Source: an optimization exercise on an open RTL-to-GDS flow (aim: small area, a short achievable clock period and few clock cycles per item). Production flows keep margins and buffers that such runs may drop.
Only simulation tests tie the RTL to the original design; equivalence was not proved.
The series may have gaps, and a smaller design here may also do less where the tests do not look.

Figure 1. Sequential cells coloured by netlist name (run 1).
Drawn at 3 px/um.
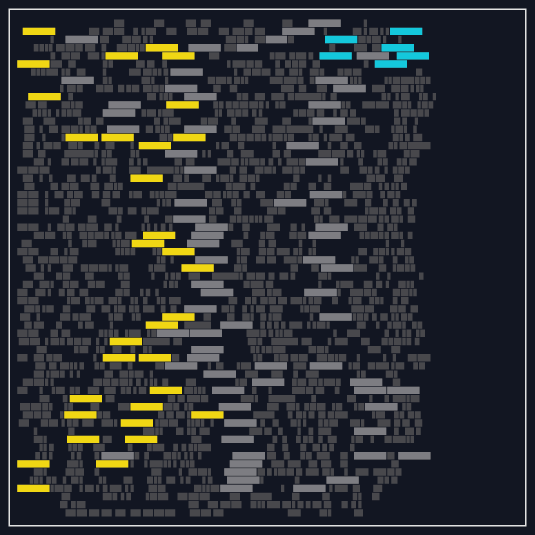
Figure 2. Met2 routing (run 1).
Drawn at 3 px/um.
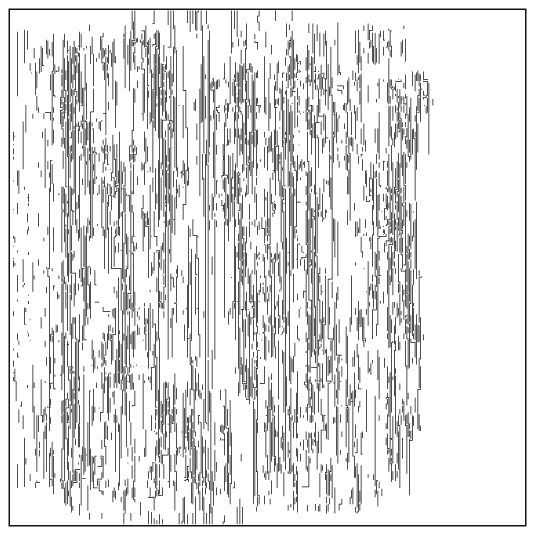
Figure 3. Clock nets (run 1).
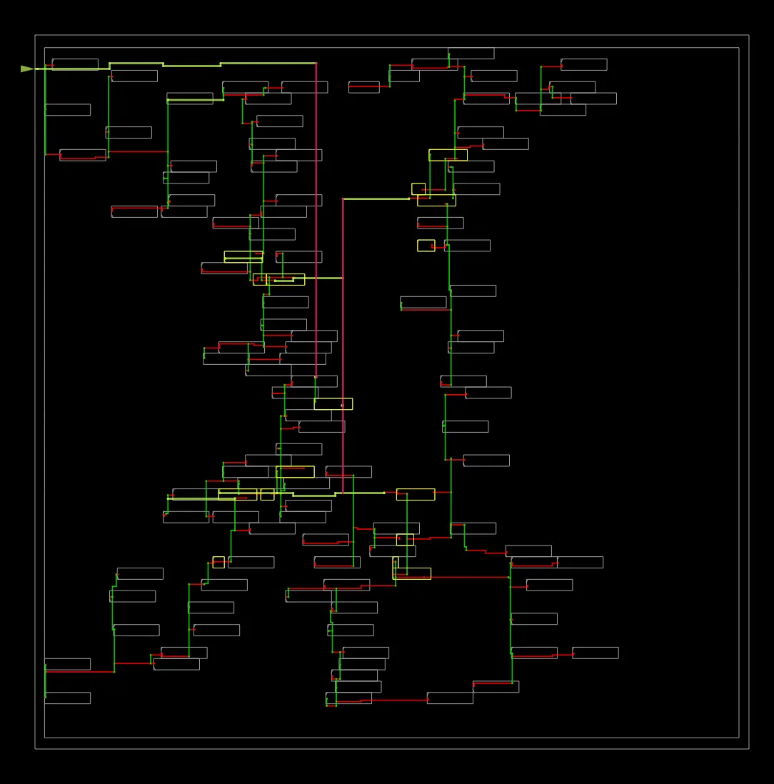
File: flow/run.sh
#!/bin/bash
# synth_recipe.tcl (not shown) runs the flow's synth.tcl, then flattens the netlist and writes it again
# the make line also repeats each setting of config.mk as NAME=value (left out here)
make -C /OpenROAD-flow-scripts/flow DESIGN_CONFIG=/design/flow/config.mk WORK_HOME=/design/flow/orfs CLKGATE_MAP_FILE= SYNTH_SCRIPT=/design/flow/synth_recipe.tcl finish
File: flow/config.mk
export PLATFORM = sky130hd
export DESIGN_NAME = multdiv
export DESIGN_NICKNAME = multdiv
export VERILOG_FILES = /design/flow/design.v
export SDC_FILE = /design/flow/constraint.sdc
export NUM_CORES = 4
export LEC_CHECK = 0
export CAP_MARGIN = 20
export CORE_MARGIN = 2
export CORE_UTILIZATION = 40
export SLEW_MARGIN = 20
File: flow/constraint.sdc
create_clock -name core_clock -period 6.0 [get_ports {clock}]
set_input_delay 1.2000 -clock core_clock [delete_from_list [all_inputs] [get_ports {clock}]]
set_output_delay 1.2000 -clock core_clock [all_outputs]
set_load 0.01 [all_outputs]
File: flow/design.v
module multdiv(data_operandA, data_operandB, ctrl_MULT, ctrl_DIV, clock, reset,
               data_result, data_exception, data_resultRDY);
    input [31:0] data_operandA, data_operandB;
    input ctrl_MULT, ctrl_DIV, clock, reset;
    output [31:0] data_result;
    output data_exception, data_resultRDY;
    reg busy, done, mult, negres, bzero;
    reg [5:0] count;
    reg [31:0] hi, lo, m;
    wire start;
    assign start = ctrl_MULT | ctrl_DIV;
    wire [31:0] magA, magB;
    assign magA = data_operandA[31] ? (~data_operandA + 32'd1) : data_operandA;
    assign magB = data_operandB[31] ? (~data_operandB + 32'd1) : data_operandB;
    wire [32:0] msum;
    assign msum = {1'b0, hi} + {1'b0, m};
    wire [31:0] rsh;
    wire [32:0] dsub;
    assign rsh  = {hi[30:0], lo[31]};
    assign dsub = {1'b0, rsh} - {1'b0, m};
    always @(posedge clock) begin
        if (reset) begin
            busy <= 1'b0;
            done <= 1'b0;
        end else begin
            done <= 1'b0;
            if (start) begin
                busy   <= 1'b1;
                mult   <= ctrl_MULT;
                count  <= 6'd0;
                hi     <= 32'd0;
                m      <= ctrl_MULT ? magA : magB;
                lo     <= ctrl_MULT ? magB : magA;
                negres <= data_operandA[31] ^ data_operandB[31];
                bzero  <= ~|data_operandB;
            end else if (busy) begin
                if (mult) begin
                    if (lo[0])
                        {hi, lo} <= {msum, lo[31:1]};
                    else
                        {hi, lo} <= {1'b0, hi, lo[31:1]};
                end else begin
                    hi <= dsub[32] ? rsh : dsub[31:0];
                    lo <= {lo[30:0], ~dsub[32]};
                end
                count <= count + 6'd1;
                if (count == 6'd31) begin
                    busy <= 1'b0;
                    done <= 1'b1;
                end
            end
        end
    end
    wire [31:0] res;
    assign res = negres ? (~lo + 32'd1) : lo;
    wire multovf;
    assign multovf = (|hi) | (negres ? (lo[31] & (|lo[30:0])) : lo[31]);
    assign data_resultRDY = done;
    assign data_result    = (~mult & bzero) ? 32'd0 : res;
    assign data_exception = mult ? multovf : bzero;
endmodule
==> flow_summary.json, run 1 <==
{
  "status": "timing/DRC/antenna clean",
  "die-area_sq_um": 29500,
  "synth_fp_nets": 1531,
  "synth_area_per_cell_sq_um": 8.07,
  "antennaDiodeCount": 0,
  "cts_resized": 0,
  "cts_tree": "built",
  "r2r-end": "hi[20]",
  "arrival_ns": 3.68,
  "synth.most_common_cell": "nand2_1",
  "synth_cells": 1393,
  "tightest_slew_ns": 1.02,
  "hold_slack_ns": 0.511,
  "fin_ws_ns": 1.12,
  "hold_viol_final": 0,
  "grt_overflow": 0,
  "fin_area_sq_um": 12900,
  "grt_antenna_before_repair": 0,
  "core.rowCount": 61,
  "synth-edff-count": 105,
  "grt_setup_unrepaired": "no",
  "cts_hold_buf": 0,
  "clk_pin_slew_ns": 0.08,
  "drt_pass1_iterations": 6,
  "post-place-ws_ns": 1.25,
  "yosysTopAreaCell": "edfxtp_1",
  "whs_endpoint": "done",
  "maxSlewHeadroom_pct": 31.8,
  "place_hpwl_um": 25700,
  "io_buffers": 101,
  "place_area_sq_um": 12600,
  "synth-seq-cells": 107,
  "hold_depth": 1,
  "yosysSeqAreaShare_pct": 28.4,
  "dp_cells": 1820,
  "syn2layout_area_growth_pct": 14.8,
  "fillers": 2702,
  "final_cell_mix": "nand2_1, nor2_1, o21ai_0, edfxtp_1, a21oi_1",
  "r2r_cells": 13,
  "grt_pass1_wl_um": 54600,
  "drt_iter0_drc": 996,
  "cap_violations": 0,
  "synth_flop_cell": "edfxtp_1",
  "drive_gt1_share_pct": 5.56,
  "start_kind": "flip-flop",
  "drv_slew": 0,
  "cp_max_fo": 5,
  "die_h_um": 172,
  "crit_required_ns": 4.80,
  "start_util_pct": 40.6,
  "hold_path_class": "flip-flop to flip-flop",
  "grt.total_usage_pct": 23.4,
  "synthArstFlopShare_pct": 0,
  "io_pins": 102,
  "yosys.cell_types.count": 65,
  "place.gp.congestion": 0.898,
  "ant_nets": 0,
  "drc": 0,
  "vias_per_cell": 5.75,
  "period_needed_ns": 4.88,
  "skew_ns": 0.0186,
  "r2r_slack_ns": 1.67,
  "die-width_um": 172,
  "layout.cells.non_filler": 1836,
  "synth_commonest_cells": "nand2_1, nor2_1, o21ai_0",
  "layout_commonest_cell": "nand2_1",
  "design.core.area_sq_um": 27700,
  "synthesis.area_sq_um": 11200,
  "fin_tns_setup_ns": 0,
  "synthTopCellsByArea": "edfxtp_1, ha_1, xor2_1",
  "ys_warn_count": 1,
  "synth_top_area_share_pct": 28.0,
  "wl_per_cell_um": 18.6,
  "cts_setup_buffers": 0,
  "grt_pass1_vias": 10029,
  "post-route-period-util_pct": 81.3,
  "clockBufferDepth": 2,
  "r2r-start": "lo[31]",
  "layout.nets": 1591,
  "setup-violations-final": 0,
  "htreeDepth": 3
}
Testbench counts for the RTL of run 1, summed over its fixed seeds: cycles 105,608, ops 3,200.
## Picture notes: Figure 1
legend:
  count:
    colour: cyan
    flops: 6
    where: top right
  lo:
    colour: yellow
    flops: 32
sequential share of cell area: 24.7%
sequential cell area: 3190 sq um
Util after Layout: 46.6%

## Picture notes: Figure 2
wire length on this layer: 15,300 um
share of all routed wire: 45%
nets with wire on the layer: 1,223
main direction: vertical
longest straight run: 93.5 um
WL final: 34,200 um
grt met2 use: 37.5%
routed via count: 10,554

## Picture notes: Figure 3
insertion delay to the later sink of the worst-skew pair: 0.36 ns
Layout clock buffers: 9
Clock Sinks: 107
cts bufs inserted: 9

[run 1: area by class of cell]
| cell class | count | area, sq um | share of cell area [%] |
|---|---|---|---|
| clock inverter | 7 | 60.1 | 0.465 |
| clock buffer | 9 | 225 | 1.74 |
| tap | 378 | 473 | 3.66 |
| sequential | 107 | 3190 | 24.7 |
| inverter | 52 | 195 | 1.51 |
| multi-input combinational | 1165 | 7630 | 59.1 |
| timing repair buffer | 118 | 1130 | 8.76 |
[run 1: flip-flops by register name (all words and copies together) (netlist names)]
register and cells:
m 32, mult 1, negres 1, done 1, hi 32, count 6
bzero 1, lo 32, busy 1
[run 1: worst max path at each step]
stage / startpoint / end / slack (ns) / cells after the start
final: lo[10] / data_result[30] / 1.12 / 9
after floorplan: ctrl_DIV / count[0] / 0.64 / 5
after global placement: data_operandB[0] / lo[26] / 1.30 / 11
after detailed placement: data_operandB[1] / lo[27] / 1.25 / 10
after global routing: lo[11] / data_result[30] / 0.95 / 9
after CTS: lo[11] / data_result[30] / 1.12 / 9
[run 1: cells by family (layout without fill, tap and decap cells)]
| logic type | count (synthesis) | count (layout) | synth area share (%) |
|---|---|---|---|
| multiplexers | 49 | 49 | 4.69 |
| AO/OA/AOI/OAI | 432 | 432 | 24.3 |
| adder cells (fa/ha/maj) | 70 | 70 | 7.92 |
| AND/OR/NAND/NOR | 477 | 477 | 20.0 |
| XOR/XNOR | 137 | 137 | 10.7 |
| flip-flops | 107 | 107 | 28.4 |
| buffers and inverters | 121 | 186 | 4.04 |
[run 1: metal layers]
| metal | wire length [um] | global-route usage (%) |
|---|---|---|
| met4 | 326 | 4.35 |
| met1 | 16800 | 34.4 |
| met5 | 0 | 0 |
| met2 | 15300 | 37.5 |
| met3 | 1820 | 2.39 |
[run 1: critical path, stage by stage (launching register included)]
cell             delay, ns
edfxtp_1              0.45
or4_1                 0.57
nor4b_1               0.36
nand3_1               0.22
nor3_1                0.36
nand3_1               0.22
o31ai_1               0.29
xor2_1                0.10
nor2_1                0.17
clkdlybuf4s50_1       0.57
==> inputs of run 2 (changes only) <==
==> flow/design.v (replaced) <==
module multdiv(data_operandA, data_operandB, ctrl_MULT, ctrl_DIV, clock, reset,
               data_result, data_exception, data_resultRDY);
    input [31:0] data_operandA, data_operandB;
    input ctrl_MULT, ctrl_DIV, clock, reset;
    output [31:0] data_result;
    output data_exception, data_resultRDY;
    localparam S_IDLE = 3'd0, S_FIRST = 3'd1, S_MUL = 3'd2, S_DIV = 3'd3, S_INC = 3'd4;
    reg [2:0] state;
    reg done, mult, neg, prev, bzero, big;
    reg [4:0] cnt;
    reg [33:0] x, y;
    reg [31:0] z;
    wire start = ctrl_MULT | ctrl_DIV;
    wire sa = data_operandA[31], sb = data_operandB[31];
    wire [30:0] nA = data_operandA[30:0] ^ {31{sa}};
    wire [30:0] nB = data_operandB[30:0] ^ {31{sb}};
    wire swap = ctrl_MULT & (nA < nB);    
    function [4:0] slen;
        input [30:0] v;
        reg [31:0] w;
        reg [4:0] n;
        begin
            w = {v, 1'b1};
            n[4] = |w[31:16];
            w = n[4] ? {w[31:16], 16'd0} : {w[15:0], 16'd0};
            n[3] = |w[31:24];
            w = n[3] ? w : {w[23:0], 8'd0};
            n[2] = |w[31:28];
            w = n[2] ? w : {w[27:0], 4'd0};
            n[1] = |w[31:30];
            w = n[1] ? w : {w[29:0], 2'd0};
            n[0] = w[31];
            slen = n;
        end
    endfunction
    wire ys = y[31], zs = z[31];
    wire [4:0] ly = slen(y[30:0] ^ {31{ys}});
    wire [4:0] lz = slen(z[30:0] ^ {31{zs}});
    wire [5:0] la = {1'b0, ly} + {5'd0, ys};
    wire [4:0] lb = (lz == 5'd0) ? 5'd1 : lz;
    wire [5:0] sdiff = la - {1'b0, lb};
    wire qzero = sdiff[5];               
    wire bz = ~|z;
    wire b_one = z[0] ^ prev;
    wire b_two = (z[1] & ~z[0] & ~prev) | (~z[1] & z[0] & prev);
    wire b_neg = z[1] & ~(z[0] & prev);
    reg sub;
    reg [33:0] opb;
    always @* begin
        if (state == S_FIRST && !mult) begin         
            opb = y; sub = ys;
        end else if (state == S_DIV) begin           
            opb = y; sub = ~y[33];
        end else if (state == S_INC) begin
            opb = 34'd0; sub = 1'b0;
        end else begin
            opb = b_one ? y : (b_two ? {y[32:0], 1'b0} : 34'd0);
            sub = b_neg;
        end
    end
    wire [33:0] ax = (state == S_FIRST) ? 34'd0 : x;
    wire cin = sub | (state == S_INC);
    wire [33:0] sum = ax + (opb ^ {34{sub}}) + {33'd0, cin};
    wire qbit = ~sum[33];
    wire mlast = (&z[31:1]) | ~|z[31:1];
    wire dlast = cnt == 5'd0;
    wire [31:0] qf = {z[30:0], qbit};
    always @(posedge clock) begin
        if (reset) begin
            state <= S_IDLE;
            done  <= 1'b0;
        end else begin
            done <= 1'b0;
            case (state)
                S_FIRST: begin
                    if (mult) begin
                        big  <= ({1'b0, ly} + {1'b0, lz}) > 6'd33;
                        x    <= sum;
                        y    <= {y[31:0], 2'b00};
                        z    <= {{2{z[31]}}, z[31:2]};
                        prev <= z[1];
                        if (mlast) begin
                            state <= S_IDLE;
                            done  <= 1'b1;
                        end else
                            state <= S_MUL;
                    end else begin
                        bzero <= bz;
                        neg   <= ys ^ zs;
                        if (bz | qzero) begin
                            x     <= 34'd0;
                            state <= S_IDLE;
                            done  <= 1'b1;
                        end else begin
                            x     <= sum;
                            y     <= {{2{z[31]}}, z} << sdiff[4:0];
                            z     <= 32'd0;
                            cnt   <= sdiff[4:0];
                            state <= S_DIV;
                        end
                    end
                end
                S_MUL: begin
                    x    <= sum;
                    y    <= {y[31:0], 2'b00};
                    z    <= {{2{z[31]}}, z[31:2]};
                    prev <= z[1];
                    if (mlast) begin
                        state <= S_IDLE;
                        done  <= 1'b1;
                    end
                end
                S_DIV: begin
                    if (dlast) begin
                        x <= {2'b00, qf ^ {32{neg}}};
                        if (neg) state <= S_INC;
                        else begin
                            state <= S_IDLE;
                            done  <= 1'b1;
                        end
                    end else begin
                        if (qbit)
                            x <= sum;
                        y   <= {y[33], y[33:1]};
                        z   <= {z[30:0], qbit};
                        cnt <= cnt - 5'd1;
                    end
                end
                S_INC: begin
                    x     <= sum;
                    state <= S_IDLE;
                    done  <= 1'b1;
                end
                default: ;
            endcase
            if (start) begin
                state <= S_FIRST;
                mult  <= ctrl_MULT;
                prev  <= 1'b0;
                y     <= swap ? {{2{sb}}, data_operandB} : {{2{sa}}, data_operandA};
                z     <= swap ? data_operandA : data_operandB;
            end
        end
    end
    assign data_resultRDY = done;
    assign data_result    = x[31:0];
    assign data_exception = mult ? (big | ~((&x[33:31]) | ~|x[33:31])) : bzero;
endmodule
Figure 4. Sequential cells coloured by netlist name (run 2).
Drawn at 3 px/um.
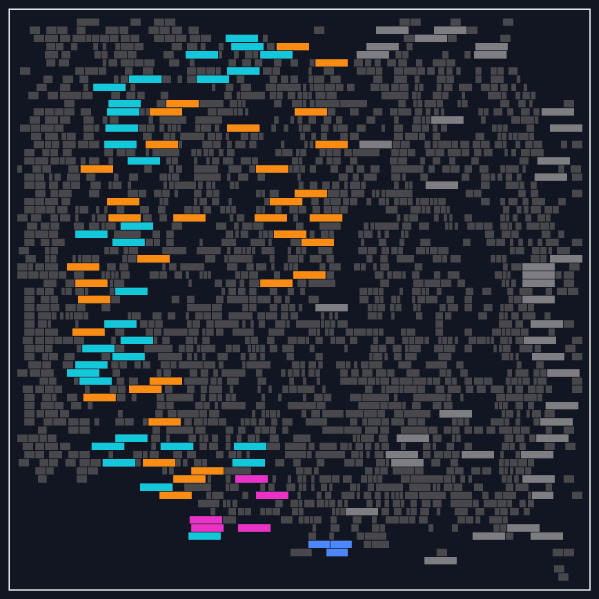
legend:
  state:
    colour: blue
    flops: 3
  cnt:
    colour: magenta
    flops: 5
    where: bottom middle
  y:
    colour: orange
    flops: 34
  z:
    colour: cyan
    flops: 32
not coloured: 40

Figure 5. Cells coloured by class (run 2).
Drawn at 2 px/um.
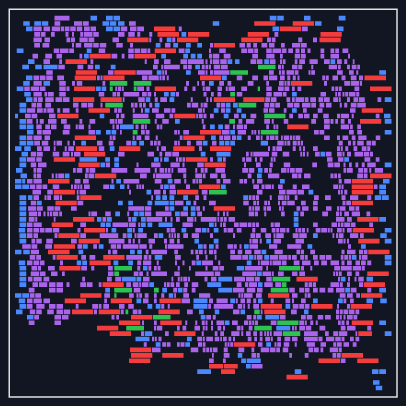
legend:
  all other logic:
    colour: purple
    cells: 1,387
    share_of_their_area: 60%
  flip-flops:
    colour: red
    cells: 114
    share_of_their_area: 20%
  other buffers and delay cells:
    colour: blue
    cells: 300
    share_of_their_area: 16%
  clock drivers and dummy loads:
    colour: green
    cells: 32
    share_of_their_area: 3.5%

==> run 2 against run 1 <==
  * Still clean on timing, DRC and antenna
  * Critical path depth is 12 higher
  * Final cell count is 25% higher
  * First-iteration DRC count is 68% higher
  * Via count is 38% higher
  * Die area is 26% higher
  * Critical path type is now flip-flop to flip-flop
==> flow_summary.json, run 2 <==
{
  "numCtsBuffers": 17,
  "synth_mux_area_share_pct": 10.8,
  "ys_warn_count": 1,
  "synth_simple_gate_area_share_pct": 14.8,
  "place_hpwl_um": 42500,
  "synth-edff-count": 110,
  "core.rowCount": 69,
  "path_buf_inv": 3,
  "yosys.cell_types.count": 82,
  "grt_pass1_vias": 13844,
  "synth.most_common_cell": "a21oi_1",
  "grt_setup_unrepaired": "yes",
  "synth_compound_area_share_pct": 25.2,
  "drc": 0,
  "synth-seq-cells": 114,
  "post-route-period-util_pct": 98.1,
  "syn2layout_area_growth_pct": 22.5,
  "layout_commonest_cell": "buf_4",
  "start_kind": "flip-flop",
  "cp_top_family": "compound AO/OA/AOI/OAI gates",
  "wl_per_cell_um": 24.6,
  "ant_nets": 0,
  "cap_violations": 0,
  "htreeDepth": 4,
  "synth_top_family_by_area": "compound AO/OA/AOI/OAI gates",
  "io_buffers": 101,
  "hold_path_class": "flip-flop to flip-flop",
  "clk_pin_slew_ns": 0.06,
  "cp_cell_sequence": "or4_1 > mux2i_1 > o2111a_2 > inv_4 > o32a_4 > o21ai_4 > nor2_4 > buf_4 > a211oi_1 > o221a_1 > o21bai_2 > ha_1 > ha_1 > a21o_1 > a21oi_1 > or4b_2 > a31oi_2 > or2_4 > o21ai_1 > buf_4 > o22ai_1",
  "period_needed_ns": 5.89,
  "slowest_delay_ns": 0.71,
  "place.gp.congestion": 1.05,
  "cts_sinks": 114,
  "drt_iter0_drc": 1674,
  "grt_antenna_before_repair": 1,
  "clockBufferDepth": 2,
  "clk_latency_ns": 0.46,
  "crit_required_ns": 6.17,
  "synthArstFlopShare_pct": 0,
  "r2r_slack_ns": 0.11,
  "antennaDiodeCount": 0,
  "post-place-ws_ns": 0.0445,
  "dp_cells": 2240,
  "fin_ws_ns": 0.114,
  "grt_pass1_wl_um": 84000,
  "drive_gt1_share_pct": 17.3,
  "cp_max_fo": 13,
  "status": "timing/DRC/antenna clean",
  "final_cell_mix": "buf_4, a21oi_1, nand2_1, xnor2_1, edfxtp_1",
  "top_regs": "x x34, y x34, z x32",
  "tightest_slew_ns": 1.02,
  "die-width_um": 193,
  "synth_xor_area_share_pct": 10.8,
  "fin_tns_setup_ns": 0,
  "io_pins": 102,
  "fillers": 3436,
  "hold_slack_ns": 0.650,
  "grt_overflow": 0,
  "layout.nets": 1972,
  "crit_path_top_delay_cell": "o21ai_1",
  "drt_pass1_iterations": 6,
  "synth_top_area_share_pct": 23.1,
  "hold_viol_final": 0,
  "yosysSeqAreaShare_pct": 23.7,
  "drv_slew": 0,
  "synth_area_per_cell_sq_um": 8.40,
  "synth_flop_cell": "edfxtp_1",
  "grt.total_usage_pct": 30.0,
  "start_util_pct": 40.4,
  "synth_commonest_cells": "a21oi_1, nand2_1, xnor2_1",
  "setup-violations-final": 0,
  "yosysTopAreaCell": "edfxtp_1",
  "die_h_um": 193,
  "synthTopCellsByArea": "edfxtp_1, mux2i_1, xnor2_1",
  "arrival_ns": 6.06,
  "vias_per_cell": 6.35,
  "layout.cells.non_filler": 2294,
  "skew_ns": 0.0197
}
Testbench counts for the RTL of run 2, summed over its fixed seeds: cycles 28,161, ops 3,200.
Figure 6. Met2 routing (run 2).
Drawn at 2 px/um.
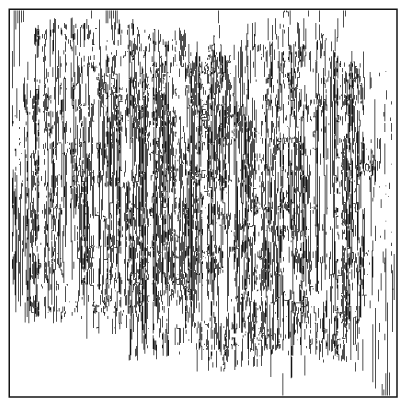
nets with wire on the layer: 1,658
wire length on this layer: 25.0 mm
routed via count: 14,564
WL final: 56,300 um

[run 2: cell count changes after synthesis, sizes merged, moves of 35 or more]
cell / change
a21oi: +62
clkbuf: +56
mux2i: +85
a221oi: +53
o21ai: -73
xnor2: +59
buf: +76
and2: +35
[run 2: repair_timing]
item / 4_1_cts / 5_1_grt
setup endpoints to repair: 0 / 125
gates resized for setup: 0 / 38
setup buffers: 0 / 21
[run 2: worst min-delay path: cells and delay by family (launching register included)]
family,cells,cell delay [ns]
AOI/OAI and AO/OA,1,0.06
DFF,1,0.43
and+or+nand+nor,1,0.11
[run 2: logic make-up after synthesis]
kind of cell	count (synthesis)
multiplexers	128
AO/OA/AOI/OAI	531
flip-flops	114
buffers and inverters	227
adder cells (fa/ha/maj)	84
XOR/XNOR	176
AND/OR/NAND/NOR	442
[run 2: layer usage]
layer  routed length (um)  vias up  GRT usage, %  part of all wire (%)
li1                     -     6608             -                     -
met2                25000      756          46.1                    44
met4                 2170        2          12.6                   3.9
met3                 5030      113          5.65                   8.9
met1                24100     7085          41.2                    43
met5                    8        -             0                 0.014
[run 2: through the flow]
stage	area (sq um)	util, %
final	17500	49.5
after global placement	16500	46.7
after global routing	17500	49.5
after CTS	17100	48.4
after floorplan	14300	-
after detailed placement	16500	46.7
[run 2: path summary, 6_finish.rpt]
| path | from | to | cells after the start |
|---|---|---|---|
| setup / recovery | y[31] | x[18] | 21 |
| hold / removal | state[1] | state[1] | 2 |
| setup reg to reg | y[31] | x[18] | 21 |
| hold reg to reg | state[1] | state[1] | 2 |
[run 2: layout make-up]
cell class	count	area [sq um]	share of cell area, %
clock buffer	17	425	2.43
clock inverter	15	168	0.957
inverter	26	103	0.586
multi-input combinational	1361	10100	57.9
sequential	114	3380	19.3
tap	461	577	3.29
timing repair buffer	300	2730	15.6
==> inputs of run 3 (changes only) <==
==> flow/design.v (replaced) <==
module multdiv(data_operandA, data_operandB, ctrl_MULT, ctrl_DIV, clock, reset,
               data_result, data_exception, data_resultRDY);
    input [31:0] data_operandA, data_operandB;
    input ctrl_MULT, ctrl_DIV, clock, reset;
    output [31:0] data_result;
    output data_exception, data_resultRDY;
    localparam S_IDLE = 3'd0, S_FIRST = 3'd1, S_MUL = 3'd2, S_DIV = 3'd3, S_INC = 3'd4;
    reg [2:0] state;
    reg done, mult, neg, prev, bzero, big;
    reg [4:0] cnt;
    reg [33:0] x, y;
    reg [31:0] z;
    wire start = ctrl_MULT | ctrl_DIV;
    function [4:0] slen;
        input [30:0] v;
        reg [31:0] w;
        reg [4:0] n;
        begin
            w = {v, 1'b1};
            n[4] = |w[31:16];
            w = n[4] ? {w[31:16], 16'd0} : {w[15:0], 16'd0};
            n[3] = |w[31:24];
            w = n[3] ? w : {w[23:0], 8'd0};
            n[2] = |w[31:28];
            w = n[2] ? w : {w[27:0], 4'd0};
            n[1] = |w[31:30];
            w = n[1] ? w : {w[29:0], 2'd0};
            n[0] = w[31];
            slen = n;
        end
    endfunction
    wire first = state == S_FIRST;
    wire mstep = state == S_MUL;
    wire dstep = state == S_DIV;
    wire istep = state == S_INC;
    wire ys = y[33], zs = z[31];
    wire [4:0] ly = slen(y[30:0] ^ {31{ys}});
    wire [4:0] lz = slen(z[30:0] ^ {31{zs}});
    wire zlong = lz > ly;
    wire [5:0] la = {1'b0, ly} + {5'd0, ys};
    wire [4:0] lb = (lz == 5'd0) ? 5'd1 : lz;
    wire [5:0] sdiff = la - {1'b0, lb};
    wire bz = ~|z;
    wire dzero = bz | sdiff[5];           
    wire mswap = first & mult & zlong;    
    wire dfirst = first & ~mult;
    wire [4:0] shamt = mult ? 5'd0 : sdiff[4:0];
    wire [33:0] zal = {{2{zs}}, z} << shamt;
    wire b_one = z[0] ^ prev;
    wire b_two = (z[1] & ~z[0] & ~prev) | (~z[1] & z[0] & prev);
    wire b_neg = z[1] & ~(z[0] & prev);
    wire dsub = dfirst | dstep;                         
    wire [33:0] bsel = b_one ? y : (b_two ? {y[32:0], 1'b0} : 34'd0);
    wire [33:0] opb = dsub ? y : (istep ? 34'd0 : bsel);
    wire sub = dfirst ? ys : (dstep ? ~ys : (~istep & b_neg));
    wire cin = sub | istep;
    wire [33:0] ax = first ? 34'd0 : x;
    wire [33:0] sum = ax + (opb ^ {34{sub}}) + {33'd0, cin};
    wire qbit = ~sum[33];
    wire mlast = (&z[31:1]) | ~|z[31:1];
    wire dlast = cnt == 5'd0;
    wire [31:0] qf = {z[30:0], qbit} ^ {32{neg}};
    wire [33:0] x_nx = (mswap | (dfirst & dzero)) ? 34'd0 :
                       (dstep & dlast)             ? {2'b00, qf} :
                       (dstep & ~qbit)             ? x : sum;
    wire [33:0] y_nx = start                       ? {{2{data_operandA[31]}}, data_operandA} :
                       dstep                       ? {y[33], y[33:1]} :
                       (dfirst | mswap)            ? zal : {y[31:0], 2'b00};
    wire [31:0] z_nx = start                       ? data_operandB :
                       dstep                       ? {z[30:0], qbit} :
                       dfirst                      ? 32'd0 :
                       mswap                       ? y[31:0] : {{2{zs}}, z[31:2]};
    always @(posedge clock) begin
        x <= x_nx;
        y <= y_nx;
        z <= z_nx;
        prev <= start ? 1'b0 : ((first | mstep) & ~mswap) ? z[1] : prev;
        if (first) begin
            big   <= ({1'b0, ly} + {1'b0, lz}) > 6'd33;
            bzero <= bz;
            neg   <= ys ^ zs;
            cnt   <= sdiff[4:0];
        end else if (dstep)
            cnt <= cnt - 5'd1;
        if (start)
            mult <= ctrl_MULT;
    end
    always @(posedge clock) begin
        if (reset) begin
            state <= S_IDLE;
            done  <= 1'b0;
        end else begin
            done <= 1'b0;
            case (state)
                S_FIRST:
                    if (mult) begin
                        if (zlong)
                            state <= S_MUL;
                        else if (mlast) begin
                            state <= S_IDLE;
                            done  <= 1'b1;
                        end else
                            state <= S_MUL;
                    end else if (dzero) begin
                        state <= S_IDLE;
                        done  <= 1'b1;
                    end else
                        state <= S_DIV;
                S_MUL:
                    if (mlast) begin
                        state <= S_IDLE;
                        done  <= 1'b1;
                    end
                S_DIV:
                    if (dlast) begin
                        if (neg) state <= S_INC;
                        else begin
                            state <= S_IDLE;
                            done  <= 1'b1;
                        end
                    end
                S_INC: begin
                    state <= S_IDLE;
                    done  <= 1'b1;
                end
                default: ;
            endcase
            if (start)
                state <= S_FIRST;
        end
    end
    assign data_resultRDY = done;
    assign data_result    = x[31:0];
    assign data_exception = mult ? (big | ~((&x[33:31]) | ~|x[33:31])) : bzero;
endmodule
Figure 7. Met2 routing (run 3).
Drawn at 3 px/um.
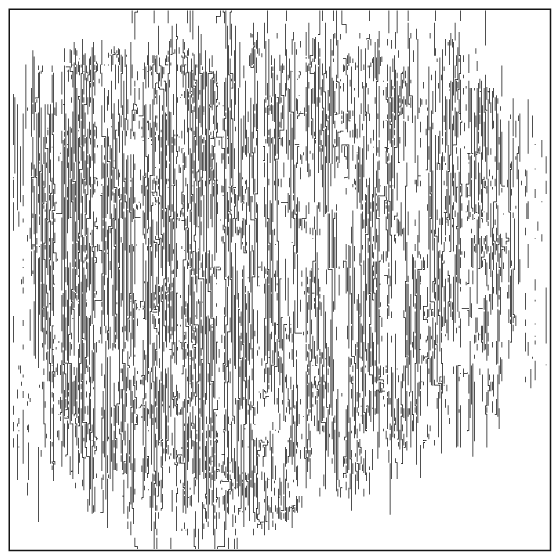
share of all routed wire: 44%
nets with wire on the layer: 1,512
longest straight run: 55.2 um
main direction: vertical

Figure 8. Cells coloured by class (run 3).
Drawn at 3 px/um.
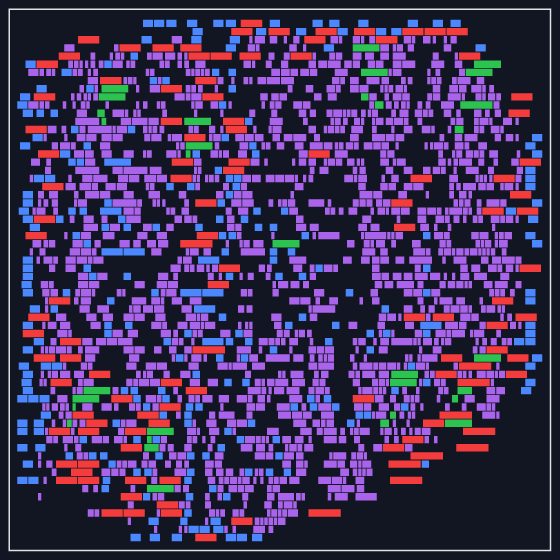
Core Area: 30,500 sq um
site row count: 64
Final Cell Area: 15,000 sq um

==> run 3 against run 2 <==
  * Still clean
  * Utilization down 0.25 points
  * First-iteration DRC count decreased by 20%
  * Clock skew shrank 0.0046 ns
  * Final cell count shrank 6.6%
  * Non-clock buffer count is 40 lower
  * Maximum frequency grew 2.1%
  * Worst setup slack improved by 0.12 ns
  * Area after synthesis down 13%
  * Critical path type unchanged
  * Largest cell class unchanged
==> flow_summary.json, run 3 <==
{
  "synth_commonest_cells": "nor2_1, a21oi_1, mux2i_1",
  "nonClockInverterCount": 39,
  "drt_pass1_iterations": 5,
  "synthArstFlopShare_pct": 0,
  "start_util_pct": 40.6,
  "wl_per_cell_um": 24.6,
  "place.gp.congestion": 0.984,
  "routedLengthMet1_um": 23300,
  "hold_depth": 2,
  "multi_input_gates": 1301,
  "clkbuf_count": 20,
  "synth-seq-cells": 114,
  "crit_required_ns": 6.36,
  "seq_cells": 114,
  "status": "timing/DRC/antenna clean",
  "dominant-cell-class": "multi-input gates",
  "signal_buffers": 260,
  "die-width_um": 180,
  "crit_start": "y[33]",
  "grt_pass1_vias": 12638,
  "period_needed_ns": 5.76,
  "r2r-start": "y[33]",
  "grt_overflow": 0,
  "drive_gt1_share_pct": 14.8,
  "hold_viol_final": 0,
  "vias_per_cell": 6.19,
  "synth_top_area_share_pct": 16.7,
  "syn2layout_area_growth_pct": 21.3,
  "layout.nets": 1861,
  "use_met2_pct": 49.4,
  "num_tap_cells": 396,
  "setup-violations-final": 0,
  "clkCellAreaFrac_pct": 3.73,
  "fillers": 3013,
  "drt_iter0_drc": 1335,
  "synth-edff-count": 11,
  "skew_ns": 0.0151,
  "layout.nonclk_buf_share_pct": 15.5,
  "ys_warn_count": 1,
  "multi_input_area_sq_um": 9080,
  "ant_nets": 0,
  "htreeDepth": 4,
  "drv_slew": 0,
  "place_hpwl_um": 40100,
  "layout_commonest_cell": "buf_4",
  "post-place-ws_ns": 0.00639,
  "grt_busiest_layer": "met2",
  "yosysTopAreaCell": "dfxtp_1",
  "grt_pass1_wl_um": 77800,
  "grt.total_usage_pct": 31.6,
  "io_buffers": 101,
  "top_regs": "x x34, y x34, z x32",
  "met2_length_um": 23300,
  "multi_input_area_share_pct": 60.5,
  "seq_area_sq_um": 2390,
  "grt_antenna_before_repair": 0,
  "numCtsBuffers": 17,
  "start_kind": "flip-flop",
  "antennaDiodeCount": 1,
  "route.met3.wl_um": 3920,
  "clk_latency_ns": 0.45,
  "synth.most_common_cell": "nor2_1",
  "synth_flop_cell": "dfxtp_1",
  "die_h_um": 180,
  "wirelength_um": 52700,
  "hp-start": "x[26]",
  "post-route-period-util_pct": 96.0,
  "final_cell_mix": "buf_4, nor2_1, a21oi_1, nand2_1, mux2i_1",
  "globalRouteMet1Util_pct": 42.0
}
Testbench counts for the RTL of run 3, summed over its fixed seeds: cycles 28,877, ops 3,200.
Figure 9. A small window of the routed layout (run 3).
Window x 70 to 110, y 34 to 74 um. Cells in grey, sequential cells in the stronger grey; small squares are vias.
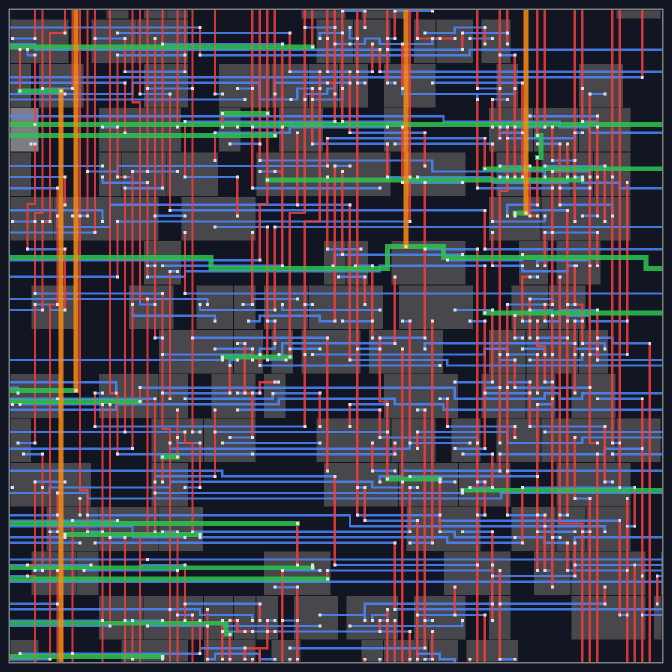
legend:
  met1:
    colour: blue
  met2:
    colour: red
  met4:
    colour: orange
  met3:
    colour: green
most frequent: buf_4 (18), ha_1 (14)
sequential cells in the window: 0
cells with their middle in the window: 117

-- run 3: cell types whose count changed after synthesis, moves of 14 or more --
| cell | before | now |
|---|---|---|
| a21oi_1 | 162 | 139 |
| a221o_1 | 2 | 20 |
| a221oi_1 | 56 | 0 |
| clkbuf_1 | 116 | 102 |
| dfxtp_1 | 4 | 103 |
| edfxtp_1 | 110 | 11 |
| ha_1 | 80 | 56 |
| inv_1 | 21 | 35 |
| mux2i_1 | 103 | 135 |
| mux4_2 | 19 | 1 |
| nor2_1 | 114 | 145 |
| o21ai_0 | 48 | 70 |
| xnor2_1 | 117 | 73 |
| xor2_1 | 59 | 32 |
-- run 3: timing repair --
| action | 4_1_cts | 5_1_grt |
|---|---|---|
| cloned | 0 | 2 |
| endpoints found under the setup margin | 4 | 23 |
| resized for setup | 1 | 32 |
| pin swaps | 0 | 8 |
| buffers inserted | 0 | 13 |
-- run 3: final timing paths --
check / end / slack, ns
hold / removal: x[26] / 0.50
hold reg to reg: x[26] / 0.50
setup reg to reg: y[16] / 0.24
setup / recovery: y[16] / 0.24
-- run 3: metrics by stage --
step	setup TNS (ns)	area, sq um	std cells	util (%)
after floorplan	0	12400	1646	-
final	0	15000	2143	49.2
after detailed placement	0	14200	2095	46.5
after CTS	0	14800	2127	48.4
after global placement	0	14200	2095	46.5
after global routing	-0.0143	15000	2142	49.2
-- run 3: worst max-delay path, cell delays in order, from the launching register on --
cell       delay (ns)
edfxtp_1         0.45
or4_1            0.54
o22ai_1          0.15
and4_4           0.28
mux2i_1          0.21
buf_4            0.15
xnor2_2          0.10
nor4_4           0.34
clkinv_4         0.12
o211ai_1         0.25
o221ai_2         0.13
a21oi_1          0.17
ha_1             0.25
inv_1            0.07
ha_1             0.16
inv_1            0.07
fa_2             0.59
or2_4            0.24
clkbuf_16        0.19
mux2i_4          0.26
mux2i_2          0.12
nand2_1          0.07
nand2_1          0.08
o211ai_1         0.30
o211ai_1         0.15
a31oi_1          0.22
-- run 3: logic make-up after synthesis --
| family | Yosys count | share of synthesized area, % |
|---|---|---|
| compound gates | 502 | 27.1 |
| simple gates | 484 | 18.8 |
| buf+inv | 232 | 8.71 |
| mux | 147 | 12.1 |
| flops | 114 | 19.3 |
| xor+xnor | 107 | 7.69 |
| fa+ha+maj | 60 | 6.31 |
==> inputs of run 4 (changes only) <==
--- a/flow/design.v
+++ b/flow/design.v
@@ -7,7 +7,8 @@
     localparam S_IDLE = 3'd0, S_FIRST = 3'd1, S_MUL = 3'd2, S_DIV = 3'd3, S_INC = 3'd4;
     reg [2:0] state;
     reg done, mult, neg, prev, bzero, big;
-    reg [4:0] cnt;
+    reg [4:0] cnt, ly, lz;
+    reg zres, xz;
     reg [33:0] x, y;
     reg [31:0] z;
     wire start = ctrl_MULT | ctrl_DIV;
@@ -34,8 +35,8 @@
     wire dstep = state == S_DIV;
     wire istep = state == S_INC;
     wire ys = y[33], zs = z[31];
-    wire [4:0] ly = slen(y[30:0] ^ {31{ys}});
-    wire [4:0] lz = slen(z[30:0] ^ {31{zs}});
+    wire [4:0] lA = slen(data_operandA[30:0] ^ {31{data_operandA[31]}});
+    wire [4:0] lB = slen(data_operandB[30:0] ^ {31{data_operandB[31]}});
     wire zlong = lz > ly;
     wire [5:0] la = {1'b0, ly} + {5'd0, ys};
     wire [4:0] lb = (lz == 5'd0) ? 5'd1 : lz;
@@ -54,14 +55,13 @@
     wire [33:0] opb = dsub ? y : (istep ? 34'd0 : bsel);
     wire sub = dfirst ? ys : (dstep ? ~ys : (~istep & b_neg));
     wire cin = sub | istep;
-    wire [33:0] ax = first ? 34'd0 : x;
+    wire [33:0] ax = (first | xz) ? 34'd0 : x;
     wire [33:0] sum = ax + (opb ^ {34{sub}}) + {33'd0, cin};
     wire qbit = ~sum[33];
     wire mlast = (&z[31:1]) | ~|z[31:1];
     wire dlast = cnt == 5'd0;
     wire [31:0] qf = {z[30:0], qbit} ^ {32{neg}};
-    wire [33:0] x_nx = (mswap | (dfirst & dzero)) ? 34'd0 :
-                       (dstep & dlast)             ? {2'b00, qf} :
+    wire [33:0] x_nx = (dstep & dlast)             ? {2'b00, qf} :
                        (dstep & ~qbit)             ? x : sum;
     wire [33:0] y_nx = start                       ? {{2{data_operandA[31]}}, data_operandA} :
                        dstep                       ? {y[33], y[33:1]} :
@@ -75,7 +75,13 @@
         y <= y_nx;
         z <= z_nx;
         prev <= start ? 1'b0 : ((first | mstep) & ~mswap) ? z[1] : prev;
+        xz <= mswap;
+        if (start) begin
+            ly <= lA;
+            lz <= lB;
+        end
         if (first) begin
+            zres  <= ~mult & dzero;
             big   <= ({1'b0, ly} + {1'b0, lz}) > 6'd33;
             bzero <= bz;
             neg   <= ys ^ zs;
@@ -130,6 +136,6 @@
         end
     end
     assign data_resultRDY = done;
-    assign data_result    = x[31:0];
+    assign data_result    = x[31:0] & {32{~zres}};
     assign data_exception = mult ? (big | ~((&x[33:31]) | ~|x[33:31])) : bzero;
 endmodule
Figure 10. Clock nets (run 4).
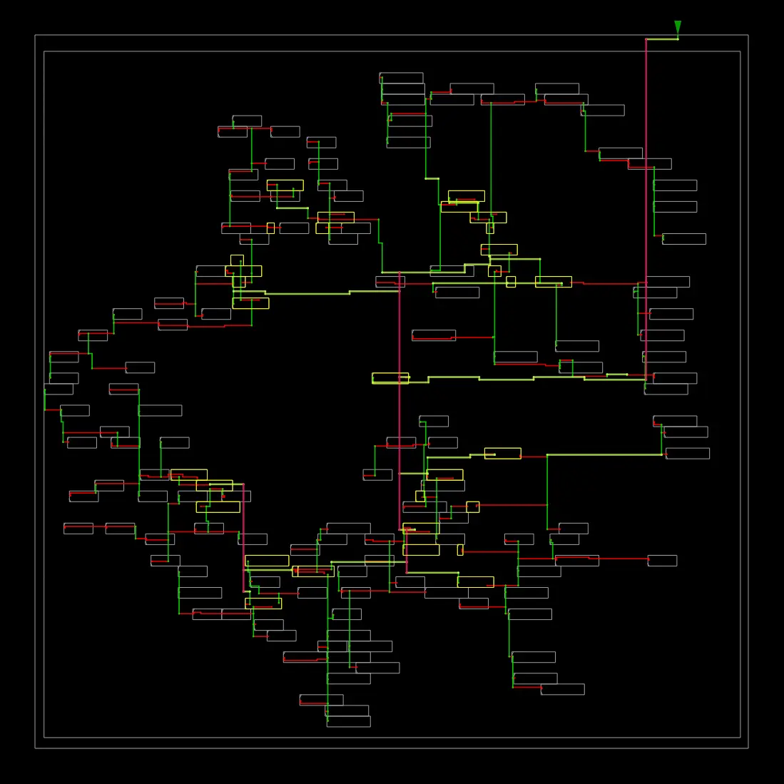
sequential cells: 126
Clock Sinks: 126

Figure 11. Sequential cells coloured by netlist name (run 4).
Drawn at 3 px/um.
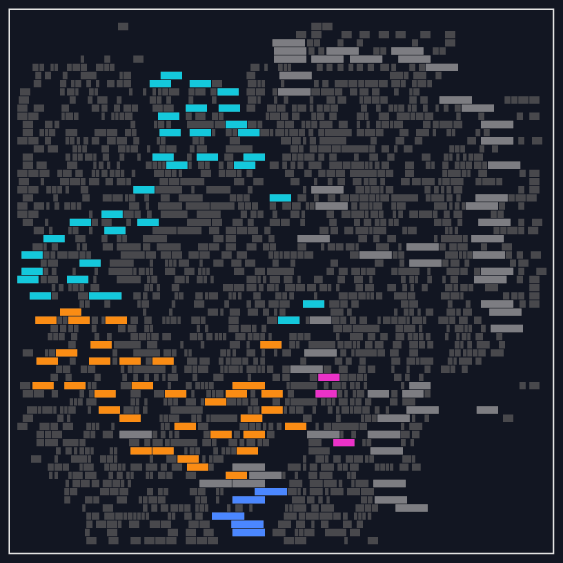
sequential share of cell area: 21.3%
sequential cell area: 3060 sq um
Util after Layout: 46.7%

==> run 4 against run 3 <==
  * Synthesized cell count shrank 2.5%
  * Via count down 6.8%
  * Critical path depth is 9 lower
  * Hold slack gained 0.022 ns
  * Clock skew is 0.0043 ns lower
  * Register-to-register slack gained 0.19 ns
  * Clock-buffer cell count rose by 1
  * Die area up 1.1%
  * Utilization down 2.5 points
  * Critical endpoint is now x[15]
==> flow_summary.json, run 4 <==
{
  "synth_top_family_by_area": "compound AO/OA/AOI/OAI gates",
  "cp_cell_sequence": "ha_1 > a221oi_1 > nor2b_2 > a22oi_1 > xnor2_1 > ha_1 > and2_1 > nand4_1 > o311a_1 > nor3_1 > o311ai_1 > a21o_1 > o41ai_1 > nor3_1 > nand2_1 > buf_4",
  "synthesis.area_sq_um": 12500,
  "synth.most_common_cell": "a21oi_1",
  "clockBufferDepth": 2,
  "arrival_ns": 5.66,
  "start_kind": "flip-flop",
  "synthTopCellsByArea": "edfxtp_1, dfxtp_1, mux2i_1",
  "hold_path_class": "flip-flop to flip-flop",
  "dp_cells": 1992,
  "place_hpwl_um": 33300,
  "crit_path_end_kind": "flip-flop",
  "top_regs": "x x34, y x34, z x32",
  "synth-seq-cells": 126,
  "die-area_sq_um": 32700,
  "root_buffer": "clkbuf_16",
  "critPathKind": "flip-flop to flip-flop",
  "clk_pin_slew_ns": 0.06,
  "numCtsBuffers": 17,
  "drt_iter0_drc": 1563,
  "drc": 0,
  "grt_max_degree": 65,
  "synth_area_per_cell_sq_um": 7.80,
  "crit_path_top_delay_cell": "nor2b_2",
  "cts_setup_buffers": 0,
  "ant_nets": 0,
  "syn2layout_area_growth_pct": 14.8,
  "synth_top_area_share_pct": 12.9,
  "status": "timing/DRC/antenna clean",
  "cts_resized": 0,
  "skew_ns": 0.0108,
  "start_util_pct": 40.7,
  "core.rowCount": 64,
  "design.core.area_sq_um": 30700,
  "wl_per_cell_um": 21.6,
  "layout.nets": 1742,
  "grt_overflow": 0,
  "drv_slew": 0,
  "io_pins": 102,
  "synth_simple_gate_area_share_pct": 22.5,
  "synthArstFlopShare_pct": 0,
  "fin_tns_setup_ns": 0,
  "hold_viol_final": 0,
  "vias_per_cell": 6.10,
  "synth-edff-count": 54,
  "io_buffers": 101,
  "htreeDepth": 4,
  "grt_antenna_before_repair": 0,
  "place.gp.congestion": 1.01,
  "post-route-period-util_pct": 92.8,
  "fillers": 3082,
  "layout_commonest_cell": "a21oi_1",
  "grt_pass1_vias": 11418,
  "cts_tree": "built",
  "grt_pass1_wl_um": 67900,
  "period_needed_ns": 5.57,
  "die_h_um": 181,
  "crit_required_ns": 6.09,
  "die-width_um": 181,
  "drive_gt1_share_pct": 6.33,
  "synth_compound_area_share_pct": 22.6,
  "cp_max_fo": 32,
  "cap_violations": 0,
  "drt_pass1_iterations": 5,
  "yosysSeqAreaShare_pct": 24.5,
  "antennaDiodeCount": 0,
  "synth_xor_area_share_pct": 7.27,
  "multi_input_area_sq_um": 8790,
  "grt_setup_unrepaired": "no",
  "cts_hold_buf": 0,
  "synth_cells": 1605,
  "post-place-ws_ns": 0.577,
  "synth_mux_area_share_pct": 11.3,
  "synth_fp_nets": 1732,
  "clk_latency_ns": 0.44,
  "ys_warn_count": 1,
  "synth_flop_cell": "dfxtp_1",
  "grt.total_usage_pct": 26.5,
  "setup-violations-final": 0,
  "final_cell_mix": "a21oi_1, nor2_1, nand2_1, clkdlybuf4s50_1, mux2i_1",
  "layout.cells.non_filler": 2024,
  "maxSlewHeadroom_pct": 30.7,
  "synth_commonest_cells": "a21oi_1, nor2_1, nand2_1",
  "slowest_delay_ns": 0.55,
  "fin_ws_ns": 0.429,
  "synthAdderAreaFrac_pct": 6.13,
  "yosysTopAreaCell": "edfxtp_1"
}
Testbench counts for the RTL of run 4, summed over its fixed seeds: cycles 28,877, ops 3,200.
Figure 12. Met2 routing (run 4).
Drawn at 2 px/um.
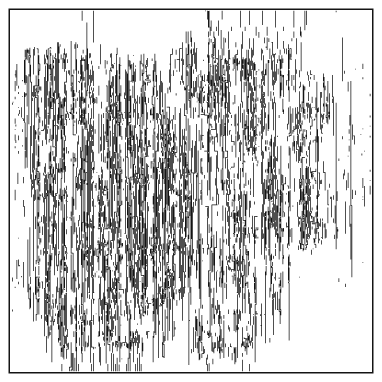
routed via count: 12,356
WL final: 43,600 um
grt met2 use: 40.2%

## run 4: changes by cell type in the layout (fill, tap and decap cells not counted), sizes merged, moves of 16 or more
cell    previous run  this run
mux4               1        17
xnor2             75        55
dfxtp            103        72
xor2              32        49
edfxtp            11        54
buf              158        30
nor2b              7        42
o21ai             77        57
mux2i            135        98
## run 4: metrics by stage
stage / hold slack [ns] / area, sq um
after floorplan: 0.455 / 12500
after global placement: 0.523 / 13800
after detailed placement: 0.532 / 13800
after CTS: 0.535 / 14400
after global routing: 0.565 / 14400
final: 0.526 / 14400
## run 4: kinds of logic after synthesis
group,Yosys count
fa+ha+maj,59
mux,120
flops,126
simple gates,573
compound gates,439
xor+xnor,104
buf+inv,184
## run 4: layout make-up
type,count,area share [%]
Tap cell,396,3.45
Sequential cell,126,21.3
Inverter,44,1.15
Clock buffer,21,3.36
Multi-Input combinational cell,1295,61.2
Timing Repair Buffer,131,8.69
Clock inverter,11,0.879
## run 4: worst max-delay path: cells and delay by family, from the launching register on
kind | cells | cell delay [ns]
compound gates | 6 | 1.91
xor+xnor | 1 | 0.17
fa+ha+maj | 2 | 0.78
buf+inv | 1 | 0.39
flops | 1 | 0.53
simple gates | 6 | 1.44
## run 4: layer usage
| layer | vias to the layer above | track usage (%) | share of wire [%] |
|---|---|---|---|
| met4 | 0 | 9.95 | 3.5 |
| met3 | 64 | 4.11 | 8.0 |
| met2 | 533 | 40.2 | 43 |
| met5 | - | 0 | 0 |
| met1 | 5846 | 37.9 | 45 |
| li1 | 5913 | - | - |
## run 4: worst paths after layout
path	from	end	slack [ns]	depth (start not counted)
setup / recovery	z[0]	x[15]	0.43	16
hold / removal	x[32]	x[32]	0.53	2
setup reg to reg	z[0]	x[15]	0.43	16
hold reg to reg	x[32]	x[32]	0.53	2
==> inputs of run 5 (changes only) <==
--- a/flow/design.v
+++ b/flow/design.v
@@ -47,13 +47,11 @@
     wire dfirst = first & ~mult;
     wire [4:0] shamt = mult ? 5'd0 : sdiff[4:0];
     wire [33:0] zal = {{2{zs}}, z} << shamt;
-    wire b_one = z[0] ^ prev;
-    wire b_two = (z[1] & ~z[0] & ~prev) | (~z[1] & z[0] & prev);
-    wire b_neg = z[1] & ~(z[0] & prev);
+    reg b_one, b_two, b_neg;
     wire dsub = dfirst | dstep;                         
     wire [33:0] bsel = b_one ? y : (b_two ? {y[32:0], 1'b0} : 34'd0);
     wire [33:0] opb = dsub ? y : (istep ? 34'd0 : bsel);
-    wire sub = dfirst ? ys : (dstep ? ~ys : (~istep & b_neg));
+    wire sub = dfirst ? ys : (dstep ? ~(x[33] ^ ys) : (~istep & b_neg));
     wire cin = sub | istep;
     wire [33:0] ax = (first | xz) ? 34'd0 : x;
     wire [33:0] sum = ax + (opb ^ {34{sub}}) + {33'd0, cin};
@@ -61,8 +59,7 @@
     wire mlast = (&z[31:1]) | ~|z[31:1];
     wire dlast = cnt == 5'd0;
     wire [31:0] qf = {z[30:0], qbit} ^ {32{neg}};
-    wire [33:0] x_nx = (dstep & dlast)             ? {2'b00, qf} :
-                       (dstep & ~qbit)             ? x : sum;
+    wire [33:0] x_nx = (dstep & dlast)             ? {2'b00, qf} : sum;
     wire [33:0] y_nx = start                       ? {{2{data_operandA[31]}}, data_operandA} :
                        dstep                       ? {y[33], y[33:1]} :
                        (dfirst | mswap)            ? zal : {y[31:0], 2'b00};
@@ -70,11 +67,15 @@
                        dstep                       ? {z[30:0], qbit} :
                        dfirst                      ? 32'd0 :
                        mswap                       ? y[31:0] : {{2{zs}}, z[31:2]};
+    wire prev_nx = start ? 1'b0 : ((first | mstep) & ~mswap) ? z[1] : prev;
     always @(posedge clock) begin
         x <= x_nx;
         y <= y_nx;
         z <= z_nx;
-        prev <= start ? 1'b0 : ((first | mstep) & ~mswap) ? z[1] : prev;
+        prev  <= prev_nx;
+        b_one <= z_nx[0] ^ prev_nx;
+        b_two <= (z_nx[1] & ~z_nx[0] & ~prev_nx) | (~z_nx[1] & z_nx[0] & prev_nx);
+        b_neg <= z_nx[1] & ~(z_nx[0] & prev_nx);
         xz <= mswap;
         if (start) begin
             ly <= lA;
Figure 13. A small window of the routed layout (run 5).
Window x 69 to 109, y 33 to 73 um. Cells in grey, sequential cells in the stronger grey; small squares are vias.
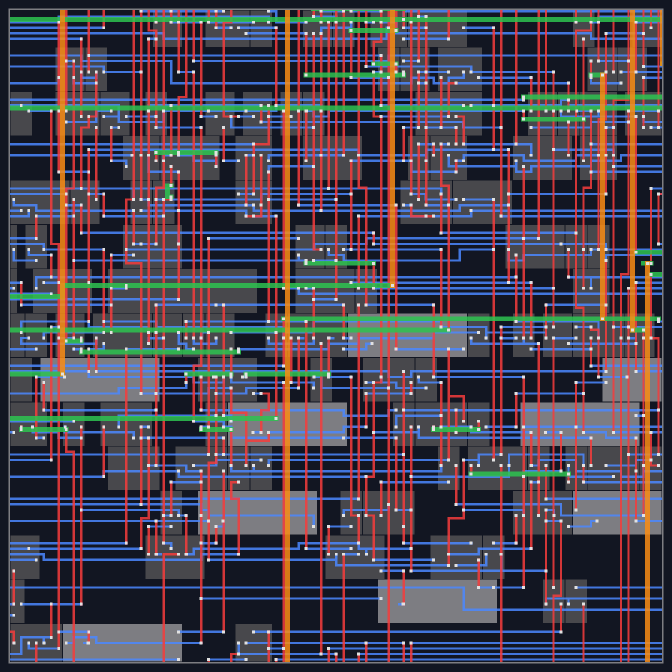
legend:
  met2:
    colour: red
  met3:
    colour: green
  met1:
    colour: blue
  met4:
    colour: orange
most frequent: nand2_1 (31), mux2i_1 (11)
sequential cells in the window: 8
cells with their middle in the window: 111
netlist names of flops here include: y (8)

Figure 14. Met2 routing (run 5).
Drawn at 3 px/um.
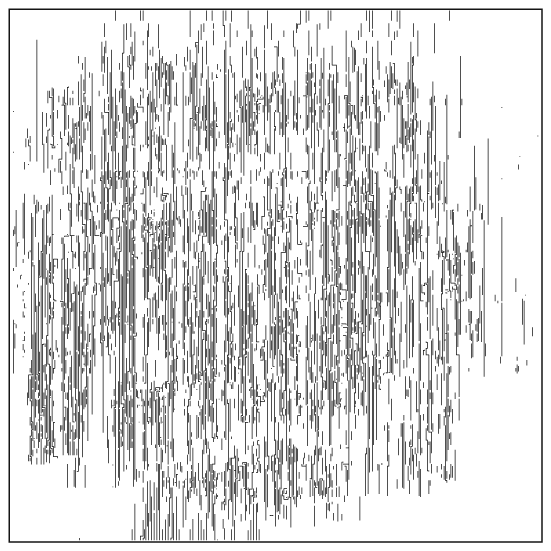
routed via count: 12,004
WL final: 41,500 um
grt met2 use: 42.0%

==> run 5 against run 4 <==
  * Routed wire length shrank 4.8%
  * Register-to-register slack improved by 0.36 ns
  * Area after synthesis down 4.3%
  * Clock-buffer cell count decreased by 4
  * Cell area fell by 4.1%
  * First-iteration DRC count shrank 31%
  * Via count shrank 2.8%
  * Maximum frequency up 7.0%
==> flow_summary.json, run 5 <==
{
  "grt.total_usage_pct": 26.2,
  "yosys.cell_types.count": 81,
  "fmax_mhz": 192,
  "grt_max_degree": 64,
  "antennaDiodeCount": 0,
  "drv_slew": 0,
  "clk_pin_slew_ns": 0.06,
  "die_h_um": 177,
  "final_cell_mix": "nand2_1, a21oi_1, mux2i_1, nor2_1, dfxtp_1",
  "htreeDepth": 4,
  "layout_commonest_cell": "nand2_1",
  "grt_overflow": 0,
  "start_util_pct": 40.5,
  "synth_flop_cell": "dfxtp_1",
  "period_needed_ns": 5.21,
  "crit_start": "state[2]",
  "synth_cells": 1558,
  "synth_fp_nets": 1685,
  "numCtsBuffers": 17,
  "cp_top_family": "compound AO/OA/AOI/OAI gates",
  "top_regs": "x x34, y x34, z x32",
  "yosysSeqAreaShare_pct": 23.4,
  "cp_max_fo": 20,
  "drc": 0,
  "start_kind": "flip-flop",
  "io_buffers": 101,
  "vias_per_cell": 6.09,
  "place_hpwl_um": 31700,
  "syn2layout_area_growth_pct": 15.0,
  "synth_top_area_share_pct": 17.9,
  "finish.utilization_pct": 46.6,
  "synth_commonest_cells": "nand2_1, a21oi_1, mux2i_1",
  "synth-edff-count": 22,
  "die-width_um": 177,
  "cts_hold_buf": 0,
  "grt_antenna_before_repair": 1,
  "layout.nets": 1695,
  "grt_setup_unrepaired": "no",
  "io_pins": 102,
  "slowest_delay_ns": 0.59,
  "r2r-start": "state[2]",
  "crit_required_ns": 6.32,
  "root_buffer": "clkbuf_16",
  "drt_pass1_iterations": 6,
  "status": "timing/DRC/antenna clean",
  "setup-violations-final": 0,
  "ant_nets": 0,
  "grt_pass1_vias": 11081,
  "maxSlewHeadroom_pct": 27.6,
  "cts_setup_buffers": 0,
  "synthArstFlopShare_pct": 0,
  "cts_resized": 0,
  "cp_cell_sequence": "nand2b_1 > inv_2 > nand2_1 > buf_4 > nand3_1 > a21oi_4 > buf_4 > xnor2_1 > ha_1 > nand2_1 > o211ai_1 > a211oi_1 > o211a_1 > o21ba_2 > a211oi_1 > mux2i_1 > nand3_1 > ha_1",
  "post-route-period-util_pct": 86.8,
  "yosysTopAreaCell": "dfxtp_1",
  "synthTopCellsByArea": "dfxtp_1, mux2i_1, ha_1",
  "ys_warn_count": 1,
  "drt_iter0_drc": 1072,
  "clockBufferDepth": 2,
  "critPathKind": "flip-flop to flip-flop",
  "grt_pass1_wl_um": 63700,
  "wl_per_cell_um": 21.1,
  "synth.most_common_cell": "nand2_1",
  "layout.cells.non_filler": 1971,
  "drive_gt1_share_pct": 5.38,
  "synth_area_per_cell_sq_um": 7.69,
  "cap_violations": 0,
  "hp-start": "prev",
  "hold_path_class": "flip-flop to flip-flop",
  "synth-seq-cells": 129,
  "dp_cells": 1937,
  "crit_path_end_kind": "flip-flop",
  "tightest_slew_ns": 1.09,
  "fin_tns_setup_ns": 0,
  "path_buf_inv": 3,
  "crit_path_top_delay_cell": "a21oi_4",
  "cts_tree": "built",
  "arrival_ns": 5.53,
  "core.rowCount": 63,
  "synthesis.area_sq_um": 12000,
  "fillers": 2961,
  "place.gp.congestion": 0.982,
  "design.core.area_sq_um": 29600,
  "hold_viol_final": 0,
  "die-area_sq_um": 31400
}
Testbench counts for the RTL of run 5, summed over its fixed seeds: cycles 28,877, ops 3,200.
Figure 15. Clock nets (run 5).
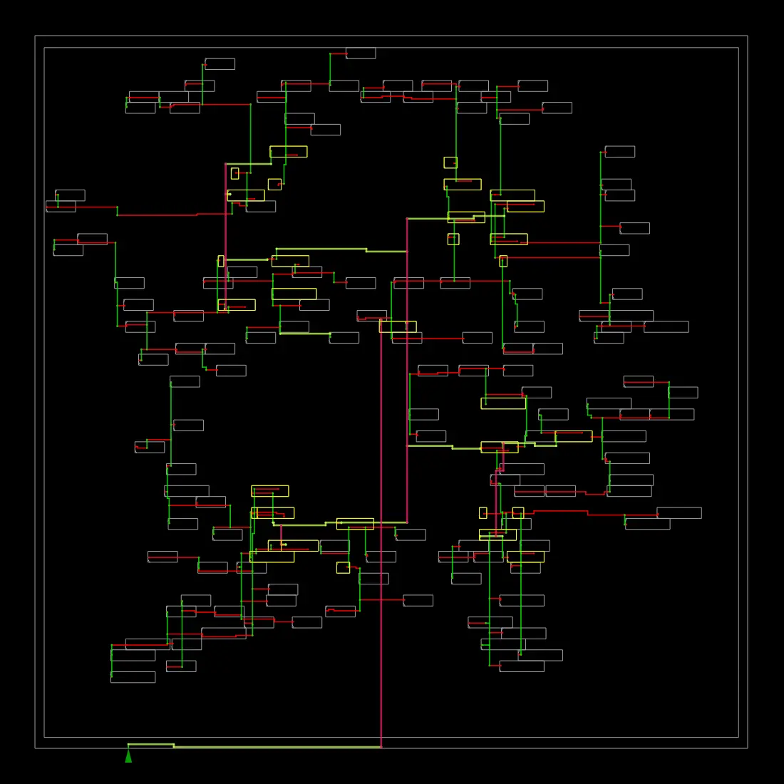
Layout clock buffers: 17
insertion delay to the later sink of the worst-skew pair: 0.43 ns
Clock Sinks: 129
Final Skew: 0.0107 ns

[run 5: cell types whose count changed in the layout (fill, tap and decap cells not counted), sizes merged, moves of 13 or more]
cell | before | now
dfxtp | 72 | 107
edfxtp | 54 | 22
mux2i | 98 | 125
nor2 | 147 | 121
nand2 | 134 | 159
mux4 | 17 | 1
nor3 | 38 | 22
a21oi | 148 | 134
a22oi | 34 | 47
[run 5: final cells by class]
type / instances / area (sq um) / area share, %
Multi-Input combinational cell: 1263 / 8560 / 62.1
Inverter: 37 / 149 / 1.08
Sequential cell: 129 / 2800 / 20.3
Clock buffer: 17 / 425 / 3.09
Timing Repair Buffer: 120 / 1160 / 8.43
Tap cell: 390 / 488 / 3.54
Clock inverter: 15 / 193 / 1.40
[run 5: through the flow]
| step | hold slack [ns] | instance area [sq um] | worst slack [ns] |
|---|---|---|---|
| floorplan | 0.486 | 12000 | 1.67 |
| global placement | 0.529 | 13100 | 0.996 |
| detailed placement | 0.547 | 13100 | 0.877 |
| CTS | 0.559 | 13800 | 0.836 |
| global route | 0.579 | 13800 | 0.421 |
| finish | 0.575 | 13800 | 0.793 |
[run 5: logic make-up (layout without fill, tap and decap cells)]
kind of cell | Yosys count | count (layout) | synth area share, %
AND/OR/NAND/NOR | 519 | 519 | 21.0
AO/OA/AOI/OAI | 446 | 446 | 24.6
buffers and inverters | 166 | 189 | 5.48
multiplexers | 131 | 131 | 11.1
flip-flops | 129 | 129 | 23.4
XOR/XNOR | 108 | 108 | 8.02
adder cells (fa/ha/maj) | 59 | 59 | 6.41
[run 5: metal layers]
layer	track usage [%]	vias to the layer above	part of all wire, %
li1	-	5710	-
met1	35.2	5717	45
met2	42.0	497	46
met3	4.68	80	6.4
met4	9.61	0	3.2
met5	0	-	0
[run 5: worst paths after layout]
| check | to | slack [ns] | depth (start not counted) |
|---|---|---|---|
| max | b_one | 0.79 | 18 |
| min | prev | 0.57 | 2 |
| min reg2reg | prev | 0.57 | 2 |
| max reg2reg | b_one | 0.79 | 18 |
==> inputs of run 6 (changes only) <==
--- a/flow/config.mk
+++ b/flow/config.mk
@@ -8,4 +8,5 @@
 export CAP_MARGIN = 20
 export CORE_MARGIN = 2
 export CORE_UTILIZATION = 40
+export SETUP_SLACK_MARGIN = 2.0
 export SLEW_MARGIN = 20
Figure 16. A small window of the routed layout (run 6).
Window x 69 to 109, y 33 to 73 um. Cells in grey, sequential cells in the stronger grey; small squares are vias.
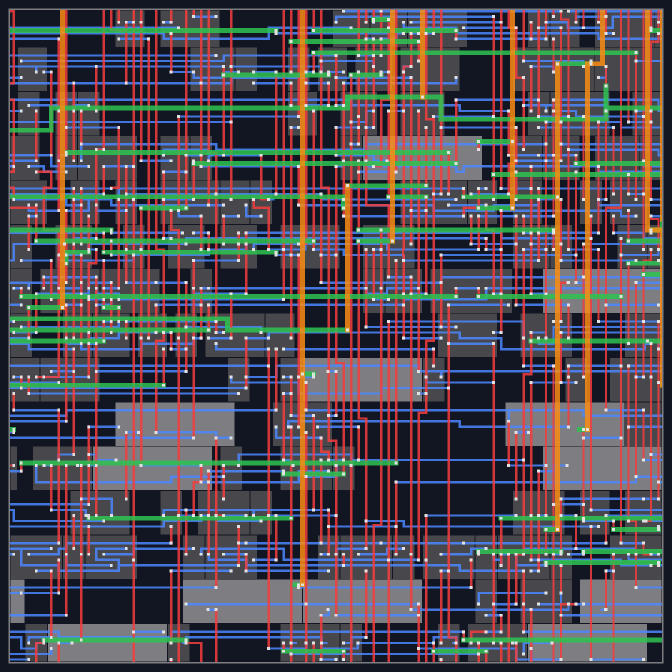
legend:
  met4:
    colour: orange
  met1:
    colour: blue
  met2:
    colour: red
  met3:
    colour: green
most frequent: nand2_1 (31), mux2i_1 (12), dfxtp_1 (12)
netlist names of flops here include: y (12)
cells with their middle in the window: 125
sequential cells in the window: 12

Figure 17. Met2 routing (run 6).
Drawn at 3 px/um.
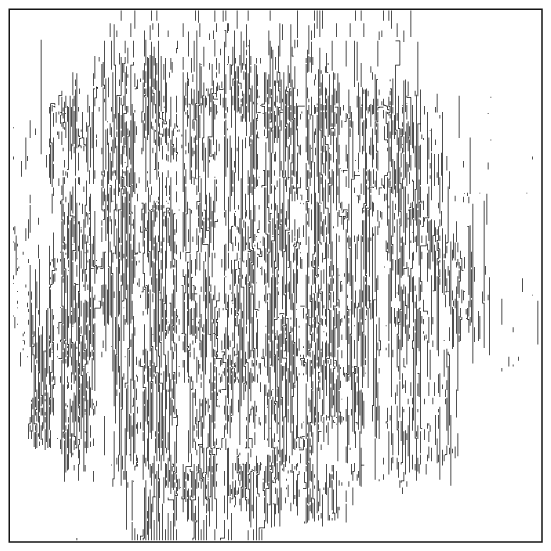
WL final: 44,100 um
routed via count: 12,561
grt met2 use: 42.6%

==> run 6 against run 5 <==
  * Still clean on timing, DRC and antenna
  * Global-route usage increased by 0.081 points
  * Register-to-register slack improved by 1.2 ns
  * Final cell count increased by 3.5%
  * Clock-buffer cell count stayed put
  * Synthesized cell count is the same
  * Flip-flop and latch count stayed put
  * Maximum frequency rose by 30%
  * Critical endpoint unchanged
  * Largest cell class unchanged
==> flow_summary.json, run 6 <==
{
  "synth.most_common_cell": "nand2_1",
  "cts_sinks": 129,
  "setup-violations-final": 0,
  "vias_per_cell": 6.16,
  "ys_warn_count": 1,
  "grt_antenna_before_repair": 1,
  "r2r_cells": 17,
  "clockBufferDepth": 2,
  "synthArstFlopShare_pct": 0,
  "yosysTopAreaCell": "dfxtp_1",
  "grt_setup_unrepaired": "yes",
  "synth_xor_area_share_pct": 8.02,
  "synth_fp_nets": 1685,
  "syn2layout_area_growth_pct": 24.7,
  "fin_ws_ns": 2.00,
  "fmax_mhz": 250,
  "synth_simple_gate_area_share_pct": 21.0,
  "period_needed_ns": 4.00,
  "crit_required_ns": 6.38,
  "start_kind": "flip-flop",
  "grt_max_degree": 85,
  "synth_mux_area_share_pct": 11.1,
  "clk_pin_slew_ns": 0.06,
  "cts_tree": "built",
  "drv_slew": 0,
  "crit_path_end_kind": "flip-flop",
  "synth_top_area_share_pct": 17.9,
  "synth_top_family_by_area": "compound AO/OA/AOI/OAI gates",
  "synth_flop_cell": "dfxtp_1",
  "htreeDepth": 4,
  "synthTopCellsByArea": "dfxtp_1, mux2i_1, ha_1",
  "yosys.cell_types.count": 81,
  "grt_pass1_wl_um": 64100,
  "fin_tns_setup_ns": 0,
  "critPathKind": "flip-flop to flip-flop",
  "cap_violations": 0,
  "core.rowCount": 63,
  "drive_gt1_share_pct": 14.3,
  "hold_slack_ns": 0.566,
  "use_met3_pct": 4.27,
  "status": "timing/DRC/antenna clean",
  "layout_commonest_cell": "nand2_1",
  "drt_iter0_drc": 1315,
  "final_cell_mix": "nand2_1, a21oi_1, mux2i_1, nor2_1, dfxtp_1",
  "place_hpwl_um": 31000,
  "io_pins": 102,
  "drt_pass1_iterations": 8,
  "io_buffers": 101,
  "r2r_slack_ns": 2.00,
  "synthesis.area_sq_um": 12000,
  "synth_area_per_cell_sq_um": 7.69,
  "grt.total_usage_pct": 26.3,
  "die-area_sq_um": 31400,
  "hold_viol_final": 0,
  "design.core.area_sq_um": 29600,
  "slowest_delay_ns": 0.47,
  "place.gp.congestion": 0.955,
  "hold_depth": 2,
  "grt_overflow": 0,
  "yosysSeqAreaShare_pct": 23.4,
  "grt_busiest_layer": "met2",
  "synth-seq-cells": 129,
  "hold_path_class": "flip-flop to flip-flop",
  "cp_cell_sequence": "nor2b_4 > a211o_1 > a21oi_4 > buf_12 > buf_8 > buf_6 > xnor2_2 > ha_1 > nor3_2 > o211ai_1 > nand3b_1 > a21o_1 > o21ba_4 > a211oi_4 > mux2i_1 > nand3_1 > ha_2",
  "maxSlewHeadroom_pct": 27.4,
  "post-place-ws_ns": 0.980,
  "globalRouteMet1Util_pct": 34.6,
  "post-route-period-util_pct": 66.6,
  "synth-edff-count": 22,
  "synth_compound_area_share_pct": 24.6,
  "start_util_pct": 40.5,
  "synth_cells": 1558,
  "crit_path_top_delay_cell": "edfxtp_1",
  "wl_per_cell_um": 21.6,
  "synthAdderAreaFrac_pct": 6.41,
  "fillers": 2813,
  "root_buffer": "clkbuf_16",
  "numCtsBuffers": 17,
  "tightest_slew_ns": 1.09,
  "synth_commonest_cells": "nand2_1, a21oi_1, mux2i_1",
  "drc": 0,
  "grt_pass1_vias": 11293,
  "cp_max_fo": 6,
  "layout.nets": 1763,
  "arrival_ns": 4.38,
  "die_h_um": 177,
  "top_regs": "x x34, y x34, z x32",
  "die-width_um": 177,
  "ant_nets": 0
}
Figure 18. Clock nets (run 6).
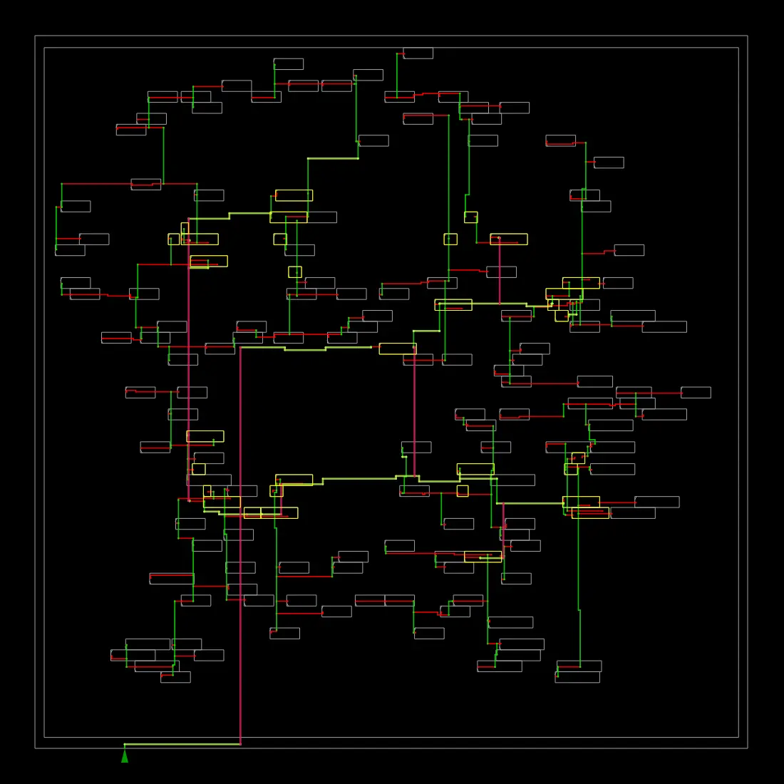
Final Skew: 0.0114 ns
insertion delay to the later sink of the worst-skew pair: 0.44 ns

run 6: routing by layer:
layer	routed length [um]	share of wire [%]
met1	18900	43
met2	20300	46
met3	3240	7.4
met4	1630	3.7
met5	13	0.029
run 6: cells by family (layout without fill, tap and decap cells):
logic type	count (synthesis)	in the layout
muxes	131	131
other	0	1
buffers and inverters	166	254
AOI/OAI and AO/OA	446	446
DFF	129	129
and+or+nand+nor	519	522
xor gates and xnor gates	108	108
adders and majority gates	59	59
run 6: worst max-delay path, delay by kind of cell (launching register included):
family / cells / cell delay (ns)
muxes: 1 / 0.24
adders and majority gates: 2 / 0.73
DFF: 1 / 0.47
AOI/OAI and AO/OA: 6 / 1.49
xor gates and xnor gates: 1 / 0.05
and+or+nand+nor: 4 / 0.58
buffers and inverters: 3 / 0.39
run 6: worst paths after layout:
check	end	start
max	b_one	mult
min	prev	prev
min reg2reg	prev	prev
max reg2reg	b_one	mult
run 6: area by class of cell:
cell class / instances / area [sq um] / share of cell area [%]
antenna: 1 / 2.50 / 0.0168
clock buffer: 17 / 425 / 2.85
clock inverter: 15 / 123 / 0.821
inverter: 37 / 161 / 1.08
multi-input combinational: 1266 / 9060 / 60.6
sequential: 129 / 2810 / 18.8
tap: 390 / 488 / 3.27
timing repair buffer: 185 / 1870 / 12.5
run 6: through the flow:
step | util [%] | cells | cell area (sq um)
floorplan | - | 1558 | 12000
global route | 50.5 | 2039 | 14900
detailed placement | 44.4 | 1938 | 13100
finish | 50.5 | 2040 | 14900
CTS | 47.7 | 1991 | 14100
global placement | 44.4 | 1938 | 13100
run 6: what timing repair did:
action | 4_1_cts | 5_1_grt
setup endpoints to repair | 65 | 55
pin swaps | 18 | 49
cloned | 2 | 5
buffers inserted | 19 | 42
gates resized for setup | 63 | 101
hold buffers | 0 | 0
==> run 7: a larger rewrite; changed files in full <==
==> flow/design.v <==
module multdiv(data_operandA, data_operandB, ctrl_MULT, ctrl_DIV, clock, reset,
               data_result, data_exception, data_resultRDY);
    input [31:0] data_operandA, data_operandB;
    input ctrl_MULT, ctrl_DIV, clock, reset;
    output [31:0] data_result;
    output data_exception, data_resultRDY;
    reg st_first, st_mul, st_div, st_inc, done;
    reg mult, neg, prev, bzero, zres, big;
    reg [4:0] cnt, lA, lB;
    reg [33:0] x, y;
    reg [31:0] z;
    reg s_y, s_2y, sub, cin, azero;
    wire start = ctrl_MULT | ctrl_DIV;
    function [4:0] slen;
        input [30:0] v;
        reg [31:0] w;
        reg [4:0] n;
        begin
            w = {v, 1'b1};
            n[4] = |w[31:16];
            w = n[4] ? {w[31:16], 16'd0} : {w[15:0], 16'd0};
            n[3] = |w[31:24];
            w = n[3] ? w : {w[23:0], 8'd0};
            n[2] = |w[31:28];
            w = n[2] ? w : {w[27:0], 4'd0};
            n[1] = |w[31:30];
            w = n[1] ? w : {w[29:0], 2'd0};
            n[0] = w[31];
            slen = n;
        end
    endfunction
    wire sa = data_operandA[31], sb = data_operandB[31];
    wire [4:0] lA_in = slen(data_operandA[30:0] ^ {31{sa}});
    wire [4:0] lB_in = slen(data_operandB[30:0] ^ {31{sb}});
    wire ys = y[33], zs = z[31];
    wire zlong = mult & (lB > lA);
    wire bz = ~|z;
    wire [5:0] sdiff = ({1'b0, lA} + {5'd0, ys}) - {1'b0, (lB == 5'd0) ? 5'd1 : lB};
    wire dzero = bz | sdiff[5];
    wire [4:0] shamt = mult ? 5'd0 : sdiff[4:0];
    wire [33:0] opb = ({34{s_y}} & y) | ({34{s_2y}} & {y[32:0], 1'b0});
    wire [33:0] ax = azero ? 34'd0 : x;
    wire [33:0] sum = ax + (opb ^ {34{sub}}) + {33'd0, cin};
    wire qbit = ~sum[33];
    wire mswap = st_first & zlong;          
    wire dfirst = st_first & ~mult;
    wire mlast = (&z[31:1]) | ~|z[31:1];
    wire dlast = cnt == 5'd0;
    wire [31:0] qf = {z[30:0], qbit} ^ {32{neg}};
    wire [33:0] zal = {{2{zs}}, z} << shamt;
    wire [33:0] x_nx = (st_div & dlast)    ? {2'b00, qf} : sum;
    wire [33:0] y_nx = start               ? {{2{sa}}, data_operandA} :
                       st_div              ? {ys, y[33:1]} :
                       (dfirst | mswap)    ? zal : {y[31:0], 2'b00};
    wire [31:0] z_nx = start               ? data_operandB :
                       st_div              ? {z[30:0], qbit} :
                       dfirst              ? 32'd0 :
                       mswap               ? y[31:0] : {{2{zs}}, z[31:2]};
    wire prev_nx = ~start & ~mswap & z[1];
    wire z1n = start ? data_operandB[1] : mswap ? y[1] : z[3];
    wire z0n = start ? data_operandB[0] : mswap ? y[0] : z[2];
    wire pn  = ~start & ~mswap & z[1];
    wire d_one = z0n ^ pn;
    wire d_two = (z1n & ~z0n & ~pn) | (~z1n & z0n & pn);
    wire d_neg = z1n & ~(z0n & pn);
    wire dsub = ~(sum[33] ^ ys);            
    always @(posedge clock) begin
        x <= x_nx;
        y <= y_nx;
        z <= z_nx;
        prev <= prev_nx;
        azero <= start | mswap;
        if (start & ctrl_DIV) begin          
            s_y <= 1'b1; s_2y <= 1'b0; sub <= sa; cin <= sa;
        end else if (dfirst) begin           
            s_y <= 1'b1; s_2y <= 1'b0; sub <= ~zs; cin <= ~zs;
        end else if (st_div & dlast) begin   
            s_y <= 1'b0; s_2y <= 1'b0; sub <= 1'b0; cin <= 1'b1;
        end else if (st_div) begin
            s_y <= 1'b1; s_2y <= 1'b0; sub <= dsub; cin <= dsub;
        end else begin
            s_y <= d_one; s_2y <= d_two; sub <= d_neg; cin <= d_neg;
        end
        if (start) begin
            mult <= ctrl_MULT;
            neg  <= sa ^ sb;
            lA   <= lA_in;
            lB   <= lB_in;
        end
        if (st_first) begin
            big   <= ({1'b0, lA} + {1'b0, lB}) > 6'd33;
            zres  <= dfirst & dzero;
            bzero <= bz;
            cnt   <= sdiff[4:0];
        end else if (st_div)
            cnt <= cnt - 5'd1;
    end
    always @(posedge clock) begin
        if (reset) begin
            st_first <= 1'b0;
            st_mul   <= 1'b0;
            st_div   <= 1'b0;
            st_inc   <= 1'b0;
            done     <= 1'b0;
        end else begin
            st_first <= start;
            st_mul   <= ~start & ((st_first & mult & (zlong | ~mlast)) | (st_mul & ~mlast));
            st_div   <= ~start & ((dfirst & ~dzero) | (st_div & ~dlast));
            st_inc   <= ~start & st_div & dlast & neg;
            done     <= ~start & ((st_first & mult & ~zlong & mlast) | (st_mul & mlast) |
                                  (dfirst & dzero) | (st_div & dlast & ~neg) | st_inc);
        end
    end
    assign data_resultRDY = done;
    assign data_result    = x[31:0] & {32{~zres}};
    assign data_exception = mult ? (big | ~((&x[33:31]) | ~|x[33:31])) : bzero;
endmodule
==> flow/config.mk <==
export PLATFORM = sky130hd
export DESIGN_NAME = multdiv
export DESIGN_NICKNAME = multdiv
export VERILOG_FILES = /design/flow/design.v
export SDC_FILE = /design/flow/constraint.sdc
export NUM_CORES = 4
export LEC_CHECK = 0
export CAP_MARGIN = 20
export CORE_MARGIN = 2
export CORE_UTILIZATION = 40
export SLEW_MARGIN = 20
Figure 19. Sequential cells coloured by netlist name (run 7).
Drawn at 3 px/um.
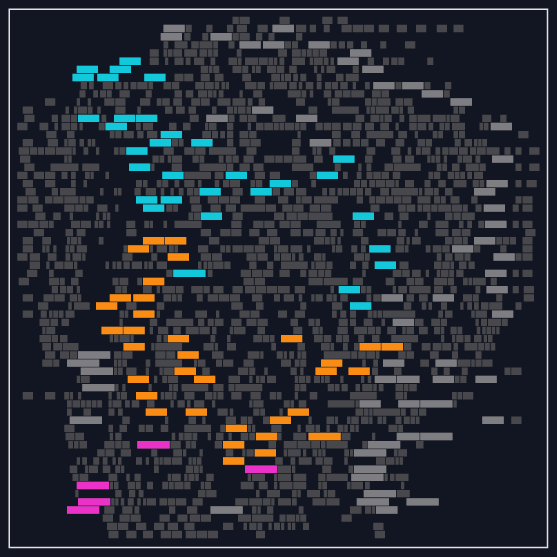
legend:
  y:
    colour: orange
    flops: 34
  lA:
    colour: magenta
    flops: 5
    where: bottom left
  z:
    colour: cyan
    flops: 32
not coloured: 59

Figure 20. Met2 routing (run 7).
Drawn at 3 px/um.
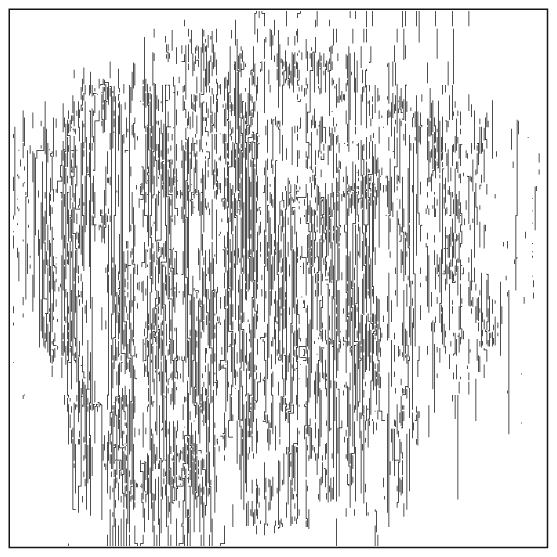
main direction: vertical
longest straight run: 83.0 um
share of all routed wire: 44%
nets with wire on the layer: 1,348
wire length on this layer: 19,200 um
WL final: 43,200 um
routed via count: 11,896

==> run 7 against run 6 <==
  * Maximum frequency fell by 17%
  * Routed wire length down 2.0%
  * Global-route usage is 0.57 points higher
  * First-iteration DRC count increased by 0.91%
  * Register-to-register slack got worse by 0.80 ns
  * Area after synthesis grew 2.1%
  * Critical path type unchanged
  * Critical endpoint is now y[33]
==> flow_summary.json, run 7 <==
{
  "post-route-period-util_pct": 80.0,
  "cts_resized": 0,
  "fillers": 3012,
  "arrival_ns": 5.05,
  "finish.utilization_pct": 46.1,
  "synth_commonest_cells": "nor2_1, mux2i_1, a21oi_1",
  "grt_pass1_wl_um": 65800,
  "grt.total_usage_pct": 26.9,
  "status": "timing/DRC/antenna clean",
  "synth.most_common_cell": "nor2_1",
  "maxSlewHeadroom_pct": 25.9,
  "layout_commonest_cell": "nor2_1",
  "layout.nets": 1683,
  "hold_path_class": "flip-flop to flip-flop",
  "root_buffer": "clkbuf_16",
  "yosysSeqAreaShare_pct": 23.1,
  "synth_top_area_share_pct": 17.7,
  "cap_violations": 0,
  "start_util_pct": 40.3,
  "drc": 0,
  "top_regs": "x x34, y x34, z x32",
  "clk_latency_ns": 0.45,
  "drive_gt1_share_pct": 7.01,
  "synth-edff-count": 22,
  "period_needed_ns": 4.80,
  "ys_warn_count": 1,
  "synthArstFlopShare_pct": 0,
  "place_area_sq_um": 13400,
  "syn2layout_area_growth_pct": 14.3,
  "die-area_sq_um": 32000,
  "antennaDiodeCount": 0,
  "core.rowCount": 64,
  "fin_tns_setup_ns": 0,
  "final_cell_mix": "nor2_1, mux2i_1, a21oi_1, dfxtp_1, clkdlybuf4s50_1",
  "die-width_um": 179,
  "tightest_slew_ns": 1.11,
  "grt_antenna_before_repair": 0,
  "start_kind": "flip-flop",
  "clk_pin_slew_ns": 0.07,
  "fin_area_sq_um": 14000,
  "drt_iter0_drc": 1327,
  "fmax_mhz": 208,
  "yosysTopAreaCell": "dfxtp_1",
  "synth_fp_nets": 1670,
  "drt_pass1_iterations": 6,
  "synth_cells": 1543,
  "grt_setup_unrepaired": "no",
  "cts_setup_buffers": 0,
  "grt_overflow": 0,
  "crit_required_ns": 6.26,
  "fin_ws_ns": 1.20,
  "io_pins": 102,
  "synth_flop_cell": "dfxtp_1",
  "synthTopCellsByArea": "dfxtp_1, mux2i_1, ha_1",
  "htreeDepth": 4,
  "hold_viol_final": 0,
  "crit_path_end_kind": "flip-flop",
  "drv_slew": 0,
  "vias_per_cell": 6.05,
  "cts_hold_buf": 0,
  "grt_pass1_vias": 11027,
  "ant_nets": 0,
  "place.gp.congestion": 0.966,
  "io_buffers": 101,
  "numCtsBuffers": 17,
  "design.core.area_sq_um": 30300,
  "wl_per_cell_um": 22.0,
  "place_hpwl_um": 32900,
  "synthesis.area_sq_um": 12200,
  "grt_max_degree": 70,
  "setup-violations-final": 0,
  "synth_area_per_cell_sq_um": 7.93,
  "cp_max_fo": 21,
  "post-place-ws_ns": 1.03,
  "die_h_um": 179,
  "cts_tree": "built",
  "yosys.cell_types.count": 87,
  "clockBufferDepth": 2,
  "synth-seq-cells": 130,
  "critPathKind": "flip-flop to flip-flop"
}
Testbench counts for the RTL of run 7, summed over its fixed seeds: cycles 28,877, ops 3,200.
Figure 21. Clock nets (run 7).
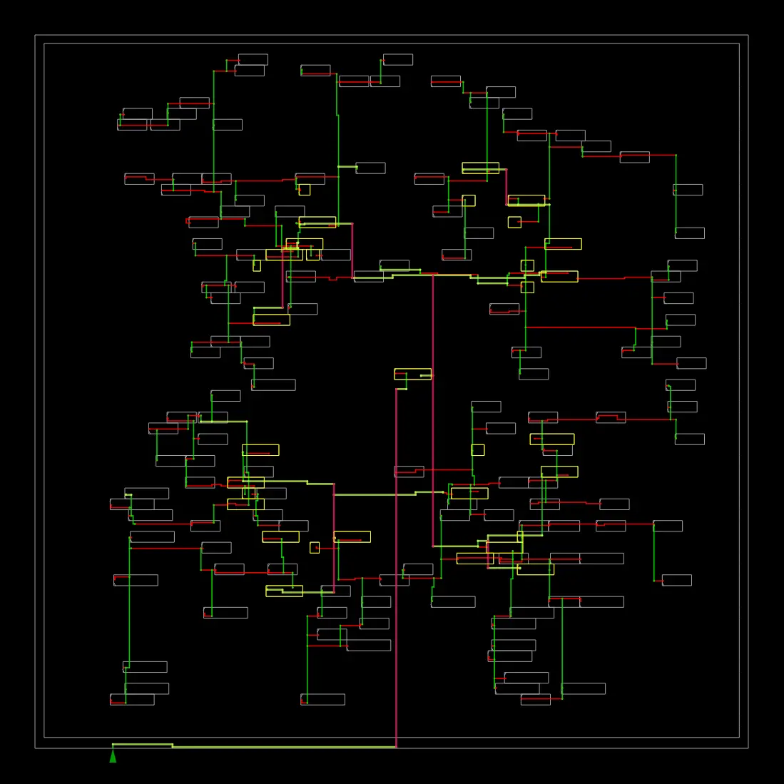
Clock Sinks: 130
Layout clock buffers: 21
Final Skew: 0.0132 ns

run 7: cell count changes in the layout (fill, tap and decap cells not counted), moves of 11 or more:
cell / previous run / this run
and2_1: 34 / 17
clkdlybuf4s50_1: 85 / 101
buf_4: 61 / 23
nor2_1: 118 / 137
nor2b_1: 39 / 73
dlymetal6s2s_1: 13 / 0
o21ai_0: 44 / 55
o21bai_1: 3 / 15
nand2_1: 156 / 99
mux2i_1: 123 / 135
a22oi_2: 11 / 0
run 7: stage by stage:
step | std cells | hold WS (ns)
finish | 1965 | 0.465
global route | 1965 | 0.471
CTS | 1965 | 0.461
detailed placement | 1933 | 0.451
global placement | 1933 | 0.443
floorplan | 1543 | 0.436
run 7: cell type report:
type                    count  area [sq um]  area share (%)
flip-flops and latches    130          2830            20.2
clock buffers              21           504            3.60
repair buffers            124          1180            8.46
inverters                  37           141            1.01
well taps                 396           495            3.54
multi-input cells        1246          8730            62.4
clock inverters            11           110           0.787
run 7: logic make-up after synthesis:
| kind of cell | Yosys count | share of synthesized area [%] |
|---|---|---|
| simple gates | 495 | 20.4 |
| compound gates | 429 | 23.3 |
| buf+inv | 167 | 5.90 |
| mux | 153 | 13.2 |
| flops | 130 | 23.1 |
| xor+xnor | 110 | 7.87 |
| fa+ha+maj | 59 | 6.28 |
run 7: final timing paths:
kind	from	cells past startpoint	slack, ns	end
worst min register to register	st_mul	2	0.46	st_mul
worst max register to register	lB[3]	13	1.20	y[33]
worst max-delay path	lB[3]	13	1.20	y[33]
worst min-delay path	st_mul	2	0.46	st_mul
run 7: per-layer routing:
layer | GRT usage (%) | wire [um]
met3 | 3.82 | 2740
met2 | 41.7 | 19200
met5 | 0 | 0
met1 | 37.7 | 19900
met4 | 10.1 | 1370
run 7: critical path, cell delays in order (launching register included):
cell and delay [ns]:
edfxtp_1 0.51, o41ai_1 0.49, ha_1 0.31, inv_1 0.06, ha_1 0.19, fa_1 0.51
nand2b_1 0.83, buf_4 0.34, mux2i_1 0.26, mux2i_1 0.16, mux2_2 0.34, a211oi_1 0.26
a21oi_1 0.09, o31ai_1 0.24
==> inputs of run 8 (changes only) <==
--- a/flow/config.mk
+++ b/flow/config.mk
@@ -8,4 +8,5 @@
 export CAP_MARGIN = 20
 export CORE_MARGIN = 2
 export CORE_UTILIZATION = 40
+export SETUP_SLACK_MARGIN = 2.6
 export SLEW_MARGIN = 20
Figure 22. Met2 routing (run 8).
Drawn at 3 px/um.
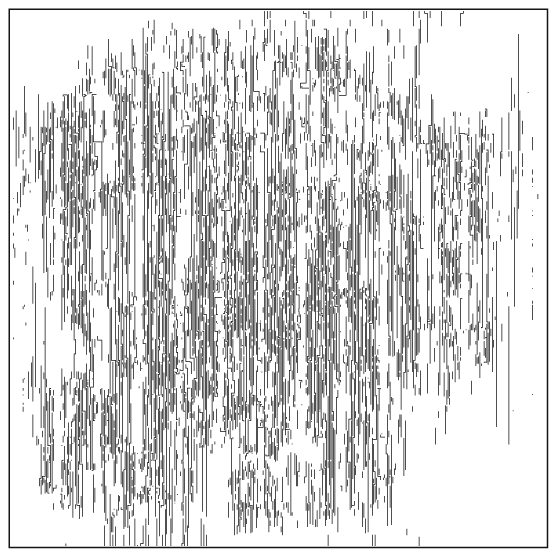
main direction: vertical
share of all routed wire: 44%
longest straight run: 75.8 um
wire length on this layer: 21.4 mm

Figure 23. Clock nets (run 8).
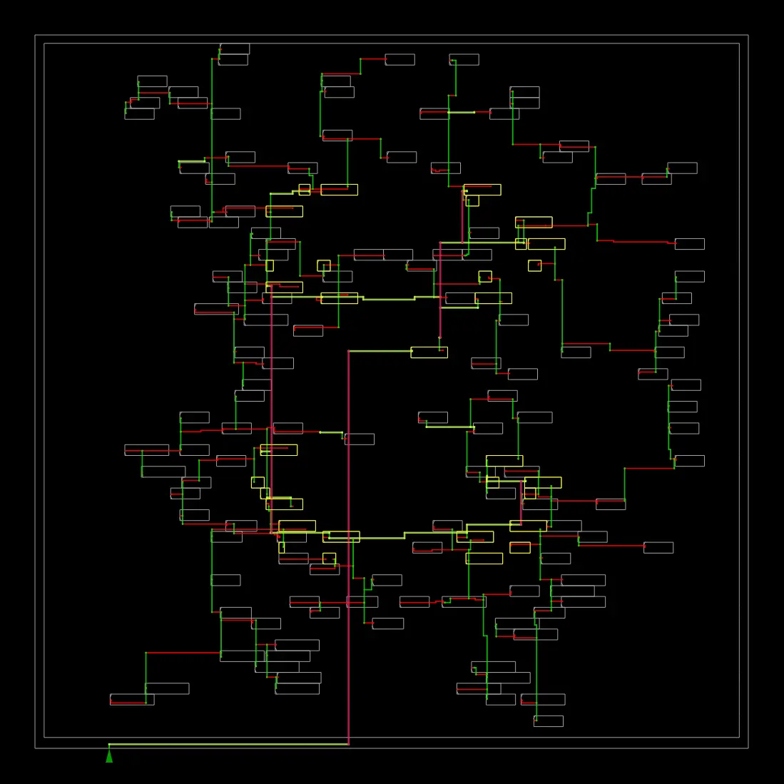
cts bufs inserted: 17
sequential cells: 130

==> run 8 against run 7 <==
  * Via count is 7.5% higher
  * Flip-flop and latch count stayed put
  * Maximum frequency is 35% higher
  * Sequential share of layout area is 2.4 points lower
==> flow_summary.json, run 8 <==
{
  "status": "timing/DRC/antenna clean",
  "htreeDepth": 4,
  "grt_pass1_vias": 11816,
  "setup-violations-final": 0,
  "grt_overflow": 0,
  "r2r-start": "lB[1]",
  "grt_pass1_wl_um": 71600,
  "drv_slew": 0,
  "yosysSeqAreaShare_pct": 23.1,
  "maxSlewHeadroom_pct": 39.6,
  "grt_setup_unrepaired": "yes",
  "core.rowCount": 64,
  "arrival_ns": 3.73,
  "synth_flop_cell": "dfxtp_1",
  "hp-start": "st_mul",
  "ant_nets": 0,
  "cp_cell_sequence": "o41ai_2 > ha_1 > inv_2 > ha_4 > fa_2 > nor2b_4 > buf_6 > mux4_2 > mux2i_4 > nor2_2 > a211oi_2 > a211oi_2 > a21oi_1 > o31ai_1",
  "start_util_pct": 40.3,
  "place_hpwl_um": 33900,
  "start_kind": "flip-flop",
  "tightest_slew_ns": 0.903,
  "grt_antenna_before_repair": 0,
  "fillers": 2819,
  "antennaDiodeCount": 0,
  "root_buffer": "clkbuf_16",
  "place.gp.congestion": 1.07,
  "die_h_um": 179,
  "top_regs": "x x34, y x34, z x32",
  "syn2layout_area_growth_pct": 30.7,
  "hold_path_class": "flip-flop to flip-flop",
  "period_needed_ns": 3.56,
  "cap_violations": 0,
  "crit_start": "lB[1]",
  "critPathKind": "flip-flop to flip-flop",
  "crit_path_end_kind": "flip-flop",
  "synth_top_area_share_pct": 17.7,
  "hold_viol_final": 0,
  "synth_fp_nets": 1670,
  "grt_max_degree": 71,
  "die-width_um": 179,
  "final_cell_mix": "nor2_1, a21oi_1, nand2_1, dfxtp_1, buf_4",
  "cp_max_fo": 5,
  "yosys.cell_types.count": 87,
  "cts_tree": "built",
  "cts_sinks": 130,
  "skew_ns": 0.0140,
  "post-route-period-util_pct": 59.3,
  "clk_latency_ns": 0.43,
  "synthTopCellsByArea": "dfxtp_1, mux2i_1, ha_1",
  "r2r_cells": 14,
  "crit_path_top_delay_cell": "fa_2",
  "io_pins": 102,
  "fin_tns_setup_ns": 0,
  "drive_gt1_share_pct": 23.0,
  "path_buf_inv": 2,
  "synth.most_common_cell": "nor2_1",
  "synth_area_per_cell_sq_um": 7.93,
  "io_buffers": 101,
  "path_common_cell": "a211oi_2",
  "synthesis.area_sq_um": 12200,
  "layout_commonest_cell": "nor2_1",
  "place_area_sq_um": 13500,
  "synth_commonest_cells": "nor2_1, mux2i_1, a21oi_1",
  "fin_ws_ns": 2.44,
  "synthArstFlopShare_pct": 0,
  "drc": 0,
  "hold_depth": 2,
  "die-area_sq_um": 32000,
  "crit_required_ns": 6.17,
  "yosysTopAreaCell": "dfxtp_1",
  "slowest_delay_ns": 0.61,
  "synth-edff-count": 22,
  "drt_pass1_iterations": 6
}
Figure 24. Cells coloured by class (run 8).
Drawn at 3 px/um.
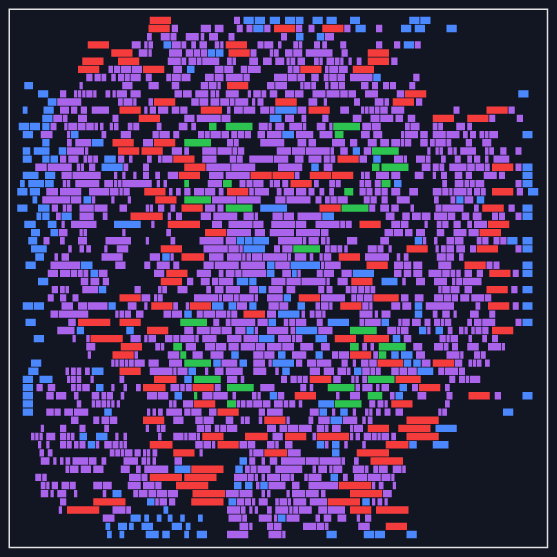
legend:
  flip-flops:
    colour: red
    cells: 130
    share_of_their_area: 18%
  clock drivers and dummy loads:
    colour: green
    cells: 32
    share_of_their_area: 3.6%
  all other logic:
    colour: purple
    cells: 1,285
    share_of_their_area: 64%
  other buffers and delay cells:
    colour: blue
    cells: 219
    share_of_their_area: 14%
Core Area: 30,300 sq um
Util after Layout: 52.7%
sequential share of cell area: 17.8%

==> run 8: cell counts after synthesis <==
No cell type changed its count.
==> run 8: layout make-up <==
cell class | count | area [sq um] | area share [%]
tap | 396 | 495 | 3.10
sequential | 130 | 2850 | 17.8
inverter | 37 | 149 | 0.931
timing repair buffer | 219 | 2090 | 13.1
clock inverter | 12 | 95.1 | 0.595
multi-input combinational | 1248 | 9840 | 61.5
clock buffer | 20 | 468 | 2.93
==> run 8: per-stage QoR <==
step	std cells	hold WS (ns)
2_1_floorplan	1543	0.436
3_3_place_gp	1937	0.442
3_5_place_dp	1937	0.448
4_1_cts	2025	0.457
5_1_grt	2062	0.478
6_report	2062	0.454
==> run 8: worst paths after layout <==
path | end | slack [ns]
worst max-delay path | y[33] | 2.44
worst max register to register | y[33] | 2.44
worst min register to register | st_mul | 0.45
worst min-delay path | st_mul | 0.45
==> run 8: cells by family (layout without fill, tap and decap cells) <==
group / count (synthesis) / after routing / share of synthesized area (%)
AO/OA/AOI/OAI: 429 / 429 / 23.3
XOR/XNOR: 110 / 110 / 7.87
AND/OR/NAND/NOR: 495 / 497 / 20.4
adder cells (fa/ha/maj): 59 / 59 / 6.28
flip-flops: 130 / 130 / 23.1
multiplexers: 153 / 153 / 13.2
buffers and inverters: 167 / 288 / 5.90
==> run 8: timing repair <==
item | CTS | global route
gates resized for setup | 266 | 133
setup endpoints to repair | 105 | 56
pin swaps | 40 | 59
hold buffers | 0 | 0
gates cloned | 4 | 2
setup buffers | 52 | 35
==> run 8: metal layers <==
metal | GRT usage (%) | vias up | part of all wire [%]
met1 | 39.9 | 6107 | 43
met4 | 13.6 | 0 | 4.5
met2 | 45.4 | 694 | 44
met3 | 5.77 | 132 | 8.5
met5 | 0 | - | 0
li1 | - | 5853 | -
==> run 8: worst register-to-register path, delay by kind of cell (launching register included) <==
family                   cells  cell delay [ns]
adder cells (fa/ha/maj)      3             0.93
AO/OA/AOI/OAI                5             0.91
multiplexers                 2             0.56
flip-flops                   1             0.43
AND/OR/NAND/NOR              2             0.26
buffers and inverters        2             0.20
==> inputs of run 9 (changes only) <==
--- a/flow/config.mk
+++ b/flow/config.mk
@@ -8,5 +8,5 @@
 export CAP_MARGIN = 20
 export CORE_MARGIN = 2
 export CORE_UTILIZATION = 40
-export SETUP_SLACK_MARGIN = 2.6
+export SETUP_SLACK_MARGIN = 3.0
 export SLEW_MARGIN = 20
Figure 25. Sequential cells coloured by netlist name (run 9).
Drawn at 3 px/um.
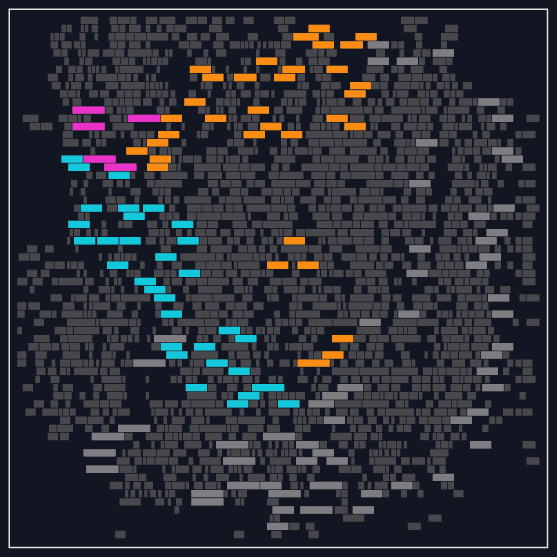
Util after Layout: 55.4%
sequential share of cell area: 16.9%
sequential cell area: 2840 sq um

Figure 26. Clock nets (run 9).
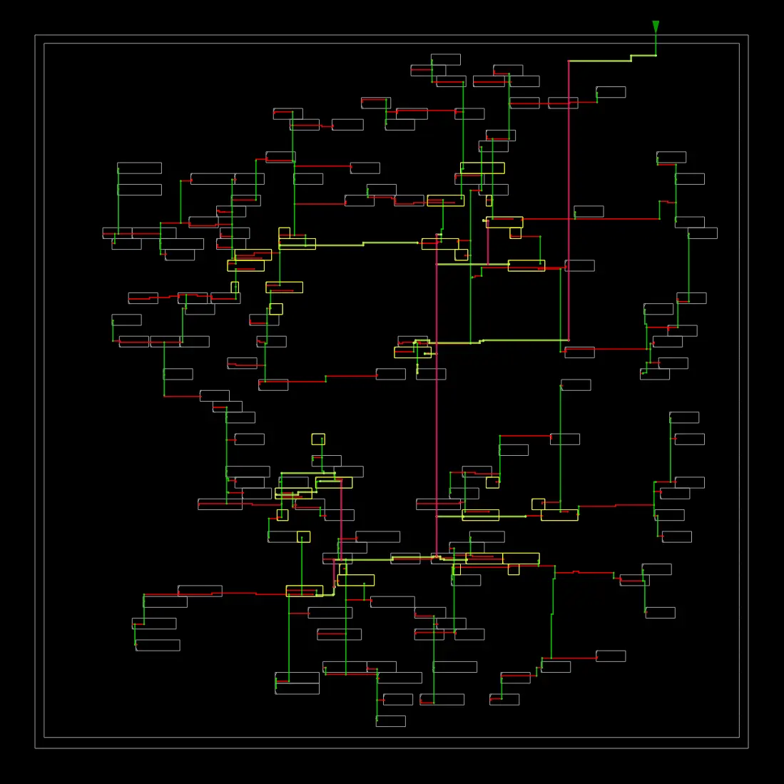
Final Skew: 0.00993 ns
Layout clock buffers: 17

==> run 9 against run 8 <==
  * Critical path depth rose by 1
  * Utilization rose by 2.7 points
  * Cell area rose by 5.1%
  * Hold slack improved by 0.021 ns
  * Die area did not move
  * Area after synthesis did not move
  * Clock skew fell by 0.0041 ns
  * Synthesized cell count did not move
  * Global-route usage fell by 0.22 points
  * Largest cell class unchanged
==> flow_summary.json, run 9 <==
{
  "cp_max_fo": 7,
  "place_hpwl_um": 32400,
  "antennaDiodeCount": 0,
  "synthArstFlopShare_pct": 0,
  "synthesis.area_sq_um": 12200,
  "met2_length_um": 22300,
  "layout_commonest_cell": "nor2_1",
  "design.core.area_sq_um": 30300,
  "grt_antenna_before_repair": 0,
  "synth-edff-count": 22,
  "syn2layout_area_growth_pct": 37.4,
  "top_layer": "met4",
  "synth_commonest_cells": "nor2_1, mux2i_1, a21oi_1",
  "io_buffers": 101,
  "post-route-period-util_pct": 59.7,
  "root_buffer": "clkbuf_16",
  "yosysTopAreaCell": "dfxtp_1",
  "path_buf_inv": 3,
  "start_util_pct": 40.3,
  "setup-violations-final": 0,
  "synth_top_area_share_pct": 17.7,
  "crit_path_end_kind": "flip-flop",
  "cts_sinks": 130,
  "numCtsBuffers": 17,
  "r2r-end": "y[17]",
  "maxSlewHeadroom_pct": 37.3,
  "die-area_sq_um": 32000,
  "critPathKind": "flip-flop to flip-flop",
  "status": "timing/DRC/antenna clean",
  "top_regs": "x x34, y x34, z x32",
  "synthTopCellsByArea": "dfxtp_1, mux2i_1, ha_1",
  "yosysSeqAreaShare_pct": 23.1,
  "arrival_ns": 3.96,
  "cts_hold_buf": 0,
  "tightest_slew_ns": 0.940,
  "route.met3.wl_um": 4550,
  "synth.most_common_cell": "nor2_1",
  "hold_depth": 2,
  "r2r_slack_ns": 2.42,
  "cts_tree": "built",
  "cp_cell_sequence": "o41ai_2 > ha_1 > inv_2 > ha_4 > fa_2 > nand2b_4 > buf_6 > buf_12 > mux2i_4 > mux2i_1 > mux2_4 > o32ai_2 > mux2i_2 > o211ai_1 > o21a_1",
  "slowest_delay_ns": 0.48,
  "drt_pass1_iterations": 8,
  "grt_pass1_vias": 12048,
  "drive_gt1_share_pct": 26.6,
  "hold_viol_final": 0,
  "clk_latency_ns": 0.43,
  "drv_slew": 0,
  "r2r-start": "lB[2]",
  "grt_overflow": 0,
  "io_pins": 102,
  "routedLengthMet1_um": 20000,
  "synth_flop_cell": "dfxtp_1",
  "hp-start": "st_mul",
  "grt_setup_unrepaired": "yes",
  "start_kind": "flip-flop",
  "htreeDepth": 4,
  "crit_start": "lB[2]",
  "ant_nets": 0,
  "r2r_cells": 15,
  "die-width_um": 179,
  "grt_max_degree": 88,
  "place.gp.congestion": 0.967,
  "synth_fp_nets": 1670
}
Figure 27. Cells coloured by class (run 9).
Drawn at 3 px/um.
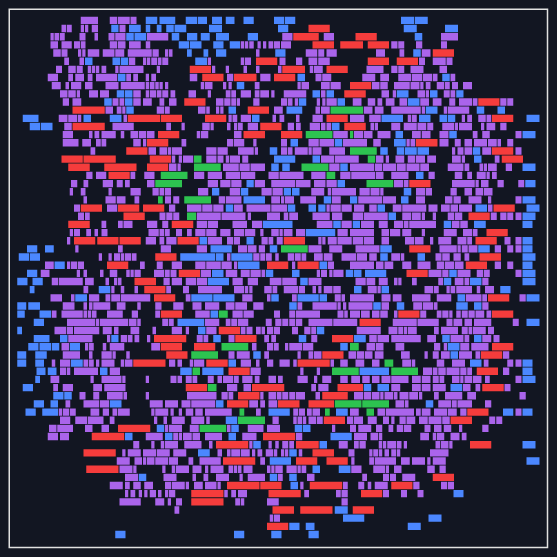
legend:
  all other logic:
    colour: purple
    cells: 1,287
    share_of_their_area: 62%
  flip-flops:
    colour: red
    cells: 130
    share_of_their_area: 17%
  clock drivers and dummy loads:
    colour: green
    cells: 32
    share_of_their_area: 3.4%
  other buffers and delay cells:
    colour: blue
    cells: 275
    share_of_their_area: 17%

run 9: cell counts after synthesis:
Identical to the previous run, type by type.
run 9: cell type report:
cell class	instances	area share (%)
clock inverters	15	0.781
repair buffers	275	16.5
clock buffers	17	2.53
inverters	37	0.856
flip-flops and latches	130	16.9
multi-input cells	1250	59.5
well taps	396	2.95
run 9: cells by family after synthesis:
logic type | count (synthesis) | synth area share [%]
xor+xnor | 110 | 7.87
simple gates | 495 | 20.4
fa+ha+maj | 59 | 6.28
buf+inv | 167 | 5.90
flops | 130 | 23.1
mux | 153 | 13.2
compound gates | 429 | 23.3
run 9: through the flow:
stage / utilization, % / cell area [sq um] / worst slack (ns) / instances
global placement: 44.6 / 13500 / 1.01 / 1928
detailed placement: 44.6 / 13500 / 0.954 / 1928
floorplan: - / 12600 / 2.53 / 1543
global route: 55.4 / 16800 / 2.32 / 2120
CTS: 52.5 / 15900 / 2.47 / 2083
finish: 55.4 / 16800 / 2.42 / 2120
run 9: tightest hold or removal path, stage by stage (launching register included):
cell and delay, ns:
dfxtp_1 0.31, nand2_1 0.06, a21oi_1 0.06
run 9: what timing repair did:
item / in CTS / in global routing
buffers inserted: 117 / 35
pin swaps: 68 / 50
setup endpoints to repair: 143 / 123
gates resized for setup: 307 / 144
endpoints found under the hold margin: 0 / 0
cloned: 6 / 2
run 9: worst max path at each step:
stage | endpoint | slack, ns | depth (start not counted)
3_3_place_gp | lB[0] | 1.01 | 11
3_5_place_dp | lB[0] | 0.95 | 11
6_report | y[17] | 2.42 | 15
5_1_grt | y[33] | 2.32 | 14
4_1_cts | y[23] | 2.47 | 15
2_1_floorplan | lB[0] | 2.53 | 10
run 9: routing by layer:
metal  up-vias  GRT usage (%)
met3       157           5.07
met4         0           11.7
li1       5971              -
met5         -              0
met2       740           46.7
met1      6221           39.3
==> inputs of run 10 (changes only) <==
--- a/flow/config.mk
+++ b/flow/config.mk
@@ -7,6 +7,6 @@
 export LEC_CHECK = 0
 export CAP_MARGIN = 20
 export CORE_MARGIN = 2
-export CORE_UTILIZATION = 40
-export SETUP_SLACK_MARGIN = 3.0
+export CORE_UTILIZATION = 60
+export SETUP_SLACK_MARGIN = 2.6
 export SLEW_MARGIN = 20
Figure 28. Clock nets (run 10).
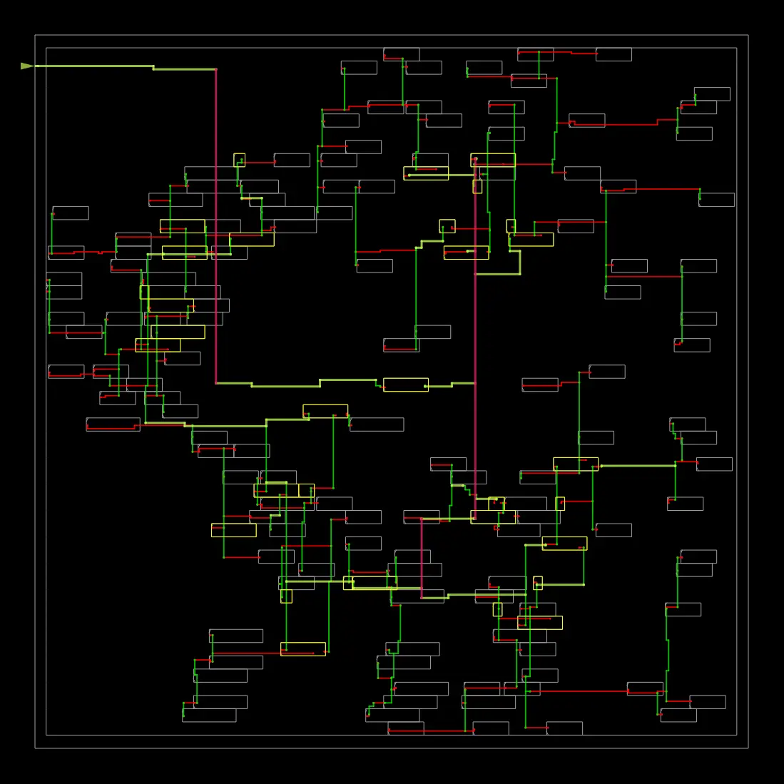
Layout clock buffers: 19
Final Skew: 0.0126 ns

Figure 29. Met2 routing (run 10).
Drawn at 3 px/um.
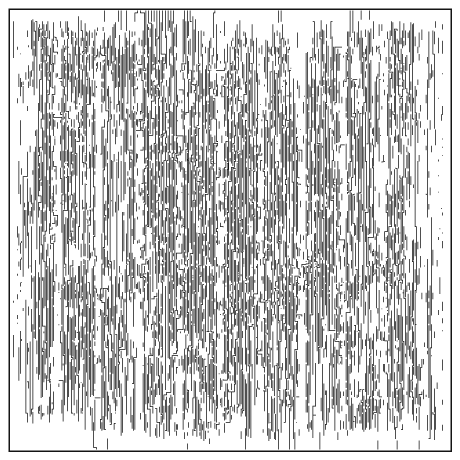
main direction: vertical
longest straight run: 58.8 um
WL final: 47,400 um
grt met2 use: 63.0%
routed via count: 13,386

==> run 10 against run 9 <==
  * Cell area decreased by 6.0%
  * First-iteration DRC count rose by 17%
  * Clock skew rose by 0.0026 ns
  * Via count up 2.3%
  * Utilization grew 23 points
  * Final cell count down 8.2%
  * Register-to-register slack got worse by 0.19 ns
  * Hold slack got worse by 0.017 ns
  * Area after synthesis unchanged
  * Critical path type unchanged
==> flow_summary.json, run 10 <==
{
  "status": "timing/DRC/antenna clean",
  "grt.total_usage_pct": 40.0,
  "cp_top_family": "multiplexers",
  "synth_top_area_share_pct": 17.7,
  "die_h_um": 147,
  "start_kind": "flip-flop",
  "die-area_sq_um": 21600,
  "synthArstFlopShare_pct": 0,
  "cp_cell_sequence": "o41ai_2 > ha_1 > inv_2 > ha_4 > fa_2 > buf_12 > nand2b_2 > mux2i_1 > mux2i_1 > mux2i_1 > a211o_1 > nand3_1 > a31oi_1",
  "synth_flop_cell": "dfxtp_1",
  "synth-seq-cells": 130,
  "grt_max_degree": 53,
  "antennaDiodeCount": 0,
  "grt_antenna_before_repair": 0,
  "critPathKind": "flip-flop to flip-flop",
  "post-place-ws_ns": 1.03,
  "fin_tns_setup_ns": 0,
  "top_regs": "x x34, y x34, z x32",
  "crit_required_ns": 6.35,
  "start_util_pct": 60.9,
  "clk_latency_ns": 0.44,
  "fin_ws_ns": 2.23,
  "tightest_slew_ns": 1.07,
  "cts_sinks": 130,
  "slowest_delay_ns": 0.51,
  "drive_gt1_share_pct": 22.2,
  "setup-violations-final": 0,
  "grt_overflow": 0,
  "hold_path_class": "flip-flop to flip-flop",
  "design.core.area_sq_um": 20100,
  "grt_pass1_vias": 12130,
  "grt_setup_unrepaired": "yes",
  "clk_pin_slew_ns": 0.06,
  "drt_pass1_iterations": 7,
  "io_buffers": 101,
  "path_common_cell": "mux2i_1",
  "cp_max_fo": 5,
  "yosysSeqAreaShare_pct": 23.1,
  "fillers": 1380,
  "place_hpwl_um": 30600,
  "synthTopCellsByArea": "dfxtp_1, mux2i_1, ha_1",
  "wl_per_cell_um": 24.3,
  "cap_violations": 0,
  "path_buf_inv": 2,
  "period_needed_ns": 3.77,
  "arrival_ns": 4.12,
  "layout_commonest_cell": "nor2_1",
  "synth_commonest_cells": "nor2_1, mux2i_1, a21oi_1",
  "vias_per_cell": 6.88,
  "cts_hold_buf": 0,
  "synth-edff-count": 22,
  "layout.nets": 1790,
  "drv_slew": 0,
  "yosysTopAreaCell": "dfxtp_1",
  "core.rowCount": 52,
  "place.gp.congestion": 1.04,
  "numCtsBuffers": 17,
  "root_buffer": "clkbuf_16",
  "synth_area_per_cell_sq_um": 7.93,
  "ant_nets": 0,
  "drt_iter0_drc": 1737,
  "synth.most_common_cell": "nor2_1",
  "io_pins": 102,
  "final_cell_mix": "nor2_1, a21oi_1, dfxtp_1, nand2_1, buf_4",
  "maxSlewHeadroom_pct": 28.7,
  "synth_cells": 1543,
  "cts_tree": "built",
  "clockBufferDepth": 2,
  "drc": 0,
  "syn2layout_area_growth_pct": 29.2,
  "crit_path_end_kind": "flip-flop",
  "post-route-period-util_pct": 62.9,
  "synth_fp_nets": 1670,
  "synthesis.area_sq_um": 12200,
  "yosys.cell_types.count": 87,
  "htreeDepth": 4,
  "ys_warn_count": 1,
  "fmax_mhz": 265,
  "die-width_um": 147,
  "hold_viol_final": 0,
  "crit_path_top_delay_cell": "fa_2",
  "grt_pass1_wl_um": 67700
}
Figure 30. Sequential cells coloured by netlist name (run 10).
Drawn at 4 px/um.
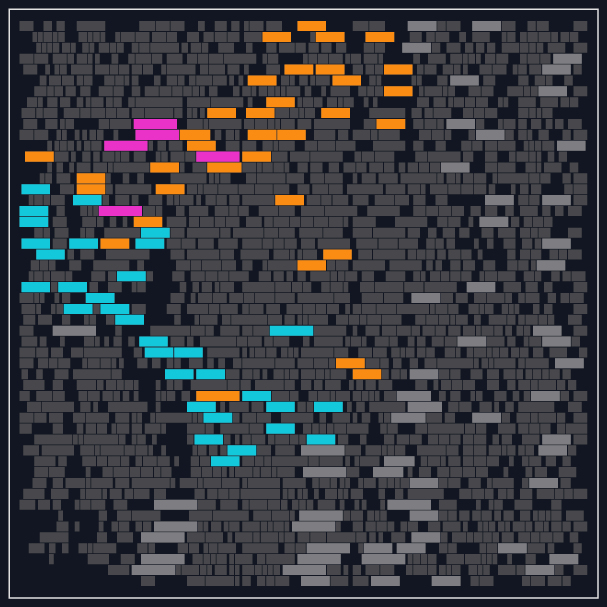
sequential share of cell area: 18.0%
Util after Layout: 78.6%

[run 10: cell types whose count changed in the layout (fill, tap and decap cells not counted), sizes merged, moves of 3 or more]
| cell | change |
|---|---|
| clkdlybuf4s50 | +25 |
| buf | -60 |
| clkinvlp | -3 |
| clkbuf | +5 |
| dlymetal6s2s | -22 |
| clkinv | +3 |
| nand2b | +3 |
| clkdlybuf4s15 | +3 |
[run 10: per-layer routing]
metal	part of all wire, %	up-vias	global-route usage (%)
li1	-	5872	-
met1	37	6218	52.6
met2	44	1056	63.0
met3	13	238	7.61
met4	6.2	2	20.2
met5	0.055	-	0
[run 10: what timing repair did]
item                                    CTS  global route
gates resized for setup                 198           149
endpoints found under the setup margin   72            45
buffers inserted                         57            41
cloned                                    6             4
pin swaps                                33            51
[run 10: metrics by stage]
stage                     instance area [sq um]  std cells  hold WS [ns]
after floorplan                           12300       1543         0.436
after global placement                    13300       1805         0.445
after detailed placement                  13300       1805         0.450
after CTS                                 14800       1900         0.458
after global routing                      15800       1946         0.493
final                                     15800       1946         0.458
[run 10: final cells by class]
type                            instances  area (sq um)  area share [%]
Sequential cell                       130          2840            18.0
Tap cell                              270           338            2.14
Clock inverter                         13           104           0.657
Timing Repair Buffer                  224          2160            13.7
Timing Repair inverter                  1          7.51          0.0475
Inverter                               37           146           0.926
Multi-Input combinational cell       1252          9730            61.6
Clock buffer                           19           475            3.01
[run 10: final timing paths]
check	start	to	slack, ns	depth (start not counted)
min reg2reg	st_mul	st_mul	0.46	2
min	st_mul	st_mul	0.46	2
max	lB[1]	y[31]	2.23	13
max reg2reg	lB[1]	y[31]	2.23	13
[run 10: logic make-up after synthesis]
group / Yosys count / share of synthesized area [%]
buffers and inverters: 167 / 5.90
adder cells (fa/ha/maj): 59 / 6.28
multiplexers: 153 / 13.2
AND/OR/NAND/NOR: 495 / 20.4
AO/OA/AOI/OAI: 429 / 23.3
flip-flops: 130 / 23.1
XOR/XNOR: 110 / 7.87
==> inputs of run 11 (changes only) <==
==> flow/flow/run.sh (new file) <==
#!/bin/bash
# Standard layout, with the ports buffered by a small plain buffer instead
# of the delay cell buffer_ports picks by default.
set -euo pipefail
bash standard.sh "BUFFER_PORTS_ARGS=-buffer_cell sky130_fd_sc_hd__buf_2" finish > standard.log 2>&1
==> flow/standard.sh (new file) <==
#!/bin/bash
# synth_recipe.tcl (not shown) runs the flow's synth.tcl, then flattens the netlist and writes it again
# the make line also repeats each setting of config.mk as NAME=value (left out here)
make -C /OpenROAD-flow-scripts/flow DESIGN_CONFIG=/design/flow/config.mk WORK_HOME=/design/flow/orfs CLKGATE_MAP_FILE= SYNTH_SCRIPT=/design/flow/synth_recipe.tcl "${@:-finish}"
--- a/flow/config.mk
+++ b/flow/config.mk
@@ -7,6 +7,6 @@
 export LEC_CHECK = 0
 export CAP_MARGIN = 20
 export CORE_MARGIN = 2
-export CORE_UTILIZATION = 60
+export CORE_UTILIZATION = 40
 export SETUP_SLACK_MARGIN = 2.6
 export SLEW_MARGIN = 20
removed: flow/run.sh
Figure 31. A small window of the routed layout (run 11).
Window x 69 to 109, y 34 to 74 um. Cells in grey, sequential cells in the stronger grey; small squares are vias.
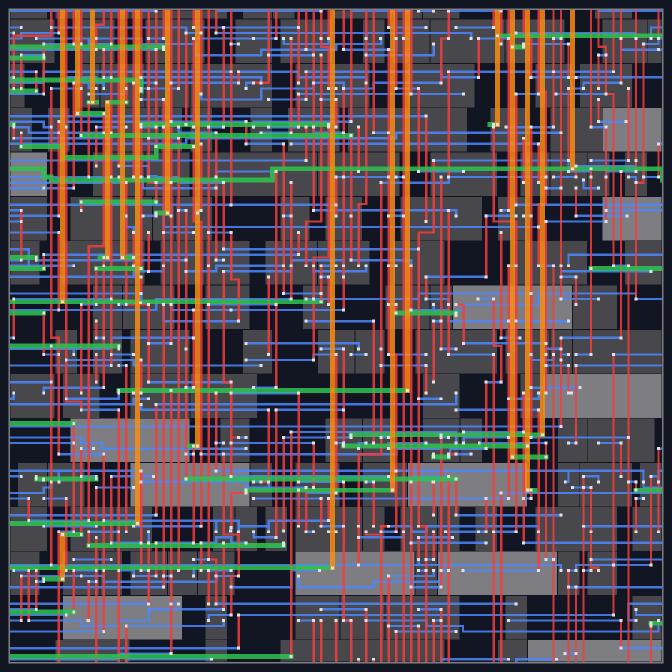
legend:
  met2:
    colour: red
  met3:
    colour: green
  met1:
    colour: blue
  met4:
    colour: orange
most frequent: nand2_1 (19), buf_4 (14), a31oi_1 (8)
sequential cells in the window: 9
netlist names of flops here include: y (8), cnt (1)
cells with their middle in the window: 134

Figure 32. Clock nets (run 11).
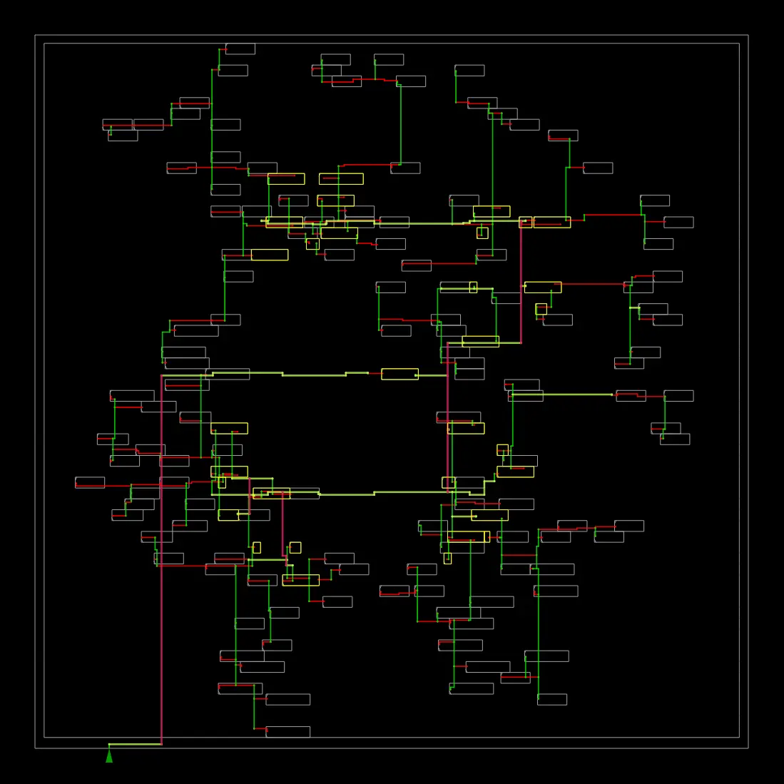
Final Skew: 0.0128 ns
insertion delay to the later sink of the worst-skew pair: 0.43 ns
Layout clock buffers: 20

==> run 11 against run 10 <==
  * Final cell count increased by 5.9%
  * Die area is 49% higher
  * Still clean on timing, DRC and antenna
  * Area after synthesis did not move
  * Via count is 5.8% lower
  * Cell area down 2.9%
  * Sequential share of layout area is 0.61 points higher
  * Highest routed layer is now met4
  * Hold slack better by 0.010 ns
  * Non-clock buffer count shrank 8
  * Critical path depth increased by 1
  * Register-to-register slack gained 0.098 ns
  * Worst setup slack gained 0.098 ns
==> flow_summary.json, run 11 <==
{
  "wirelength_um": 45700,
  "grt_pass1_wl_um": 67400,
  "drt_iter0_drc": 1228,
  "synth.most_common_cell": "nor2_1",
  "tightest_slew_ns": 1.08,
  "routedLengthMet1_um": 19700,
  "die_h_um": 179,
  "seq_share_pct": 18.6,
  "cap_violations": 0,
  "synthesis.area_sq_um": 12200,
  "clockBufferDepth": 2,
  "clkCellAreaFrac_pct": 3.74,
  "hold_slack_ns": 0.468,
  "crit_path_end_kind": "flip-flop",
  "start_util_pct": 40.3,
  "place_hpwl_um": 32500,
  "vias": 12603,
  "post-route-period-util_pct": 61.2,
  "wl_per_cell_um": 22.2,
  "layout.nonclk_buf_share_pct": 11.0,
  "htreeDepth": 4,
  "core.rowCount": 64,
  "multi_input_area_sq_um": 9590,
  "synth_fp_nets": 1670,
  "num_tap_cells": 396,
  "drt_pass1_iterations": 5,
  "critPathKind": "flip-flop to flip-flop",
  "cp_max_fo": 9,
  "multi_input_gates": 1249,
  "start_kind": "flip-flop",
  "grt_busiest_layer": "met2",
  "status": "timing/DRC/antenna clean",
  "synth-seq-cells": 130,
  "dominant-cell-class": "multi-input gates",
  "grt_overflow": 0,
  "signal_buffers": 216,
  "die-area_sq_um": 32000,
  "grt_pass1_vias": 11490,
  "drive_gt1_share_pct": 25.7,
  "route.met3.wl_um": 3770,
  "layout.nets": 1779
}
Figure 33. Cells coloured by class (run 11).
Drawn at 3 px/um.
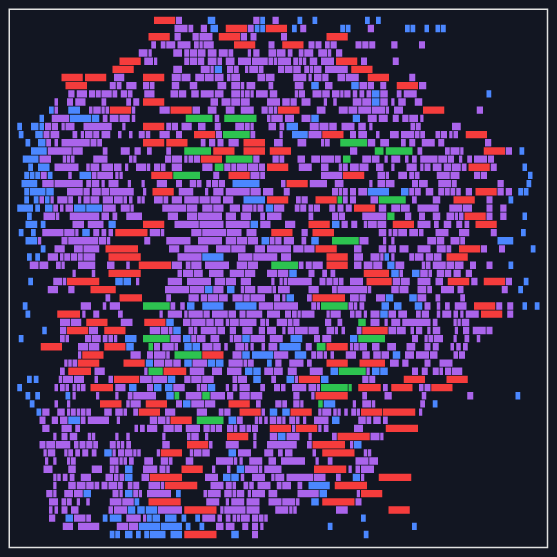
legend:
  all other logic:
    colour: purple
    cells: 1,287
    share_of_their_area: 66%
  other buffers and delay cells:
    colour: blue
    cells: 216
    share_of_their_area: 11%
  clock drivers and dummy loads:
    colour: green
    cells: 32
    share_of_their_area: 3.9%
  flip-flops:
    colour: red
    cells: 130
    share_of_their_area: 19%

run 11: changes by cell type in the layout (fill, tap and decap cells not counted), moves of 6 or more:
cell / delta
clkdlybuf4s50_1: -65
buf_6: -6
buf_2: +82
dlygate4sd2_1: -11
run 11: worst reg2reg max path: stages (launching register included):
cell	delay (ns)
edfxtp_1	0.50
o41ai_2	0.39
ha_1	0.29
inv_2	0.08
ha_4	0.13
fa_2	0.51
nand2b_4	0.17
buf_12	0.18
mux2i_4	0.26
mux2i_1	0.13
mux2_4	0.31
o32ai_2	0.09
mux2i_1	0.10
o211ai_1	0.31
o21a_1	0.17
run 11: through the flow:
| step | cell area [sq um] | cells | utilization (%) | setup WS [ns] |
|---|---|---|---|---|
| 6_report | 15300 | 2061 | 50.6 | 2.33 |
| 5_1_grt | 15300 | 2061 | 50.6 | 2.27 |
| 4_1_cts | 14600 | 2017 | 48.0 | 2.39 |
| 3_5_place_dp | 12900 | 1932 | 42.6 | 1.36 |
| 3_3_place_gp | 12900 | 1932 | 42.6 | 1.45 |
| 2_1_floorplan | 12300 | 1543 | - | 2.53 |
run 11: cells by family after synthesis:
kind of cell    count (synthesis)  synth area share, %
flops                         130                 23.1
mux                           153                 13.2
buf+inv                       167                 5.90
simple gates                  495                 20.4
compound gates                429                 23.3
xor+xnor                      110                 7.87
fa+ha+maj                      59                 6.28
run 11: timing repair:
item	in CTS	in global routing
resized for setup	135	105
endpoints found under the setup margin	68	46
cloned	4	1
buffers inserted	49	42
hold buffers	0	0
pin swaps	35	47
run 11: path summary, 6_finish.rpt:
path                            endpoint  slack, ns  startpoint  depth (start not counted)
worst min-delay path              st_mul       0.47      st_mul                          2
worst max register to register     y[16]       2.33       lB[1]                         14
worst min register to register    st_mul       0.47      st_mul                          2
worst max-delay path               y[16]       2.33       lB[1]                         14

separate check: timing with driven ports:
Ports are ideal in the flow. The routed layouts listed here were re-timed in OpenROAD. Step 1 assumes that a clkbuf_16 drives the clock port and a buf_2 every other input. Step 2 times the ports against the registers' clock, not the clock port: input delays grow and output delays shrink by t, the midpoint of the rising clock arrivals with the driver on. Three values: ideal ports, drivers, drivers and shift; two values: the first two.
run | shift t [ns] | setup slack, ns | worst slew at a driven data input, ns
run 1 | 0.403 | 1.123 / 1.074 / 1.211 | 0.05
run 2 | 0.497 | 0.114 / 0.114 / 0.114 | 0.06
run 3 | 0.494 | 0.237 / 0.237 / 0.237 | 0.05
run 4 | 0.482 | 0.429 / 0.429 / 0.429 | 0.04
run 5 | 0.478 | 0.793 / 0.793 / 0.793 | 0.04
run 6 | 0.485 | 2.002 / 2.002 / 1.658 | 0.04
run 7 | 0.489 | 1.203 / 1.203 / 0.938 | 0.04
run 8 | 0.480 | 2.440 / 2.440 / 2.021 | 0.05
run 9 | 0.474 | 2.418 / 2.418 / 2.131 | 0.06
run 10 | 0.481 | 2.228 / 2.228 / 1.991 | 0.06
run 11 | 0.479 | 2.327 / 2.327 / 2.085 | 0.06
After both steps every run listed still meets setup and hold. For run 8, which loses most, drivers alone change the setup slack by 0.000 ns; drivers and shift together by -0.419 ns.
